Background: an optimization exercise with open tools, aiming at small area, a short achievable clock period and few clock cycles. Do not read the settings as production practice. The RTL of this run was laid out without a check of its function.

**PDN straps and rails**

The bar under the picture is 100 um long. Pins as bars on the die edge. Tap cells in grey.
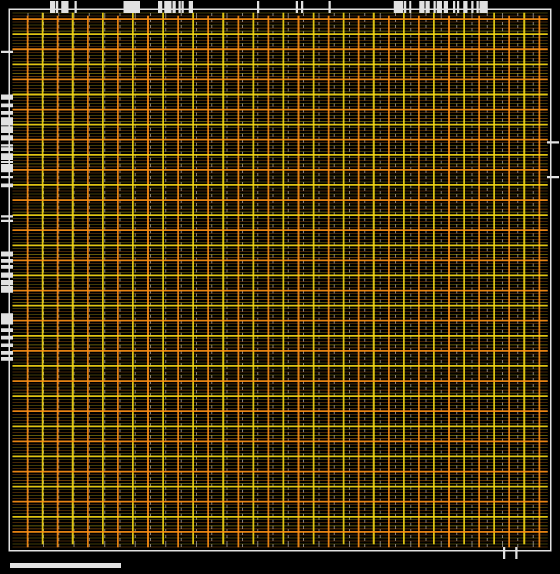
**Final layout**

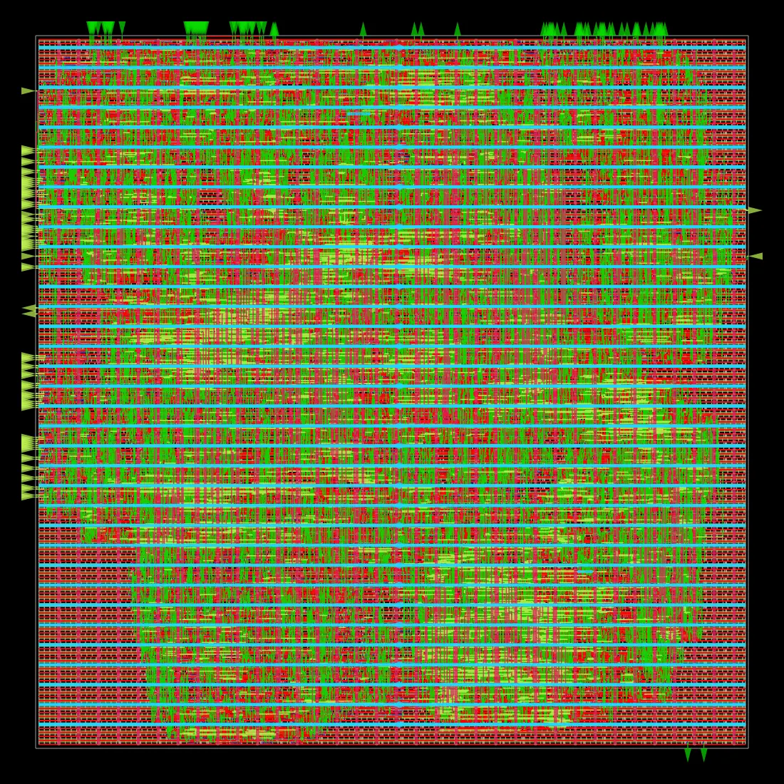
<file path="config.mk">
export PLATFORM = sky130hd
export DESIGN_NAME = Posit
export DESIGN_NICKNAME = Posit
export VERILOG_FILES = /design/flow/design.v
export SDC_FILE = /design/flow/constraint.sdc
export NUM_CORES = 4
export LEC_CHECK = 0
export CAP_MARGIN = 20
export CORE_MARGIN = 2
export CORE_UTILIZATION = 40
export PLACE_DENSITY = 0.6
export SLEW_MARGIN = 20
</file>
<file path="design.v">
module PositAddCore(
  input         clock,
  input         io_num1_sign,
  input  [8:0]  io_num1_exponent,
  input  [27:0] io_num1_fraction,
  input         io_num1_isZero,
  input         io_num1_isNaR,
  input         io_num2_sign,
  input  [8:0]  io_num2_exponent,
  input  [27:0] io_num2_fraction,
  input         io_num2_isZero,
  input         io_num2_isNaR,
  input         io_sub,
  input         io_input_valid,
  output [1:0]  io_trailingBits,
  output        io_stickyBit,
  output        io_out_sign,
  output [8:0]  io_out_exponent,
  output [27:0] io_out_fraction,
  output        io_out_isZero,
  output        io_out_isNaR,
  output        io_output_valid
);
  wire  _T = $signed(io_num1_exponent) > $signed(io_num2_exponent);  
  wire  _T_1 = $signed(io_num1_exponent) == $signed(io_num2_exponent);  
  wire  _T_2 = io_num1_fraction > io_num2_fraction;  
  wire  _T_3 = _T_1 & _T_2;  
  wire  num1magGt = _T | _T_3;  
  wire  num2AdjSign = io_num2_sign ^ io_sub;  
  wire  largeSign = num1magGt ? io_num1_sign : num2AdjSign;  
  wire [8:0] largeExp = num1magGt ? $signed(io_num1_exponent) : $signed(io_num2_exponent);  
  wire [27:0] _T_4 = num1magGt ? io_num1_fraction : io_num2_fraction;  
  wire  smallSign = num1magGt ? num2AdjSign : io_num1_sign;  
  wire [8:0] smallExp = num1magGt ? $signed(io_num2_exponent) : $signed(io_num1_exponent);  
  wire [27:0] _T_5 = num1magGt ? io_num2_fraction : io_num1_fraction;  
  wire [30:0] smallFrac = {_T_5,3'h0};  
  wire [8:0] expDiff = $signed(largeExp) - $signed(smallExp);  
  wire  _T_9 = expDiff < 9'h1f;  
  wire [30:0] _T_10 = smallFrac >> expDiff;  
  wire  _T_19 = largeSign ^ smallSign;  
  reg  isAddition_n;  
  reg [30:0] shiftedSmallFrac_n;  
  reg [30:0] largeFrac_n;  
  reg [8:0] largeExp_n;  
  reg  valid_n;  
  wire [30:0] _T_20 = ~shiftedSmallFrac_n;  
  wire [30:0] _T_22 = _T_20 + 31'h1;  
  wire [30:0] signedSmallerFrac = isAddition_n ? shiftedSmallFrac_n : _T_22;  
  wire [31:0] adderFrac = largeFrac_n + signedSmallerFrac;  
  wire  sumOverflow = isAddition_n & adderFrac[31];  
  wire  _T_25 = isAddition_n & adderFrac[31];  
  wire [8:0] _GEN_1 = {9{_T_25}};  
  wire [8:0] adjAdderExp = $signed(largeExp_n) - $signed(_GEN_1);  
  wire [30:0] adjAdderFrac = sumOverflow ? adderFrac[31:1] : adderFrac[30:0];  
  wire  sumStickyBit = sumOverflow & adderFrac[0];  
  wire [4:0] _T_62 = adjAdderFrac[1] ? 5'h1d : 5'h1e;  
  wire [4:0] _T_63 = adjAdderFrac[2] ? 5'h1c : _T_62;  
  wire [4:0] _T_64 = adjAdderFrac[3] ? 5'h1b : _T_63;  
  wire [4:0] _T_65 = adjAdderFrac[4] ? 5'h1a : _T_64;  
  wire [4:0] _T_66 = adjAdderFrac[5] ? 5'h19 : _T_65;  
  wire [4:0] _T_67 = adjAdderFrac[6] ? 5'h18 : _T_66;  
  wire [4:0] _T_68 = adjAdderFrac[7] ? 5'h17 : _T_67;  
  wire [4:0] _T_69 = adjAdderFrac[8] ? 5'h16 : _T_68;  
  wire [4:0] _T_70 = adjAdderFrac[9] ? 5'h15 : _T_69;  
  wire [4:0] _T_71 = adjAdderFrac[10] ? 5'h14 : _T_70;  
  wire [4:0] _T_72 = adjAdderFrac[11] ? 5'h13 : _T_71;  
  wire [4:0] _T_73 = adjAdderFrac[12] ? 5'h12 : _T_72;  
  wire [4:0] _T_74 = adjAdderFrac[13] ? 5'h11 : _T_73;  
  wire [4:0] _T_75 = adjAdderFrac[14] ? 5'h10 : _T_74;  
  wire [4:0] _T_76 = adjAdderFrac[15] ? 5'hf : _T_75;  
  wire [4:0] _T_77 = adjAdderFrac[16] ? 5'he : _T_76;  
  wire [4:0] _T_78 = adjAdderFrac[17] ? 5'hd : _T_77;  
  wire [4:0] _T_79 = adjAdderFrac[18] ? 5'hc : _T_78;  
  wire [4:0] _T_80 = adjAdderFrac[19] ? 5'hb : _T_79;  
  wire [4:0] _T_81 = adjAdderFrac[20] ? 5'ha : _T_80;  
  wire [4:0] _T_82 = adjAdderFrac[21] ? 5'h9 : _T_81;  
  wire [4:0] _T_83 = adjAdderFrac[22] ? 5'h8 : _T_82;  
  wire [4:0] _T_84 = adjAdderFrac[23] ? 5'h7 : _T_83;  
  wire [4:0] _T_85 = adjAdderFrac[24] ? 5'h6 : _T_84;  
  wire [4:0] _T_86 = adjAdderFrac[25] ? 5'h5 : _T_85;  
  wire [4:0] _T_87 = adjAdderFrac[26] ? 5'h4 : _T_86;  
  wire [4:0] _T_88 = adjAdderFrac[27] ? 5'h3 : _T_87;  
  wire [4:0] _T_89 = adjAdderFrac[28] ? 5'h2 : _T_88;  
  wire [4:0] _T_90 = adjAdderFrac[29] ? 5'h1 : _T_89;  
  wire [4:0] normalizationFactor = adjAdderFrac[30] ? 5'h0 : _T_90;  
  wire [4:0] _T_91 = adjAdderFrac[30] ? 5'h0 : _T_90;  
  wire [8:0] _GEN_2 = {{4{_T_91[4]}},_T_91};  
  wire [61:0] _GEN_3 = {{31'd0}, adjAdderFrac};  
  wire [61:0] normFraction = _GEN_3 << normalizationFactor;  
  wire  _T_95 = io_num1_isZero & io_num2_isZero;  
  wire  _T_96 = adderFrac == 32'h0;  
  assign io_trailingBits = normFraction[2:1];  
  assign io_stickyBit = sumStickyBit | normFraction[0];  
  assign io_out_sign = num1magGt ? io_num1_sign : num2AdjSign;  
  assign io_out_exponent = $signed(adjAdderExp) - $signed(_GEN_2);  
  assign io_out_fraction = normFraction[30:3];  
  assign io_out_isZero = _T_95 | _T_96;  
  assign io_out_isNaR = io_num1_isNaR | io_num2_isNaR;  
  assign io_output_valid = valid_n;  
  always @(posedge clock) begin
    isAddition_n <= ~_T_19;
    if (_T_9) begin
      shiftedSmallFrac_n <= _T_10;
    end else begin
      shiftedSmallFrac_n <= 31'h0;
    end
    largeFrac_n <= {_T_4,3'h0};
    if (num1magGt) begin
      largeExp_n <= io_num1_exponent;
    end else begin
      largeExp_n <= io_num2_exponent;
    end
    valid_n <= io_input_valid;
  end
endmodule
module PositCompare(
  input  [31:0] io_num1,
  input  [31:0] io_num2,
  output        io_lt,
  output        io_eq,
  output        io_gt,
  input         io_validIn,
  output        io_validOut
);
  wire  _T_2 = ~io_lt;  
  wire  _T_3 = ~io_eq;  
  assign io_lt = $signed(io_num1) < $signed(io_num2);  
  assign io_eq = $signed(io_num1) == $signed(io_num2);  
  assign io_gt = _T_2 & _T_3;  
  assign io_validOut = io_validIn;  
endmodule
module PositFMACore(
  input         clock,
  input         io_num1_sign,
  input  [8:0]  io_num1_exponent,
  input  [27:0] io_num1_fraction,
  input         io_num1_isZero,
  input         io_num1_isNaR,
  input         io_num2_sign,
  input  [8:0]  io_num2_exponent,
  input  [27:0] io_num2_fraction,
  input         io_num2_isZero,
  input         io_num2_isNaR,
  input         io_num3_sign,
  input  [8:0]  io_num3_exponent,
  input  [27:0] io_num3_fraction,
  input         io_num3_isZero,
  input         io_num3_isNaR,
  input         io_sub,
  input         io_negate,
  input         io_input_valid,
  output [1:0]  io_trailingBits,
  output        io_stickyBit,
  output        io_out_sign,
  output [8:0]  io_out_exponent,
  output [27:0] io_out_fraction,
  output        io_out_isZero,
  output        io_out_isNaR,
  output        io_output_valid
);
  wire [9:0] productExponent = $signed(io_num1_exponent) + $signed(io_num2_exponent);  
  wire [55:0] productFraction = io_num1_fraction * io_num2_fraction;  
  wire  prodOverflow = productFraction[55];  
  wire [54:0] normProductFraction = prodOverflow ? productFraction[55:1] : productFraction[54:0];  
  wire [1:0] _T_4 = {1'h0,prodOverflow};  
  wire [9:0] _GEN_0 = {{8{_T_4[1]}},_T_4};  
  wire [9:0] normProductExponent = $signed(productExponent) + $signed(_GEN_0);  
  wire  prodStickyBit = prodOverflow & productFraction[0];  
  wire [54:0] _T_8 = {io_num3_fraction,27'h0};  
  wire [54:0] addendFraction = io_num3_isZero ? 55'h0 : _T_8;  
  wire  _T_9 = io_num1_sign ^ io_num2_sign;  
  reg  productSign;  
  wire  _T_11 = io_num3_sign ^ io_negate;  
  reg  addendSign;  
  reg [8:0] addendExponent_n;  
  reg [9:0] normProductExponent_n;  
  reg [54:0] addendFraction_n;  
  reg [54:0] normProductFraction_n;  
  wire  _T_13 = ~io_num3_isZero;  
  wire [9:0] _GEN_1 = {{1{io_num3_exponent[8]}},io_num3_exponent};  
  wire  _T_14 = $signed(_GEN_1) > $signed(normProductExponent);  
  wire  _T_15 = $signed(_GEN_1) == $signed(normProductExponent);  
  wire  _T_16 = addendFraction > normProductFraction;  
  wire  _T_17 = _T_15 & _T_16;  
  wire  _T_18 = _T_14 | _T_17;  
  reg  isAddendGtProduct;  
  wire [9:0] gExp = isAddendGtProduct ? $signed({{1{addendExponent_n[8]}},addendExponent_n}) : $signed(normProductExponent_n);  
  wire [54:0] gFrac = isAddendGtProduct ? addendFraction_n : normProductFraction_n;  
  wire  gSign = isAddendGtProduct ? addendSign : productSign;  
  wire [9:0] lExp = isAddendGtProduct ? $signed(normProductExponent_n) : $signed({{1{addendExponent_n[8]}},addendExponent_n});  
  wire [54:0] lFrac = isAddendGtProduct ? normProductFraction_n : addendFraction_n;  
  wire  lSign = isAddendGtProduct ? productSign : addendSign;  
  wire [9:0] expDiff = $signed(gExp) - $signed(lExp);  
  wire  shftInBound = expDiff < 10'h37;  
  wire [54:0] _T_23 = lFrac >> expDiff;  
  wire [55:0] shiftedLFrac = shftInBound ? {{1'd0}, _T_23} : 56'h0;  
  wire [1023:0] _T_24 = 1024'h1 << expDiff;  
  wire [1023:0] _T_26 = _T_24 - 1024'h1;  
  wire [55:0] lfracStickyMask = _T_26[55:0];  
  wire [55:0] _GEN_3 = {{1'd0}, lFrac};  
  wire [55:0] _T_27 = _GEN_3 & lfracStickyMask;  
  wire  lFracStickyBit = _T_27 != 56'h0;  
  wire  _T_28 = gSign ^ lSign;  
  wire  isAddition = ~_T_28;  
  wire [55:0] _T_29 = ~shiftedLFrac;  
  wire [55:0] _T_31 = _T_29 + 56'h1;  
  wire [55:0] signedLFrac = isAddition ? shiftedLFrac : _T_31;  
  wire [55:0] _GEN_4 = {{1'd0}, gFrac};  
  wire [56:0] _T_32 = _GEN_4 + signedLFrac;  
  wire [55:0] fmaFraction = _T_32[55:0];
  wire  fmaOverflow = isAddition & fmaFraction[55];  
  wire [55:0] _T_35 = {fmaFraction[54:0],1'h0};  
  wire [55:0] adjFmaFraction = fmaOverflow ? fmaFraction : _T_35;  
  wire [1:0] _T_37 = {1'h0,fmaOverflow};  
  wire [9:0] _GEN_5 = {{8{_T_37[1]}},_T_37};  
  wire [9:0] adjFmaExponent = $signed(gExp) + $signed(_GEN_5);  
  wire [5:0] _T_96 = adjFmaFraction[1] ? 6'h36 : 6'h37;  
  wire [5:0] _T_97 = adjFmaFraction[2] ? 6'h35 : _T_96;  
  wire [5:0] _T_98 = adjFmaFraction[3] ? 6'h34 : _T_97;  
  wire [5:0] _T_99 = adjFmaFraction[4] ? 6'h33 : _T_98;  
  wire [5:0] _T_100 = adjFmaFraction[5] ? 6'h32 : _T_99;  
  wire [5:0] _T_101 = adjFmaFraction[6] ? 6'h31 : _T_100;  
  wire [5:0] _T_102 = adjFmaFraction[7] ? 6'h30 : _T_101;  
  wire [5:0] _T_103 = adjFmaFraction[8] ? 6'h2f : _T_102;  
  wire [5:0] _T_104 = adjFmaFraction[9] ? 6'h2e : _T_103;  
  wire [5:0] _T_105 = adjFmaFraction[10] ? 6'h2d : _T_104;  
  wire [5:0] _T_106 = adjFmaFraction[11] ? 6'h2c : _T_105;  
  wire [5:0] _T_107 = adjFmaFraction[12] ? 6'h2b : _T_106;  
  wire [5:0] _T_108 = adjFmaFraction[13] ? 6'h2a : _T_107;  
  wire [5:0] _T_109 = adjFmaFraction[14] ? 6'h29 : _T_108;  
  wire [5:0] _T_110 = adjFmaFraction[15] ? 6'h28 : _T_109;  
  wire [5:0] _T_111 = adjFmaFraction[16] ? 6'h27 : _T_110;  
  wire [5:0] _T_112 = adjFmaFraction[17] ? 6'h26 : _T_111;  
  wire [5:0] _T_113 = adjFmaFraction[18] ? 6'h25 : _T_112;  
  wire [5:0] _T_114 = adjFmaFraction[19] ? 6'h24 : _T_113;  
  wire [5:0] _T_115 = adjFmaFraction[20] ? 6'h23 : _T_114;  
  wire [5:0] _T_116 = adjFmaFraction[21] ? 6'h22 : _T_115;  
  wire [5:0] _T_117 = adjFmaFraction[22] ? 6'h21 : _T_116;  
  wire [5:0] _T_118 = adjFmaFraction[23] ? 6'h20 : _T_117;  
  wire [5:0] _T_119 = adjFmaFraction[24] ? 6'h1f : _T_118;  
  wire [5:0] _T_120 = adjFmaFraction[25] ? 6'h1e : _T_119;  
  wire [5:0] _T_121 = adjFmaFraction[26] ? 6'h1d : _T_120;  
  wire [5:0] _T_122 = adjFmaFraction[27] ? 6'h1c : _T_121;  
  wire [5:0] _T_123 = adjFmaFraction[28] ? 6'h1b : _T_122;  
  wire [5:0] _T_124 = adjFmaFraction[29] ? 6'h1a : _T_123;  
  wire [5:0] _T_125 = adjFmaFraction[30] ? 6'h19 : _T_124;  
  wire [5:0] _T_126 = adjFmaFraction[31] ? 6'h18 : _T_125;  
  wire [5:0] _T_127 = adjFmaFraction[32] ? 6'h17 : _T_126;  
  wire [5:0] _T_128 = adjFmaFraction[33] ? 6'h16 : _T_127;  
  wire [5:0] _T_129 = adjFmaFraction[34] ? 6'h15 : _T_128;  
  wire [5:0] _T_130 = adjFmaFraction[35] ? 6'h14 : _T_129;  
  wire [5:0] _T_131 = adjFmaFraction[36] ? 6'h13 : _T_130;  
  wire [5:0] _T_132 = adjFmaFraction[37] ? 6'h12 : _T_131;  
  wire [5:0] _T_133 = adjFmaFraction[38] ? 6'h11 : _T_132;  
  wire [5:0] _T_134 = adjFmaFraction[39] ? 6'h10 : _T_133;  
  wire [5:0] _T_135 = adjFmaFraction[40] ? 6'hf : _T_134;  
  wire [5:0] _T_136 = adjFmaFraction[41] ? 6'he : _T_135;  
  wire [5:0] _T_137 = adjFmaFraction[42] ? 6'hd : _T_136;  
  wire [5:0] _T_138 = adjFmaFraction[43] ? 6'hc : _T_137;  
  wire [5:0] _T_139 = adjFmaFraction[44] ? 6'hb : _T_138;  
  wire [5:0] _T_140 = adjFmaFraction[45] ? 6'ha : _T_139;  
  wire [5:0] _T_141 = adjFmaFraction[46] ? 6'h9 : _T_140;  
  wire [5:0] _T_142 = adjFmaFraction[47] ? 6'h8 : _T_141;  
  wire [5:0] _T_143 = adjFmaFraction[48] ? 6'h7 : _T_142;  
  wire [5:0] _T_144 = adjFmaFraction[49] ? 6'h6 : _T_143;  
  wire [5:0] _T_145 = adjFmaFraction[50] ? 6'h5 : _T_144;  
  wire [5:0] _T_146 = adjFmaFraction[51] ? 6'h4 : _T_145;  
  wire [5:0] _T_147 = adjFmaFraction[52] ? 6'h3 : _T_146;  
  wire [5:0] _T_148 = adjFmaFraction[53] ? 6'h2 : _T_147;  
  wire [5:0] _T_149 = adjFmaFraction[54] ? 6'h1 : _T_148;  
  wire [5:0] normalizationFactor = adjFmaFraction[55] ? 6'h0 : _T_149;  
  wire [5:0] _T_150 = adjFmaFraction[55] ? 6'h0 : _T_149;  
  wire [9:0] _GEN_6 = {{4{_T_150[5]}},_T_150};  
  wire [10:0] normFmaExponent = $signed(adjFmaExponent) - $signed(_GEN_6);  
  wire [118:0] _GEN_7 = {{63'd0}, adjFmaFraction};  
  wire [118:0] _T_151 = _GEN_7 << normalizationFactor;  
  wire [55:0] normFmaFraction = _T_151[55:0];  
  wire  _T_152 = io_num1_isNaR | io_num2_isNaR;  
  reg  result_isNaR;  
  wire  _T_154 = io_num1_isZero | io_num2_isZero;  
  reg  result_isZero_second_half;  
  reg  intermediate_valid;  
  wire  _T_156 = ~result_isNaR;  
  wire  _T_160 = prodStickyBit | lFracStickyBit;  
  wire  _T_162 = normFmaFraction[25:0] != 26'h0;  
  assign io_trailingBits = normFmaFraction[27:26];  
  assign io_stickyBit = _T_160 | _T_162;  
  assign io_out_sign = isAddendGtProduct ? addendSign : productSign;  
  assign io_out_exponent = normFmaExponent[8:0];  
  assign io_out_fraction = normFmaFraction[55:28];  
  assign io_out_isZero = _T_156 & result_isZero_second_half;  
  assign io_out_isNaR = result_isNaR;  
  assign io_output_valid = intermediate_valid;  
  always @(posedge clock) begin
    productSign <= _T_9 ^ io_negate;
    addendSign <= _T_11 ^ io_sub;
    addendExponent_n <= io_num3_exponent;
    normProductExponent_n <= $signed(productExponent) + $signed(_GEN_0);
    if (io_num3_isZero) begin
      addendFraction_n <= 55'h0;
    end else begin
      addendFraction_n <= _T_8;
    end
    if (prodOverflow) begin
      normProductFraction_n <= productFraction[55:1];
    end else begin
      normProductFraction_n <= productFraction[54:0];
    end
    isAddendGtProduct <= _T_13 & _T_18;
    result_isNaR <= _T_152 | io_num3_isNaR;
    result_isZero_second_half <= _T_154 & io_num3_isZero;
    intermediate_valid <= io_input_valid;
  end
endmodule
module PositDivSqrtCore(
  input         clock,
  input         reset,
  input         io_validIn,
  input         io_sqrtOp,
  input         io_num1_sign,
  input  [8:0]  io_num1_exponent,
  input  [27:0] io_num1_fraction,
  input         io_num1_isZero,
  input         io_num1_isNaR,
  input         io_num2_sign,
  input  [8:0]  io_num2_exponent,
  input  [27:0] io_num2_fraction,
  input         io_num2_isZero,
  input         io_num2_isNaR,
  output        io_validOut_div,
  output        io_validOut_sqrt,
  output [4:0]  io_exceptions,
  output [1:0]  io_trailingBits,
  output        io_stickyBit,
  output        io_out_sign,
  output [8:0]  io_out_exponent,
  output [27:0] io_out_fraction,
  output        io_out_isZero,
  output        io_out_isNaR
);
  reg [5:0] cycleCount;  
  reg  sqrtOp_stored;  
  reg  isNaR_out;  
  reg  isZero_out;  
  reg [4:0] exec_out;  
  reg  sign_out;  
  reg [8:0] divSqrtExp;  
  reg [31:0] divSqrtFrac;  
  reg [28:0] remLo;  
  reg [31:0] remHi;  
  reg [31:0] divisor;  
  wire  _T_2 = ~io_sqrtOp;  
  wire  divZ = _T_2 & io_num2_isZero;  
  wire  _T_3 = io_num1_sign | io_num1_isNaR;  
  wire  _T_4 = io_num1_isNaR | io_num2_isNaR;  
  wire  _T_5 = _T_4 | divZ;  
  wire  isNaR = io_sqrtOp ? _T_3 : _T_5;  
  wire  specialCase = isNaR | io_num1_isZero;  
  wire [8:0] expDiff = $signed(io_num1_exponent) - $signed(io_num2_exponent);  
  wire  idle = cycleCount == 6'h0;  
  wire  readyIn = cycleCount <= 6'h1;  
  wire  starting = readyIn & io_validIn;  
  wire  _T_8 = ~specialCase;  
  wire  started_normally = starting & _T_8;  
  wire  _T_11 = io_sqrtOp & io_num1_exponent[0];  
  wire [28:0] _T_12 = {io_num1_fraction, 1'h0};  
  wire [28:0] radicand = _T_11 ? _T_12 : {{1'd0}, io_num1_fraction};  
  wire  _T_13 = ~idle;  
  wire  _T_14 = _T_13 | io_validIn;  
  wire  _T_15 = starting & specialCase;  
  wire [1:0] _T_16 = _T_15 ? 2'h2 : 2'h0;  
  wire [5:0] _T_17 = started_normally ? 6'h20 : 6'h0;  
  wire [5:0] _GEN_9 = {{4'd0}, _T_16};  
  wire [5:0] _T_18 = _GEN_9 | _T_17;  
  wire [5:0] _T_21 = cycleCount - 6'h1;  
  wire [5:0] _T_22 = _T_13 ? _T_21 : 6'h0;  
  wire [5:0] _T_23 = _T_18 | _T_22;  
  wire [3:0] _T_24 = divZ ? 4'h8 : 4'h0;  
  wire  _T_25 = io_num1_sign ^ io_num2_sign;  
  wire [7:0] _T_27 = io_num1_exponent[8:1];  
  wire  _T_30 = started_normally & _T_2;  
  wire  _T_31 = readyIn & io_sqrtOp;  
  wire [30:0] _T_32 = {radicand, 2'h0};  
  wire [30:0] _T_33 = _T_31 ? _T_32 : 31'h0;  
  wire  _T_34 = ~readyIn;  
  wire  _T_35 = _T_34 & sqrtOp_stored;  
  wire [30:0] _T_36 = {remLo, 2'h0};  
  wire [30:0] _T_37 = _T_35 ? _T_36 : 31'h0;  
  wire [30:0] _T_38 = _T_33 | _T_37;  
  wire [1:0] _T_41 = _T_31 ? radicand[28:27] : 2'h0;  
  wire  _T_43 = readyIn & _T_2;  
  wire [28:0] _T_44 = _T_43 ? radicand : 29'h0;  
  wire [28:0] _GEN_10 = {{27'd0}, _T_41};  
  wire [28:0] _T_45 = _GEN_10 | _T_44;  
  wire [33:0] _GEN_11 = {remHi, 2'h0};  
  wire [34:0] _T_48 = {{1'd0}, _GEN_11};  
  wire [28:0] _T_49 = {{27'd0}, remLo[28:27]};  
  wire [34:0] _GEN_13 = {{6'd0}, _T_49};  
  wire [34:0] _T_50 = _T_48 | _GEN_13;  
  wire [34:0] _T_51 = _T_35 ? _T_50 : 35'h0;  
  wire [34:0] _GEN_14 = {{6'd0}, _T_45};  
  wire [34:0] _T_52 = _GEN_14 | _T_51;  
  wire  _T_54 = ~sqrtOp_stored;  
  wire  _T_55 = _T_34 & _T_54;  
  wire [32:0] _T_56 = {remHi, 1'h0};  
  wire [32:0] _T_57 = _T_55 ? _T_56 : 33'h0;  
  wire [34:0] _GEN_15 = {{2'd0}, _T_57};  
  wire [34:0] rem = _T_52 | _GEN_15;  
  wire [27:0] _T_62 = _T_43 ? io_num2_fraction : 28'h0;  
  wire [27:0] _GEN_16 = {{27'd0}, _T_31};  
  wire [27:0] _T_63 = _GEN_16 | _T_62;  
  wire [32:0] _T_66 = {divSqrtFrac, 1'h0};  
  wire [33:0] _T_67 = {_T_66,1'h1};  
  wire [33:0] _T_68 = _T_35 ? _T_67 : 34'h0;  
  wire [33:0] _GEN_17 = {{6'd0}, _T_63};  
  wire [33:0] _T_69 = _GEN_17 | _T_68;  
  wire [31:0] _T_73 = _T_55 ? divisor : 32'h0;  
  wire [33:0] _GEN_18 = {{2'd0}, _T_73};  
  wire [33:0] testDiv = _T_69 | _GEN_18;  
  wire [35:0] _T_74 = {1'b0,$signed(rem)};  
  wire [34:0] _T_75 = {1'b0,$signed(testDiv)};  
  wire [35:0] _GEN_19 = {{1{_T_75[34]}},_T_75};  
  wire [35:0] testRem = $signed(_T_74) - $signed(_GEN_19);  
  wire  nextBit = $signed(testRem) >= 36'sh0;  
  wire  _T_78 = cycleCount > 6'h2;  
  wire  _T_79 = started_normally | _T_78;  
  wire [35:0] _T_80 = $signed(_T_74) - $signed(_GEN_19);  
  wire [35:0] _T_81 = nextBit ? _T_80 : {{1'd0}, rem};  
  wire [35:0] _GEN_8 = _T_79 ? _T_81 : {{4'd0}, remHi};  
  wire [32:0] nextFraction = {divSqrtFrac,nextBit};  
  wire  _T_82 = started_normally & nextBit;  
  wire [32:0] _T_84 = _T_34 ? nextFraction : 33'h0;  
  wire [32:0] _GEN_20 = {{32'd0}, _T_82};  
  wire [32:0] _T_85 = _GEN_20 | _T_84;  
  wire  normReq = ~divSqrtFrac[31];  
  wire [32:0] _T_87 = {divSqrtFrac,1'h0};  
  wire [32:0] _T_88 = normReq ? _T_87 : {{1'd0}, divSqrtFrac};  
  wire  _T_89 = ~divSqrtFrac[31];  
  wire [8:0] _GEN_21 = {9{_T_89}};  
  wire [31:0] frac_out = _T_88[31:0];  
  wire  validOut = cycleCount == 6'h1;  
  wire  _T_99 = frac_out[1:0] != 2'h0;  
  wire  _T_100 = remHi != 32'h0;  
  assign io_validOut_div = validOut & _T_54;  
  assign io_validOut_sqrt = validOut & sqrtOp_stored;  
  assign io_exceptions = exec_out;  
  assign io_trailingBits = frac_out[3:2];  
  assign io_stickyBit = _T_99 | _T_100;  
  assign io_out_sign = sign_out;  
  assign io_out_exponent = $signed(divSqrtExp) + $signed(_GEN_21);  
  assign io_out_fraction = frac_out[31:4];  
  assign io_out_isZero = isZero_out;  
  assign io_out_isNaR = isNaR_out;  
  always @(posedge clock) begin
    if (reset) begin
      cycleCount <= 6'h0;
    end else if (_T_14) begin
      cycleCount <= _T_23;
    end
    if (starting) begin
      sqrtOp_stored <= io_sqrtOp;
    end
    if (starting) begin
      if (io_sqrtOp) begin
        isNaR_out <= _T_3;
      end else begin
        isNaR_out <= _T_5;
      end
    end
    if (starting) begin
      isZero_out <= io_num1_isZero;
    end
    if (reset) begin
      exec_out <= 5'h0;
    end else if (starting) begin
      exec_out <= {{1'd0}, _T_24};
    end
    if (started_normally) begin
      if (io_sqrtOp) begin
        sign_out <= 1'h0;
      end else begin
        sign_out <= _T_25;
      end
    end
    if (reset) begin
      divSqrtExp <= 9'sh0;
    end else if (started_normally) begin
      if (io_sqrtOp) begin
        divSqrtExp <= {{1{_T_27[7]}},_T_27};
      end else begin
        divSqrtExp <= expDiff;
      end
    end
    if (reset) begin
      divSqrtFrac <= 32'h0;
    end else begin
      divSqrtFrac <= _T_85[31:0];
    end
    if (reset) begin
      remLo <= 29'h0;
    end else begin
      remLo <= _T_38[28:0];
    end
    if (reset) begin
      remHi <= 32'h0;
    end else begin
      remHi <= _GEN_8[31:0];
    end
    if (reset) begin
      divisor <= 32'h0;
    end else if (_T_30) begin
      divisor <= {{4'd0}, io_num2_fraction};
    end
  end
endmodule
module PositMulCore(
  input         io_num1_sign,
  input  [8:0]  io_num1_exponent,
  input  [27:0] io_num1_fraction,
  input         io_num1_isZero,
  input         io_num1_isNaR,
  input         io_num2_sign,
  input  [8:0]  io_num2_exponent,
  input  [27:0] io_num2_fraction,
  input         io_num2_isZero,
  input         io_num2_isNaR,
  output [1:0]  io_trailingBits,
  output        io_stickyBit,
  output        io_out_sign,
  output [8:0]  io_out_exponent,
  output [27:0] io_out_fraction,
  output        io_out_isZero,
  output        io_out_isNaR,
  input         io_validIn,
  output        io_validOut
);
  wire [8:0] prodExp = $signed(io_num1_exponent) + $signed(io_num2_exponent);  
  wire [55:0] prodFrac = io_num1_fraction * io_num2_fraction;  
  wire  prodOverflow = prodFrac[55];  
  wire  _T_3 = ~prodOverflow;  
  wire [56:0] _GEN_0 = {{1'd0}, prodFrac};  
  wire [56:0] normProductFrac = _GEN_0 << _T_3;  
  wire [1:0] _T_4 = prodOverflow ? $signed(2'sh1) : $signed(2'sh0);  
  wire [8:0] _GEN_1 = {{7{_T_4[1]}},_T_4};  
  assign io_trailingBits = normProductFrac[27:26];  
  assign io_stickyBit = normProductFrac[25:0] != 26'h0;  
  assign io_out_sign = io_num1_sign ^ io_num2_sign;  
  assign io_out_exponent = $signed(prodExp) + $signed(_GEN_1);  
  assign io_out_fraction = normProductFrac[55:28];  
  assign io_out_isZero = io_num1_isZero | io_num2_isZero;  
  assign io_out_isNaR = io_num1_isNaR | io_num2_isNaR;  
  assign io_validOut = io_validIn;  
endmodule
module PositExtractor(
  input  [31:0] io_in,
  output        io_out_sign,
  output [8:0]  io_out_exponent,
  output [27:0] io_out_fraction,
  output        io_out_isZero,
  output        io_out_isNaR
);
  wire  sign = io_in[31];  
  wire [31:0] _T = ~io_in;  
  wire [31:0] _T_2 = _T + 32'h1;  
  wire [31:0] absIn = sign ? _T_2 : io_in;  
  wire  negExp = ~absIn[30];  
  wire [30:0] regExpFrac = absIn[30:0];  
  wire [30:0] _T_4 = ~regExpFrac;  
  wire [30:0] zerosRegime = negExp ? regExpFrac : _T_4;  
  wire  _T_5 = zerosRegime != 31'h0;  
  wire  _T_6 = ~_T_5;  
  wire [4:0] _T_38 = zerosRegime[1] ? 5'h1d : 5'h1e;  
  wire [4:0] _T_39 = zerosRegime[2] ? 5'h1c : _T_38;  
  wire [4:0] _T_40 = zerosRegime[3] ? 5'h1b : _T_39;  
  wire [4:0] _T_41 = zerosRegime[4] ? 5'h1a : _T_40;  
  wire [4:0] _T_42 = zerosRegime[5] ? 5'h19 : _T_41;  
  wire [4:0] _T_43 = zerosRegime[6] ? 5'h18 : _T_42;  
  wire [4:0] _T_44 = zerosRegime[7] ? 5'h17 : _T_43;  
  wire [4:0] _T_45 = zerosRegime[8] ? 5'h16 : _T_44;  
  wire [4:0] _T_46 = zerosRegime[9] ? 5'h15 : _T_45;  
  wire [4:0] _T_47 = zerosRegime[10] ? 5'h14 : _T_46;  
  wire [4:0] _T_48 = zerosRegime[11] ? 5'h13 : _T_47;  
  wire [4:0] _T_49 = zerosRegime[12] ? 5'h12 : _T_48;  
  wire [4:0] _T_50 = zerosRegime[13] ? 5'h11 : _T_49;  
  wire [4:0] _T_51 = zerosRegime[14] ? 5'h10 : _T_50;  
  wire [4:0] _T_52 = zerosRegime[15] ? 5'hf : _T_51;  
  wire [4:0] _T_53 = zerosRegime[16] ? 5'he : _T_52;  
  wire [4:0] _T_54 = zerosRegime[17] ? 5'hd : _T_53;  
  wire [4:0] _T_55 = zerosRegime[18] ? 5'hc : _T_54;  
  wire [4:0] _T_56 = zerosRegime[19] ? 5'hb : _T_55;  
  wire [4:0] _T_57 = zerosRegime[20] ? 5'ha : _T_56;  
  wire [4:0] _T_58 = zerosRegime[21] ? 5'h9 : _T_57;  
  wire [4:0] _T_59 = zerosRegime[22] ? 5'h8 : _T_58;  
  wire [4:0] _T_60 = zerosRegime[23] ? 5'h7 : _T_59;  
  wire [4:0] _T_61 = zerosRegime[24] ? 5'h6 : _T_60;  
  wire [4:0] _T_62 = zerosRegime[25] ? 5'h5 : _T_61;  
  wire [4:0] _T_63 = zerosRegime[26] ? 5'h4 : _T_62;  
  wire [4:0] _T_64 = zerosRegime[27] ? 5'h3 : _T_63;  
  wire [4:0] _T_65 = zerosRegime[28] ? 5'h2 : _T_64;  
  wire [4:0] _T_66 = zerosRegime[29] ? 5'h1 : _T_65;  
  wire [4:0] _T_67 = zerosRegime[30] ? 5'h0 : _T_66;  
  wire [4:0] _T_68 = _T_6 ? 5'h1f : _T_67;  
  wire [5:0] regimeCount = {1'h0,_T_68};  
  wire [5:0] _T_69 = ~regimeCount;  
  wire [5:0] _T_71 = _T_69 + 6'h1;  
  wire [5:0] _T_73 = regimeCount - 6'h1;  
  wire [5:0] regime = negExp ? _T_71 : _T_73;  
  wire [5:0] _T_75 = regimeCount + 6'h2;  
  wire [94:0] _GEN_0 = {{63'd0}, absIn};  
  wire [94:0] expFrac = _GEN_0 << _T_75;  
  wire [1:0] extractedExp = expFrac[31:30];  
  wire [26:0] frac = expFrac[29:3];  
  wire  _T_78 = io_in[30:0] != 31'h0;  
  wire  _T_79 = ~_T_78;  
  wire  _T_81 = io_in != 32'h0;  
  wire [7:0] _T_84 = {regime,extractedExp};  
  assign io_out_sign = io_in[31];  
  assign io_out_exponent = {{1{_T_84[7]}},_T_84};  
  assign io_out_fraction = {1'h1,frac};  
  assign io_out_isZero = ~_T_81;  
  assign io_out_isNaR = sign & _T_79;  
endmodule
module PositGenerator(
  input         io_in_sign,
  input  [8:0]  io_in_exponent,
  input  [27:0] io_in_fraction,
  input         io_in_isZero,
  input         io_in_isNaR,
  input  [1:0]  io_trailingBits,
  input         io_stickyBit,
  output [31:0] io_out
);
  wire [26:0] fraction = io_in_fraction[26:0];  
  wire  negExp = $signed(io_in_exponent) < 9'sh0;  
  wire [6:0] _T_2 = 7'h0 - io_in_exponent[8:2];  
  wire [6:0] regime = negExp ? _T_2 : io_in_exponent[8:2];  
  wire [1:0] exponent = io_in_exponent[1:0];  
  wire  _T_4 = regime != 7'h1f;  
  wire  _T_5 = negExp & _T_4;  
  wire [6:0] _GEN_0 = {{6'd0}, _T_5};  
  wire [6:0] offset = regime - _GEN_0;  
  wire [1:0] _T_7 = negExp ? 2'h1 : 2'h2;  
  wire [32:0] expFrac = {_T_7,exponent,fraction,io_trailingBits};  
  wire [32:0] uT_uS_posit = $signed(expFrac) >>> offset;  
  wire [30:0] uR_uS_posit = uT_uS_posit[32:2];  
  wire [127:0] _T_12 = 128'h1 << offset;  
  wire [127:0] _T_14 = _T_12 - 128'h1;  
  wire [29:0] stickyBitMask = _T_14[29:0];  
  wire [1:0] gr = uT_uS_posit[1:0];  
  wire [32:0] _T_15 = {_T_7,exponent,fraction,io_trailingBits};  
  wire [32:0] _GEN_1 = {{3'd0}, stickyBitMask};  
  wire [32:0] _T_16 = _T_15 & _GEN_1;  
  wire  _T_17 = _T_16 != 33'h0;  
  wire  stickyBit = io_stickyBit | _T_17;  
  wire  _T_19 = uR_uS_posit == 31'h7fffffff;  
  wire  _T_22 = ~uR_uS_posit[0];  
  wire  _T_24 = _T_22 & gr[1];  
  wire  _T_26 = ~gr[0];  
  wire  _T_27 = _T_24 & _T_26;  
  wire  _T_28 = ~stickyBit;  
  wire  _T_29 = _T_27 & _T_28;  
  wire  _T_30 = ~_T_29;  
  wire  _T_31 = gr[1] & _T_30;  
  wire  roundingBit = _T_19 ? 1'h0 : _T_31;  
  wire [30:0] _GEN_2 = {{30'd0}, roundingBit};  
  wire [30:0] R_uS_posit = uR_uS_posit + _GEN_2;  
  wire  _T_33 = R_uS_posit != 31'h0;  
  wire  _T_34 = ~_T_33;  
  wire [30:0] _GEN_3 = {{30'd0}, _T_34};  
  wire [30:0] _T_35 = R_uS_posit | _GEN_3;  
  wire [31:0] uFC_R_uS_posit = {1'h0,_T_35};  
  wire [31:0] _T_36 = ~uFC_R_uS_posit;  
  wire [31:0] _T_38 = _T_36 + 32'h1;  
  wire [31:0] R_S_posit = io_in_sign ? _T_38 : uFC_R_uS_posit;  
  wire  _T_40 = io_in_fraction == 28'h0;  
  wire  _T_41 = _T_40 | io_in_isZero;  
  wire [31:0] _T_42 = _T_41 ? 32'h0 : R_S_posit;  
  assign io_out = io_in_isNaR ? 32'h80000000 : _T_42;  
endmodule
module Posit(
  input         clock,
  input         reset,
  output        io_request_ready,
  input         io_request_valid,
  input  [31:0] io_request_bits_num1,
  input  [31:0] io_request_bits_num2,
  input  [31:0] io_request_bits_num3,
  input  [2:0]  io_request_bits_inst,
  input  [1:0]  io_request_bits_mode,
  input         io_result_ready,
  output        io_result_valid,
  output        io_result_bits_isZero,
  output        io_result_bits_isNaR,
  output [31:0] io_result_bits_out,
  output        io_result_bits_lt,
  output        io_result_bits_eq,
  output        io_result_bits_gt,
  output [4:0]  io_result_bits_exceptions,
  input  [1:0]  io_in_idx,
  output [1:0]  io_out_idx
);
  wire  positAddCore_clock;  
  wire  positAddCore_io_num1_sign;  
  wire [8:0] positAddCore_io_num1_exponent;  
  wire [27:0] positAddCore_io_num1_fraction;  
  wire  positAddCore_io_num1_isZero;  
  wire  positAddCore_io_num1_isNaR;  
  wire  positAddCore_io_num2_sign;  
  wire [8:0] positAddCore_io_num2_exponent;  
  wire [27:0] positAddCore_io_num2_fraction;  
  wire  positAddCore_io_num2_isZero;  
  wire  positAddCore_io_num2_isNaR;  
  wire  positAddCore_io_sub;  
  wire  positAddCore_io_input_valid;  
  wire [1:0] positAddCore_io_trailingBits;  
  wire  positAddCore_io_stickyBit;  
  wire  positAddCore_io_out_sign;  
  wire [8:0] positAddCore_io_out_exponent;  
  wire [27:0] positAddCore_io_out_fraction;  
  wire  positAddCore_io_out_isZero;  
  wire  positAddCore_io_out_isNaR;  
  wire  positAddCore_io_output_valid;  
  wire [31:0] positCompare_io_num1;  
  wire [31:0] positCompare_io_num2;  
  wire  positCompare_io_lt;  
  wire  positCompare_io_eq;  
  wire  positCompare_io_gt;  
  wire  positCompare_io_validIn;  
  wire  positCompare_io_validOut;  
  wire  positFMACore_clock;  
  wire  positFMACore_io_num1_sign;  
  wire [8:0] positFMACore_io_num1_exponent;  
  wire [27:0] positFMACore_io_num1_fraction;  
  wire  positFMACore_io_num1_isZero;  
  wire  positFMACore_io_num1_isNaR;  
  wire  positFMACore_io_num2_sign;  
  wire [8:0] positFMACore_io_num2_exponent;  
  wire [27:0] positFMACore_io_num2_fraction;  
  wire  positFMACore_io_num2_isZero;  
  wire  positFMACore_io_num2_isNaR;  
  wire  positFMACore_io_num3_sign;  
  wire [8:0] positFMACore_io_num3_exponent;  
  wire [27:0] positFMACore_io_num3_fraction;  
  wire  positFMACore_io_num3_isZero;  
  wire  positFMACore_io_num3_isNaR;  
  wire  positFMACore_io_sub;  
  wire  positFMACore_io_negate;  
  wire  positFMACore_io_input_valid;  
  wire [1:0] positFMACore_io_trailingBits;  
  wire  positFMACore_io_stickyBit;  
  wire  positFMACore_io_out_sign;  
  wire [8:0] positFMACore_io_out_exponent;  
  wire [27:0] positFMACore_io_out_fraction;  
  wire  positFMACore_io_out_isZero;  
  wire  positFMACore_io_out_isNaR;  
  wire  positFMACore_io_output_valid;  
  wire  positDivSqrtCore_clock;  
  wire  positDivSqrtCore_reset;  
  wire  positDivSqrtCore_io_validIn;  
  wire  positDivSqrtCore_io_sqrtOp;  
  wire  positDivSqrtCore_io_num1_sign;  
  wire [8:0] positDivSqrtCore_io_num1_exponent;  
  wire [27:0] positDivSqrtCore_io_num1_fraction;  
  wire  positDivSqrtCore_io_num1_isZero;  
  wire  positDivSqrtCore_io_num1_isNaR;  
  wire  positDivSqrtCore_io_num2_sign;  
  wire [8:0] positDivSqrtCore_io_num2_exponent;  
  wire [27:0] positDivSqrtCore_io_num2_fraction;  
  wire  positDivSqrtCore_io_num2_isZero;  
  wire  positDivSqrtCore_io_num2_isNaR;  
  wire  positDivSqrtCore_io_validOut_div;  
  wire  positDivSqrtCore_io_validOut_sqrt;  
  wire [4:0] positDivSqrtCore_io_exceptions;  
  wire [1:0] positDivSqrtCore_io_trailingBits;  
  wire  positDivSqrtCore_io_stickyBit;  
  wire  positDivSqrtCore_io_out_sign;  
  wire [8:0] positDivSqrtCore_io_out_exponent;  
  wire [27:0] positDivSqrtCore_io_out_fraction;  
  wire  positDivSqrtCore_io_out_isZero;  
  wire  positDivSqrtCore_io_out_isNaR;  
  wire  positMulCore_io_num1_sign;  
  wire [8:0] positMulCore_io_num1_exponent;  
  wire [27:0] positMulCore_io_num1_fraction;  
  wire  positMulCore_io_num1_isZero;  
  wire  positMulCore_io_num1_isNaR;  
  wire  positMulCore_io_num2_sign;  
  wire [8:0] positMulCore_io_num2_exponent;  
  wire [27:0] positMulCore_io_num2_fraction;  
  wire  positMulCore_io_num2_isZero;  
  wire  positMulCore_io_num2_isNaR;  
  wire [1:0] positMulCore_io_trailingBits;  
  wire  positMulCore_io_stickyBit;  
  wire  positMulCore_io_out_sign;  
  wire [8:0] positMulCore_io_out_exponent;  
  wire [27:0] positMulCore_io_out_fraction;  
  wire  positMulCore_io_out_isZero;  
  wire  positMulCore_io_out_isNaR;  
  wire  positMulCore_io_validIn;  
  wire  positMulCore_io_validOut;  
  wire [31:0] num1Extractor_io_in;  
  wire  num1Extractor_io_out_sign;  
  wire [8:0] num1Extractor_io_out_exponent;  
  wire [27:0] num1Extractor_io_out_fraction;  
  wire  num1Extractor_io_out_isZero;  
  wire  num1Extractor_io_out_isNaR;  
  wire [31:0] num2Extractor_io_in;  
  wire  num2Extractor_io_out_sign;  
  wire [8:0] num2Extractor_io_out_exponent;  
  wire [27:0] num2Extractor_io_out_fraction;  
  wire  num2Extractor_io_out_isZero;  
  wire  num2Extractor_io_out_isNaR;  
  wire [31:0] num3Extractor_io_in;  
  wire  num3Extractor_io_out_sign;  
  wire [8:0] num3Extractor_io_out_exponent;  
  wire [27:0] num3Extractor_io_out_fraction;  
  wire  num3Extractor_io_out_isZero;  
  wire  num3Extractor_io_out_isNaR;  
  wire  positGenerator_io_in_sign;  
  wire [8:0] positGenerator_io_in_exponent;  
  wire [27:0] positGenerator_io_in_fraction;  
  wire  positGenerator_io_in_isZero;  
  wire  positGenerator_io_in_isNaR;  
  wire [1:0] positGenerator_io_trailingBits;  
  wire  positGenerator_io_stickyBit;  
  wire [31:0] positGenerator_io_out;  
  wire  PositGenerator_io_in_sign;  
  wire [8:0] PositGenerator_io_in_exponent;  
  wire [27:0] PositGenerator_io_in_fraction;  
  wire  PositGenerator_io_in_isZero;  
  wire  PositGenerator_io_in_isNaR;  
  wire [1:0] PositGenerator_io_trailingBits;  
  wire  PositGenerator_io_stickyBit;  
  wire [31:0] PositGenerator_io_out;  
  wire  PositGenerator_1_io_in_sign;  
  wire [8:0] PositGenerator_1_io_in_exponent;  
  wire [27:0] PositGenerator_1_io_in_fraction;  
  wire  PositGenerator_1_io_in_isZero;  
  wire  PositGenerator_1_io_in_isNaR;  
  wire [1:0] PositGenerator_1_io_trailingBits;  
  wire  PositGenerator_1_io_stickyBit;  
  wire [31:0] PositGenerator_1_io_out;  
  wire  PositGenerator_2_io_in_sign;  
  wire [8:0] PositGenerator_2_io_in_exponent;  
  wire [27:0] PositGenerator_2_io_in_fraction;  
  wire  PositGenerator_2_io_in_isZero;  
  wire  PositGenerator_2_io_in_isNaR;  
  wire [1:0] PositGenerator_2_io_trailingBits;  
  wire  PositGenerator_2_io_stickyBit;  
  wire [31:0] PositGenerator_2_io_out;  
  wire  PositGenerator_3_io_in_sign;  
  wire [8:0] PositGenerator_3_io_in_exponent;  
  wire [27:0] PositGenerator_3_io_in_fraction;  
  wire  PositGenerator_3_io_in_isZero;  
  wire  PositGenerator_3_io_in_isNaR;  
  wire [1:0] PositGenerator_3_io_trailingBits;  
  wire  PositGenerator_3_io_stickyBit;  
  wire [31:0] PositGenerator_3_io_out;  
  reg [31:0] init_num1;  
  reg [31:0] init_num2;  
  reg [31:0] init_num3;  
  reg [2:0] init_inst;  
  reg [1:0] init_mode;  
  reg  init_valid;  
  reg [1:0] init_idx;  
  reg  result_valid;  
  reg  exec_valid;  
  wire  _T = io_request_valid & io_request_ready;  
  wire  _T_1 = ~result_valid;  
  wire  _T_2 = ~exec_valid;  
  wire  _T_3 = _T_1 & _T_2;  
  wire  _T_4 = _T_3 & init_valid;  
  reg  exec_num1_sign;  
  reg [8:0] exec_num1_exponent;  
  reg [27:0] exec_num1_fraction;  
  reg  exec_num1_isZero;  
  reg  exec_num1_isNaR;  
  reg  exec_num2_sign;  
  reg [8:0] exec_num2_exponent;  
  reg [27:0] exec_num2_fraction;  
  reg  exec_num2_isZero;  
  reg  exec_num2_isNaR;  
  reg  exec_num3_sign;  
  reg [8:0] exec_num3_exponent;  
  reg [27:0] exec_num3_fraction;  
  reg  exec_num3_isZero;  
  reg  exec_num3_isNaR;  
  reg [31:0] comp_num1;  
  reg [31:0] comp_num2;  
  reg [2:0] exec_inst;  
  reg [1:0] exec_mode;  
  reg [1:0] exec_idx;  
  reg  dispatched;  
  reg  result_out_sign;  
  reg [8:0] result_out_exponent;  
  reg [27:0] result_out_fraction;  
  reg  result_out_isZero;  
  reg  result_out_isNaR;  
  reg  result_stickyBit;  
  reg [1:0] result_trailingBits;  
  reg  result_lt;  
  reg  result_eq;  
  reg  result_gt;  
  reg [1:0] result_idx;  
  wire  _T_44 = positCompare_io_validOut | positMulCore_io_validOut;  
  wire  _T_45 = _T_44 | positDivSqrtCore_io_validOut_div;  
  wire  _T_46 = _T_45 | positDivSqrtCore_io_validOut_sqrt;  
  wire  _T_47 = _T_46 | positFMACore_io_output_valid;  
  wire  new_result_valid = _T_47 | positAddCore_io_output_valid;  
  wire  _GEN_30 = exec_valid | dispatched;  
  wire  _T_19 = exec_inst == 3'h1;  
  wire  _T_20 = exec_valid & _T_19;  
  wire  _T_21 = ~dispatched;  
  wire  _T_25 = exec_inst == 3'h2;  
  wire  _T_26 = exec_valid & _T_25;  
  wire  _T_31 = exec_inst == 3'h3;  
  wire  _T_32 = exec_valid & _T_31;  
  wire  _T_36 = exec_inst == 3'h5;  
  wire  _T_37 = exec_valid & _T_36;  
  wire  _T_40 = exec_inst == 3'h4;  
  wire  _T_41 = exec_valid & _T_40;  
  wire  _T_49 = 3'h5 == exec_inst;  
  wire  _T_50_sign = _T_49 & positDivSqrtCore_io_out_sign;  
  wire  _T_50_isZero = _T_49 & positDivSqrtCore_io_out_isZero;  
  wire  _T_50_isNaR = _T_49 & positDivSqrtCore_io_out_isNaR;  
  wire  _T_51 = 3'h4 == exec_inst;  
  wire  _T_53 = 3'h3 == exec_inst;  
  wire  _T_55 = 3'h1 == exec_inst;  
  wire  _T_58 = _T_49 & positDivSqrtCore_io_stickyBit;  
  wire  _T_75 = ~reset;  
  wire  _T_110 = positGenerator_io_out != 32'h0;  
  wire  _T_111 = ~_T_110;  
  wire  _T_115 = positGenerator_io_out[30:0] != 31'h0;  
  wire  _T_116 = ~_T_115;  
  wire  _T_117 = positGenerator_io_out[31] & _T_116;  
  wire  _GEN_44 = ~_T;  
  wire  _GEN_45 = _GEN_44 & _T_4;  
  wire  _GEN_46 = ~_T_4;  
  wire  _GEN_47 = _GEN_46 & new_result_valid;  
  wire  _GEN_48 = ~new_result_valid;  
  wire  _GEN_49 = _GEN_48 & exec_valid;  
  PositAddCore positAddCore (  
    .clock(positAddCore_clock),
    .io_num1_sign(positAddCore_io_num1_sign),
    .io_num1_exponent(positAddCore_io_num1_exponent),
    .io_num1_fraction(positAddCore_io_num1_fraction),
    .io_num1_isZero(positAddCore_io_num1_isZero),
    .io_num1_isNaR(positAddCore_io_num1_isNaR),
    .io_num2_sign(positAddCore_io_num2_sign),
    .io_num2_exponent(positAddCore_io_num2_exponent),
    .io_num2_fraction(positAddCore_io_num2_fraction),
    .io_num2_isZero(positAddCore_io_num2_isZero),
    .io_num2_isNaR(positAddCore_io_num2_isNaR),
    .io_sub(positAddCore_io_sub),
    .io_input_valid(positAddCore_io_input_valid),
    .io_trailingBits(positAddCore_io_trailingBits),
    .io_stickyBit(positAddCore_io_stickyBit),
    .io_out_sign(positAddCore_io_out_sign),
    .io_out_exponent(positAddCore_io_out_exponent),
    .io_out_fraction(positAddCore_io_out_fraction),
    .io_out_isZero(positAddCore_io_out_isZero),
    .io_out_isNaR(positAddCore_io_out_isNaR),
    .io_output_valid(positAddCore_io_output_valid)
  );
  PositCompare positCompare (  
    .io_num1(positCompare_io_num1),
    .io_num2(positCompare_io_num2),
    .io_lt(positCompare_io_lt),
    .io_eq(positCompare_io_eq),
    .io_gt(positCompare_io_gt),
    .io_validIn(positCompare_io_validIn),
    .io_validOut(positCompare_io_validOut)
  );
  PositFMACore positFMACore (  
    .clock(positFMACore_clock),
    .io_num1_sign(positFMACore_io_num1_sign),
    .io_num1_exponent(positFMACore_io_num1_exponent),
    .io_num1_fraction(positFMACore_io_num1_fraction),
    .io_num1_isZero(positFMACore_io_num1_isZero),
    .io_num1_isNaR(positFMACore_io_num1_isNaR),
    .io_num2_sign(positFMACore_io_num2_sign),
    .io_num2_exponent(positFMACore_io_num2_exponent),
    .io_num2_fraction(positFMACore_io_num2_fraction),
    .io_num2_isZero(positFMACore_io_num2_isZero),
    .io_num2_isNaR(positFMACore_io_num2_isNaR),
    .io_num3_sign(positFMACore_io_num3_sign),
    .io_num3_exponent(positFMACore_io_num3_exponent),
    .io_num3_fraction(positFMACore_io_num3_fraction),
    .io_num3_isZero(positFMACore_io_num3_isZero),
    .io_num3_isNaR(positFMACore_io_num3_isNaR),
    .io_sub(positFMACore_io_sub),
    .io_negate(positFMACore_io_negate),
    .io_input_valid(positFMACore_io_input_valid),
    .io_trailingBits(positFMACore_io_trailingBits),
    .io_stickyBit(positFMACore_io_stickyBit),
    .io_out_sign(positFMACore_io_out_sign),
    .io_out_exponent(positFMACore_io_out_exponent),
    .io_out_fraction(positFMACore_io_out_fraction),
    .io_out_isZero(positFMACore_io_out_isZero),
    .io_out_isNaR(positFMACore_io_out_isNaR),
    .io_output_valid(positFMACore_io_output_valid)
  );
  PositDivSqrtCore positDivSqrtCore (  
    .clock(positDivSqrtCore_clock),
    .reset(positDivSqrtCore_reset),
    .io_validIn(positDivSqrtCore_io_validIn),
    .io_sqrtOp(positDivSqrtCore_io_sqrtOp),
    .io_num1_sign(positDivSqrtCore_io_num1_sign),
    .io_num1_exponent(positDivSqrtCore_io_num1_exponent),
    .io_num1_fraction(positDivSqrtCore_io_num1_fraction),
    .io_num1_isZero(positDivSqrtCore_io_num1_isZero),
    .io_num1_isNaR(positDivSqrtCore_io_num1_isNaR),
    .io_num2_sign(positDivSqrtCore_io_num2_sign),
    .io_num2_exponent(positDivSqrtCore_io_num2_exponent),
    .io_num2_fraction(positDivSqrtCore_io_num2_fraction),
    .io_num2_isZero(positDivSqrtCore_io_num2_isZero),
    .io_num2_isNaR(positDivSqrtCore_io_num2_isNaR),
    .io_validOut_div(positDivSqrtCore_io_validOut_div),
    .io_validOut_sqrt(positDivSqrtCore_io_validOut_sqrt),
    .io_exceptions(positDivSqrtCore_io_exceptions),
    .io_trailingBits(positDivSqrtCore_io_trailingBits),
    .io_stickyBit(positDivSqrtCore_io_stickyBit),
    .io_out_sign(positDivSqrtCore_io_out_sign),
    .io_out_exponent(positDivSqrtCore_io_out_exponent),
    .io_out_fraction(positDivSqrtCore_io_out_fraction),
    .io_out_isZero(positDivSqrtCore_io_out_isZero),
    .io_out_isNaR(positDivSqrtCore_io_out_isNaR)
  );
  PositMulCore positMulCore (  
    .io_num1_sign(positMulCore_io_num1_sign),
    .io_num1_exponent(positMulCore_io_num1_exponent),
    .io_num1_fraction(positMulCore_io_num1_fraction),
    .io_num1_isZero(positMulCore_io_num1_isZero),
    .io_num1_isNaR(positMulCore_io_num1_isNaR),
    .io_num2_sign(positMulCore_io_num2_sign),
    .io_num2_exponent(positMulCore_io_num2_exponent),
    .io_num2_fraction(positMulCore_io_num2_fraction),
    .io_num2_isZero(positMulCore_io_num2_isZero),
    .io_num2_isNaR(positMulCore_io_num2_isNaR),
    .io_trailingBits(positMulCore_io_trailingBits),
    .io_stickyBit(positMulCore_io_stickyBit),
    .io_out_sign(positMulCore_io_out_sign),
    .io_out_exponent(positMulCore_io_out_exponent),
    .io_out_fraction(positMulCore_io_out_fraction),
    .io_out_isZero(positMulCore_io_out_isZero),
    .io_out_isNaR(positMulCore_io_out_isNaR),
    .io_validIn(positMulCore_io_validIn),
    .io_validOut(positMulCore_io_validOut)
  );
  PositExtractor num1Extractor (  
    .io_in(num1Extractor_io_in),
    .io_out_sign(num1Extractor_io_out_sign),
    .io_out_exponent(num1Extractor_io_out_exponent),
    .io_out_fraction(num1Extractor_io_out_fraction),
    .io_out_isZero(num1Extractor_io_out_isZero),
    .io_out_isNaR(num1Extractor_io_out_isNaR)
  );
  PositExtractor num2Extractor (  
    .io_in(num2Extractor_io_in),
    .io_out_sign(num2Extractor_io_out_sign),
    .io_out_exponent(num2Extractor_io_out_exponent),
    .io_out_fraction(num2Extractor_io_out_fraction),
    .io_out_isZero(num2Extractor_io_out_isZero),
    .io_out_isNaR(num2Extractor_io_out_isNaR)
  );
  PositExtractor num3Extractor (  
    .io_in(num3Extractor_io_in),
    .io_out_sign(num3Extractor_io_out_sign),
    .io_out_exponent(num3Extractor_io_out_exponent),
    .io_out_fraction(num3Extractor_io_out_fraction),
    .io_out_isZero(num3Extractor_io_out_isZero),
    .io_out_isNaR(num3Extractor_io_out_isNaR)
  );
  PositGenerator positGenerator (  
    .io_in_sign(positGenerator_io_in_sign),
    .io_in_exponent(positGenerator_io_in_exponent),
    .io_in_fraction(positGenerator_io_in_fraction),
    .io_in_isZero(positGenerator_io_in_isZero),
    .io_in_isNaR(positGenerator_io_in_isNaR),
    .io_trailingBits(positGenerator_io_trailingBits),
    .io_stickyBit(positGenerator_io_stickyBit),
    .io_out(positGenerator_io_out)
  );
  PositGenerator PositGenerator (  
    .io_in_sign(PositGenerator_io_in_sign),
    .io_in_exponent(PositGenerator_io_in_exponent),
    .io_in_fraction(PositGenerator_io_in_fraction),
    .io_in_isZero(PositGenerator_io_in_isZero),
    .io_in_isNaR(PositGenerator_io_in_isNaR),
    .io_trailingBits(PositGenerator_io_trailingBits),
    .io_stickyBit(PositGenerator_io_stickyBit),
    .io_out(PositGenerator_io_out)
  );
  PositGenerator PositGenerator_1 (  
    .io_in_sign(PositGenerator_1_io_in_sign),
    .io_in_exponent(PositGenerator_1_io_in_exponent),
    .io_in_fraction(PositGenerator_1_io_in_fraction),
    .io_in_isZero(PositGenerator_1_io_in_isZero),
    .io_in_isNaR(PositGenerator_1_io_in_isNaR),
    .io_trailingBits(PositGenerator_1_io_trailingBits),
    .io_stickyBit(PositGenerator_1_io_stickyBit),
    .io_out(PositGenerator_1_io_out)
  );
  PositGenerator PositGenerator_2 (  
    .io_in_sign(PositGenerator_2_io_in_sign),
    .io_in_exponent(PositGenerator_2_io_in_exponent),
    .io_in_fraction(PositGenerator_2_io_in_fraction),
    .io_in_isZero(PositGenerator_2_io_in_isZero),
    .io_in_isNaR(PositGenerator_2_io_in_isNaR),
    .io_trailingBits(PositGenerator_2_io_trailingBits),
    .io_stickyBit(PositGenerator_2_io_stickyBit),
    .io_out(PositGenerator_2_io_out)
  );
  PositGenerator PositGenerator_3 (  
    .io_in_sign(PositGenerator_3_io_in_sign),
    .io_in_exponent(PositGenerator_3_io_in_exponent),
    .io_in_fraction(PositGenerator_3_io_in_fraction),
    .io_in_isZero(PositGenerator_3_io_in_isZero),
    .io_in_isNaR(PositGenerator_3_io_in_isNaR),
    .io_trailingBits(PositGenerator_3_io_trailingBits),
    .io_stickyBit(PositGenerator_3_io_stickyBit),
    .io_out(PositGenerator_3_io_out)
  );
  assign io_request_ready = ~init_valid;  
  assign io_result_valid = result_valid;  
  assign io_result_bits_isZero = result_out_isZero | _T_111;  
  assign io_result_bits_isNaR = result_out_isNaR | _T_117;  
  assign io_result_bits_out = positGenerator_io_out;  
  assign io_result_bits_lt = result_lt;  
  assign io_result_bits_eq = result_eq;  
  assign io_result_bits_gt = result_gt;  
  assign io_result_bits_exceptions = positDivSqrtCore_io_exceptions;  
  assign io_out_idx = result_idx;  
  assign positAddCore_clock = clock;
  assign positAddCore_io_num1_sign = exec_num1_sign;  
  assign positAddCore_io_num1_exponent = exec_num1_exponent;  
  assign positAddCore_io_num1_fraction = exec_num1_fraction;  
  assign positAddCore_io_num1_isZero = exec_num1_isZero;  
  assign positAddCore_io_num1_isNaR = exec_num1_isNaR;  
  assign positAddCore_io_num2_sign = exec_num2_sign;  
  assign positAddCore_io_num2_exponent = exec_num2_exponent;  
  assign positAddCore_io_num2_fraction = exec_num2_fraction;  
  assign positAddCore_io_num2_isZero = exec_num2_isZero;  
  assign positAddCore_io_num2_isNaR = exec_num2_isNaR;  
  assign positAddCore_io_sub = exec_mode[0];  
  assign positAddCore_io_input_valid = _T_20 & _T_21;  
  assign positCompare_io_num1 = comp_num1;  
  assign positCompare_io_num2 = comp_num2;  
  assign positCompare_io_validIn = _T_26 & _T_21;  
  assign positFMACore_clock = clock;
  assign positFMACore_io_num1_sign = exec_num1_sign;  
  assign positFMACore_io_num1_exponent = exec_num1_exponent;  
  assign positFMACore_io_num1_fraction = exec_num1_fraction;  
  assign positFMACore_io_num1_isZero = exec_num1_isZero;  
  assign positFMACore_io_num1_isNaR = exec_num1_isNaR;  
  assign positFMACore_io_num2_sign = exec_num2_sign;  
  assign positFMACore_io_num2_exponent = exec_num2_exponent;  
  assign positFMACore_io_num2_fraction = exec_num2_fraction;  
  assign positFMACore_io_num2_isZero = exec_num2_isZero;  
  assign positFMACore_io_num2_isNaR = exec_num2_isNaR;  
  assign positFMACore_io_num3_sign = exec_num3_sign;  
  assign positFMACore_io_num3_exponent = exec_num3_exponent;  
  assign positFMACore_io_num3_fraction = exec_num3_fraction;  
  assign positFMACore_io_num3_isZero = exec_num3_isZero;  
  assign positFMACore_io_num3_isNaR = exec_num3_isNaR;  
  assign positFMACore_io_sub = exec_mode[0];  
  assign positFMACore_io_negate = exec_mode[1];  
  assign positFMACore_io_input_valid = _T_32 & _T_21;  
  assign positDivSqrtCore_clock = clock;
  assign positDivSqrtCore_reset = reset;
  assign positDivSqrtCore_io_validIn = _T_37 & _T_21;  
  assign positDivSqrtCore_io_sqrtOp = exec_mode[0];  
  assign positDivSqrtCore_io_num1_sign = exec_num1_sign;  
  assign positDivSqrtCore_io_num1_exponent = exec_num1_exponent;  
  assign positDivSqrtCore_io_num1_fraction = exec_num1_fraction;  
  assign positDivSqrtCore_io_num1_isZero = exec_num1_isZero;  
  assign positDivSqrtCore_io_num1_isNaR = exec_num1_isNaR;  
  assign positDivSqrtCore_io_num2_sign = exec_num2_sign;  
  assign positDivSqrtCore_io_num2_exponent = exec_num2_exponent;  
  assign positDivSqrtCore_io_num2_fraction = exec_num2_fraction;  
  assign positDivSqrtCore_io_num2_isZero = exec_num2_isZero;  
  assign positDivSqrtCore_io_num2_isNaR = exec_num2_isNaR;  
  assign positMulCore_io_num1_sign = exec_num1_sign;  
  assign positMulCore_io_num1_exponent = exec_num1_exponent;  
  assign positMulCore_io_num1_fraction = exec_num1_fraction;  
  assign positMulCore_io_num1_isZero = exec_num1_isZero;  
  assign positMulCore_io_num1_isNaR = exec_num1_isNaR;  
  assign positMulCore_io_num2_sign = exec_num2_sign;  
  assign positMulCore_io_num2_exponent = exec_num2_exponent;  
  assign positMulCore_io_num2_fraction = exec_num2_fraction;  
  assign positMulCore_io_num2_isZero = exec_num2_isZero;  
  assign positMulCore_io_num2_isNaR = exec_num2_isNaR;  
  assign positMulCore_io_validIn = _T_41 & _T_21;  
  assign num1Extractor_io_in = init_num1;  
  assign num2Extractor_io_in = init_num2;  
  assign num3Extractor_io_in = init_num3;  
  assign positGenerator_io_in_sign = result_out_sign;  
  assign positGenerator_io_in_exponent = result_out_exponent;  
  assign positGenerator_io_in_fraction = result_out_fraction;  
  assign positGenerator_io_in_isZero = result_out_isZero;  
  assign positGenerator_io_in_isNaR = result_out_isNaR;  
  assign positGenerator_io_trailingBits = result_trailingBits;  
  assign positGenerator_io_stickyBit = result_stickyBit;  
  assign PositGenerator_io_in_sign = positAddCore_io_out_sign;  
  assign PositGenerator_io_in_exponent = positAddCore_io_out_exponent;  
  assign PositGenerator_io_in_fraction = positAddCore_io_out_fraction;  
  assign PositGenerator_io_in_isZero = positAddCore_io_out_isZero;  
  assign PositGenerator_io_in_isNaR = positAddCore_io_out_isNaR;  
  assign PositGenerator_io_trailingBits = positAddCore_io_trailingBits;  
  assign PositGenerator_io_stickyBit = positAddCore_io_stickyBit;  
  assign PositGenerator_1_io_in_sign = positFMACore_io_out_sign;  
  assign PositGenerator_1_io_in_exponent = positFMACore_io_out_exponent;  
  assign PositGenerator_1_io_in_fraction = positFMACore_io_out_fraction;  
  assign PositGenerator_1_io_in_isZero = positFMACore_io_out_isZero;  
  assign PositGenerator_1_io_in_isNaR = positFMACore_io_out_isNaR;  
  assign PositGenerator_1_io_trailingBits = positFMACore_io_trailingBits;  
  assign PositGenerator_1_io_stickyBit = positFMACore_io_stickyBit;  
  assign PositGenerator_2_io_in_sign = positMulCore_io_out_sign;  
  assign PositGenerator_2_io_in_exponent = positMulCore_io_out_exponent;  
  assign PositGenerator_2_io_in_fraction = positMulCore_io_out_fraction;  
  assign PositGenerator_2_io_in_isZero = positMulCore_io_out_isZero;  
  assign PositGenerator_2_io_in_isNaR = positMulCore_io_out_isNaR;  
  assign PositGenerator_2_io_trailingBits = positMulCore_io_trailingBits;  
  assign PositGenerator_2_io_stickyBit = positMulCore_io_stickyBit;  
  assign PositGenerator_3_io_in_sign = positDivSqrtCore_io_out_sign;  
  assign PositGenerator_3_io_in_exponent = positDivSqrtCore_io_out_exponent;  
  assign PositGenerator_3_io_in_fraction = positDivSqrtCore_io_out_fraction;  
  assign PositGenerator_3_io_in_isZero = positDivSqrtCore_io_out_isZero;  
  assign PositGenerator_3_io_in_isNaR = positDivSqrtCore_io_out_isNaR;  
  assign PositGenerator_3_io_trailingBits = positDivSqrtCore_io_trailingBits;  
  assign PositGenerator_3_io_stickyBit = positDivSqrtCore_io_stickyBit;  
  always @(posedge clock) begin
    if (reset) begin
      init_num1 <= 32'h0;
    end else if (_T) begin
      init_num1 <= io_request_bits_num1;
    end
    if (reset) begin
      init_num2 <= 32'h0;
    end else if (_T) begin
      init_num2 <= io_request_bits_num2;
    end
    if (reset) begin
      init_num3 <= 32'h0;
    end else if (_T) begin
      init_num3 <= io_request_bits_num3;
    end
    if (reset) begin
      init_inst <= 3'h0;
    end else if (_T) begin
      init_inst <= io_request_bits_inst;
    end
    if (reset) begin
      init_mode <= 2'h0;
    end else if (_T) begin
      init_mode <= io_request_bits_mode;
    end
    if (reset) begin
      init_valid <= 1'h0;
    end else if (_T) begin
      init_valid <= io_request_valid;
    end else if (_T_4) begin
      init_valid <= 1'h0;
    end
    if (reset) begin
      init_idx <= 2'h0;
    end else if (_T) begin
      init_idx <= io_in_idx;
    end
    if (reset) begin
      result_valid <= 1'h0;
    end else if (io_result_ready) begin
      result_valid <= new_result_valid;
    end
    if (reset) begin
      exec_valid <= 1'h0;
    end else if (_T_4) begin
      exec_valid <= init_valid;
    end else if (new_result_valid) begin
      exec_valid <= 1'h0;
    end
    if (reset) begin
      exec_num1_sign <= 1'h0;
    end else if (_T_4) begin
      exec_num1_sign <= num1Extractor_io_out_sign;
    end
    if (reset) begin
      exec_num1_exponent <= 9'sh0;
    end else if (_T_4) begin
      exec_num1_exponent <= num1Extractor_io_out_exponent;
    end
    if (reset) begin
      exec_num1_fraction <= 28'h0;
    end else if (_T_4) begin
      exec_num1_fraction <= num1Extractor_io_out_fraction;
    end
    if (reset) begin
      exec_num1_isZero <= 1'h0;
    end else if (_T_4) begin
      exec_num1_isZero <= num1Extractor_io_out_isZero;
    end
    if (reset) begin
      exec_num1_isNaR <= 1'h0;
    end else if (_T_4) begin
      exec_num1_isNaR <= num1Extractor_io_out_isNaR;
    end
    if (reset) begin
      exec_num2_sign <= 1'h0;
    end else if (_T_4) begin
      exec_num2_sign <= num2Extractor_io_out_sign;
    end
    if (reset) begin
      exec_num2_exponent <= 9'sh0;
    end else if (_T_4) begin
      exec_num2_exponent <= num2Extractor_io_out_exponent;
    end
    if (reset) begin
      exec_num2_fraction <= 28'h0;
    end else if (_T_4) begin
      exec_num2_fraction <= num2Extractor_io_out_fraction;
    end
    if (reset) begin
      exec_num2_isZero <= 1'h0;
    end else if (_T_4) begin
      exec_num2_isZero <= num2Extractor_io_out_isZero;
    end
    if (reset) begin
      exec_num2_isNaR <= 1'h0;
    end else if (_T_4) begin
      exec_num2_isNaR <= num2Extractor_io_out_isNaR;
    end
    if (reset) begin
      exec_num3_sign <= 1'h0;
    end else if (_T_4) begin
      exec_num3_sign <= num3Extractor_io_out_sign;
    end
    if (reset) begin
      exec_num3_exponent <= 9'sh0;
    end else if (_T_4) begin
      exec_num3_exponent <= num3Extractor_io_out_exponent;
    end
    if (reset) begin
      exec_num3_fraction <= 28'h0;
    end else if (_T_4) begin
      exec_num3_fraction <= num3Extractor_io_out_fraction;
    end
    if (reset) begin
      exec_num3_isZero <= 1'h0;
    end else if (_T_4) begin
      exec_num3_isZero <= num3Extractor_io_out_isZero;
    end
    if (reset) begin
      exec_num3_isNaR <= 1'h0;
    end else if (_T_4) begin
      exec_num3_isNaR <= num3Extractor_io_out_isNaR;
    end
    if (reset) begin
      comp_num1 <= 32'h0;
    end else if (_T_4) begin
      comp_num1 <= init_num1;
    end
    if (reset) begin
      comp_num2 <= 32'h0;
    end else if (_T_4) begin
      comp_num2 <= init_num2;
    end
    if (reset) begin
      exec_inst <= 3'h0;
    end else if (_T_4) begin
      exec_inst <= init_inst;
    end
    if (reset) begin
      exec_mode <= 2'h0;
    end else if (_T_4) begin
      exec_mode <= init_mode;
    end
    if (reset) begin
      exec_idx <= 2'h0;
    end else if (_T_4) begin
      exec_idx <= init_idx;
    end
    if (reset) begin
      dispatched <= 1'h0;
    end else if (new_result_valid) begin
      dispatched <= 1'h0;
    end else begin
      dispatched <= _GEN_30;
    end
    if (reset) begin
      result_out_sign <= 1'h0;
    end else if (io_result_ready) begin
      if (_T_55) begin
        result_out_sign <= positAddCore_io_out_sign;
      end else if (_T_53) begin
        result_out_sign <= positFMACore_io_out_sign;
      end else if (_T_51) begin
        result_out_sign <= positMulCore_io_out_sign;
      end else begin
        result_out_sign <= _T_50_sign;
      end
    end
    if (reset) begin
      result_out_exponent <= 9'sh0;
    end else if (io_result_ready) begin
      if (_T_55) begin
        result_out_exponent <= positAddCore_io_out_exponent;
      end else if (_T_53) begin
        result_out_exponent <= positFMACore_io_out_exponent;
      end else if (_T_51) begin
        result_out_exponent <= positMulCore_io_out_exponent;
      end else if (_T_49) begin
        result_out_exponent <= positDivSqrtCore_io_out_exponent;
      end else begin
        result_out_exponent <= 9'sh0;
      end
    end
    if (reset) begin
      result_out_fraction <= 28'h0;
    end else if (io_result_ready) begin
      if (_T_55) begin
        result_out_fraction <= positAddCore_io_out_fraction;
      end else if (_T_53) begin
        result_out_fraction <= positFMACore_io_out_fraction;
      end else if (_T_51) begin
        result_out_fraction <= positMulCore_io_out_fraction;
      end else if (_T_49) begin
        result_out_fraction <= positDivSqrtCore_io_out_fraction;
      end else begin
        result_out_fraction <= 28'h0;
      end
    end
    if (reset) begin
      result_out_isZero <= 1'h0;
    end else if (io_result_ready) begin
      if (_T_55) begin
        result_out_isZero <= positAddCore_io_out_isZero;
      end else if (_T_53) begin
        result_out_isZero <= positFMACore_io_out_isZero;
      end else if (_T_51) begin
        result_out_isZero <= positMulCore_io_out_isZero;
      end else begin
        result_out_isZero <= _T_50_isZero;
      end
    end
    if (reset) begin
      result_out_isNaR <= 1'h0;
    end else if (io_result_ready) begin
      if (_T_55) begin
        result_out_isNaR <= positAddCore_io_out_isNaR;
      end else if (_T_53) begin
        result_out_isNaR <= positFMACore_io_out_isNaR;
      end else if (_T_51) begin
        result_out_isNaR <= positMulCore_io_out_isNaR;
      end else begin
        result_out_isNaR <= _T_50_isNaR;
      end
    end
    if (reset) begin
      result_stickyBit <= 1'h0;
    end else if (io_result_ready) begin
      if (_T_55) begin
        result_stickyBit <= positAddCore_io_stickyBit;
      end else if (_T_53) begin
        result_stickyBit <= positFMACore_io_stickyBit;
      end else if (_T_51) begin
        result_stickyBit <= positMulCore_io_stickyBit;
      end else begin
        result_stickyBit <= _T_58;
      end
    end
    if (reset) begin
      result_trailingBits <= 2'h0;
    end else if (io_result_ready) begin
      if (_T_55) begin
        result_trailingBits <= positAddCore_io_trailingBits;
      end else if (_T_53) begin
        result_trailingBits <= positFMACore_io_trailingBits;
      end else if (_T_51) begin
        result_trailingBits <= positMulCore_io_trailingBits;
      end else if (_T_49) begin
        result_trailingBits <= positDivSqrtCore_io_trailingBits;
      end else begin
        result_trailingBits <= 2'h0;
      end
    end
    if (reset) begin
      result_lt <= 1'h0;
    end else if (io_result_ready) begin
      result_lt <= positCompare_io_lt;
    end
    if (reset) begin
      result_eq <= 1'h0;
    end else if (io_result_ready) begin
      result_eq <= positCompare_io_eq;
    end
    if (reset) begin
      result_gt <= 1'h0;
    end else if (io_result_ready) begin
      result_gt <= positCompare_io_gt;
    end
    if (reset) begin
      result_idx <= 2'h0;
    end else if (io_result_ready) begin
      result_idx <= exec_idx;
    end
  end
endmodule
</file>
<file path="constraint.sdc">
create_clock -name core_clock -period 14.0 [get_ports {clock}]
set_input_delay 2.8000 -clock core_clock [delete_from_list [all_inputs] [get_ports {clock}]]
set_output_delay 2.8000 -clock core_clock [all_outputs]
set_load 0.01 [all_outputs]
</file>
<file path="run.sh">
#!/bin/bash
# synth_recipe.tcl (not shown) runs the flow's synth.tcl, then flattens the netlist and writes it again
# the make line also repeats each setting of config.mk as NAME=value (left out here)
make -C /OpenROAD-flow-scripts/flow DESIGN_CONFIG=/design/flow/config.mk WORK_HOME=/design/flow/orfs CLKGATE_MAP_FILE= SYNTH_SCRIPT=/design/flow/synth_recipe.tcl finish
</file>
==> notes.md <==
most instantiated library cell after synthesis nand2_1; Slew Viols, Final 0; Layout Skew 0.04942 ns; GR peak layer met2; die extent in x approximately 490 um; H-tree depth 3; Max Used Layer met5; Initial Util 0.4015; Metal-1 WL 164.9 mm; status no timing/DRC/antenna violations; Tightest Pin Transition 1.219 ns; met3 usage in global routing 0.04725; Worst path max stage delay 0.57 ns; max FFs per register 55; met2 Use GR 0.5121; hold_sp positDivSqrtCore.remLo[6]$_SDFF_PP0_; critical path required time 11.20 ns; DRT Pass-1 Iters 7; Worst Hold Path Cells 2; Clock Tree Buf Depth 3; CP Class flip-flop to primary output; nets 13,730; initial antenna violation count 12; Root Driver clkbuf_16; vias per cell roughly 6.1; hold crit path type flip-flop to flip-flop; design area just over 100,000 um2; fillcell total 23,410
Back to the opening pictures, 'PDN straps and rails':
yellow -> VDD
orange -> VSS
met4 straps = 35
tap cells = 3,043

Back to the opening pictures, 'final layout':
drt total wl: 392.6 mm
Ports: 153
die height: 486.9 um
Core Rows: 177
die area: 237,100 um2

==> cell type report <==
cell class | count | area, um2 | area share
Multi-Input combinational cell | 9914 | 74080 | 0.7153
Sequential cell | 654 | 13150 | 0.1270
Timing Repair Buffer | 672 | 5680 | 0.05485
Inverter | 1061 | 3985 | 0.03848
Tap cell | 3043 | 3807 | 0.03676
Clock buffer | 108 | 2310 | 0.02230
Clock inverter | 41 | 545.5 | 0.005267
Antenna cell | 3 | 7.507 | 0.00007249
==> cell families after synthesis <==
group / after synthesis / synth area share
simple gates: 4400 / 0.2132
compound gates: 3019 / 0.2093
buf+inv: 1881 / 0.07618
fa+ha+maj: 1236 / 0.2215
mux: 761 / 0.09203
flops: 654 / 0.1408
xor+xnor: 494 / 0.04692
other cells: 1 / 0.00004020

==> static timing again, ports no longer ideal <==
How much do the figures lean on ideal ports? The routed layout below was timed once more, with nothing changed but the port constraints. Step 1 sets driving cells, clkbuf_16 on the clock port and buf_2 on the other inputs (assumed; they add their load-dependent delay and slew). Step 2, shift: input delay + t, output delay - t, t = (earliest + latest rising clock arrival at the registers) / 2. This alone moves slack from input paths to output paths. a / b / c = ideal ports / drivers / drivers and shift; a / b = the first two.
shift t [ns]: 0.801
setup WS [ns]: 0.421 / 0.332 / 0.913
worst setup path after step 2: register to register
After both steps setup and hold are still met in this run. For this run, drivers alone change the setup slack by -0.089 ns; drivers and shift together by +0.492 ns.
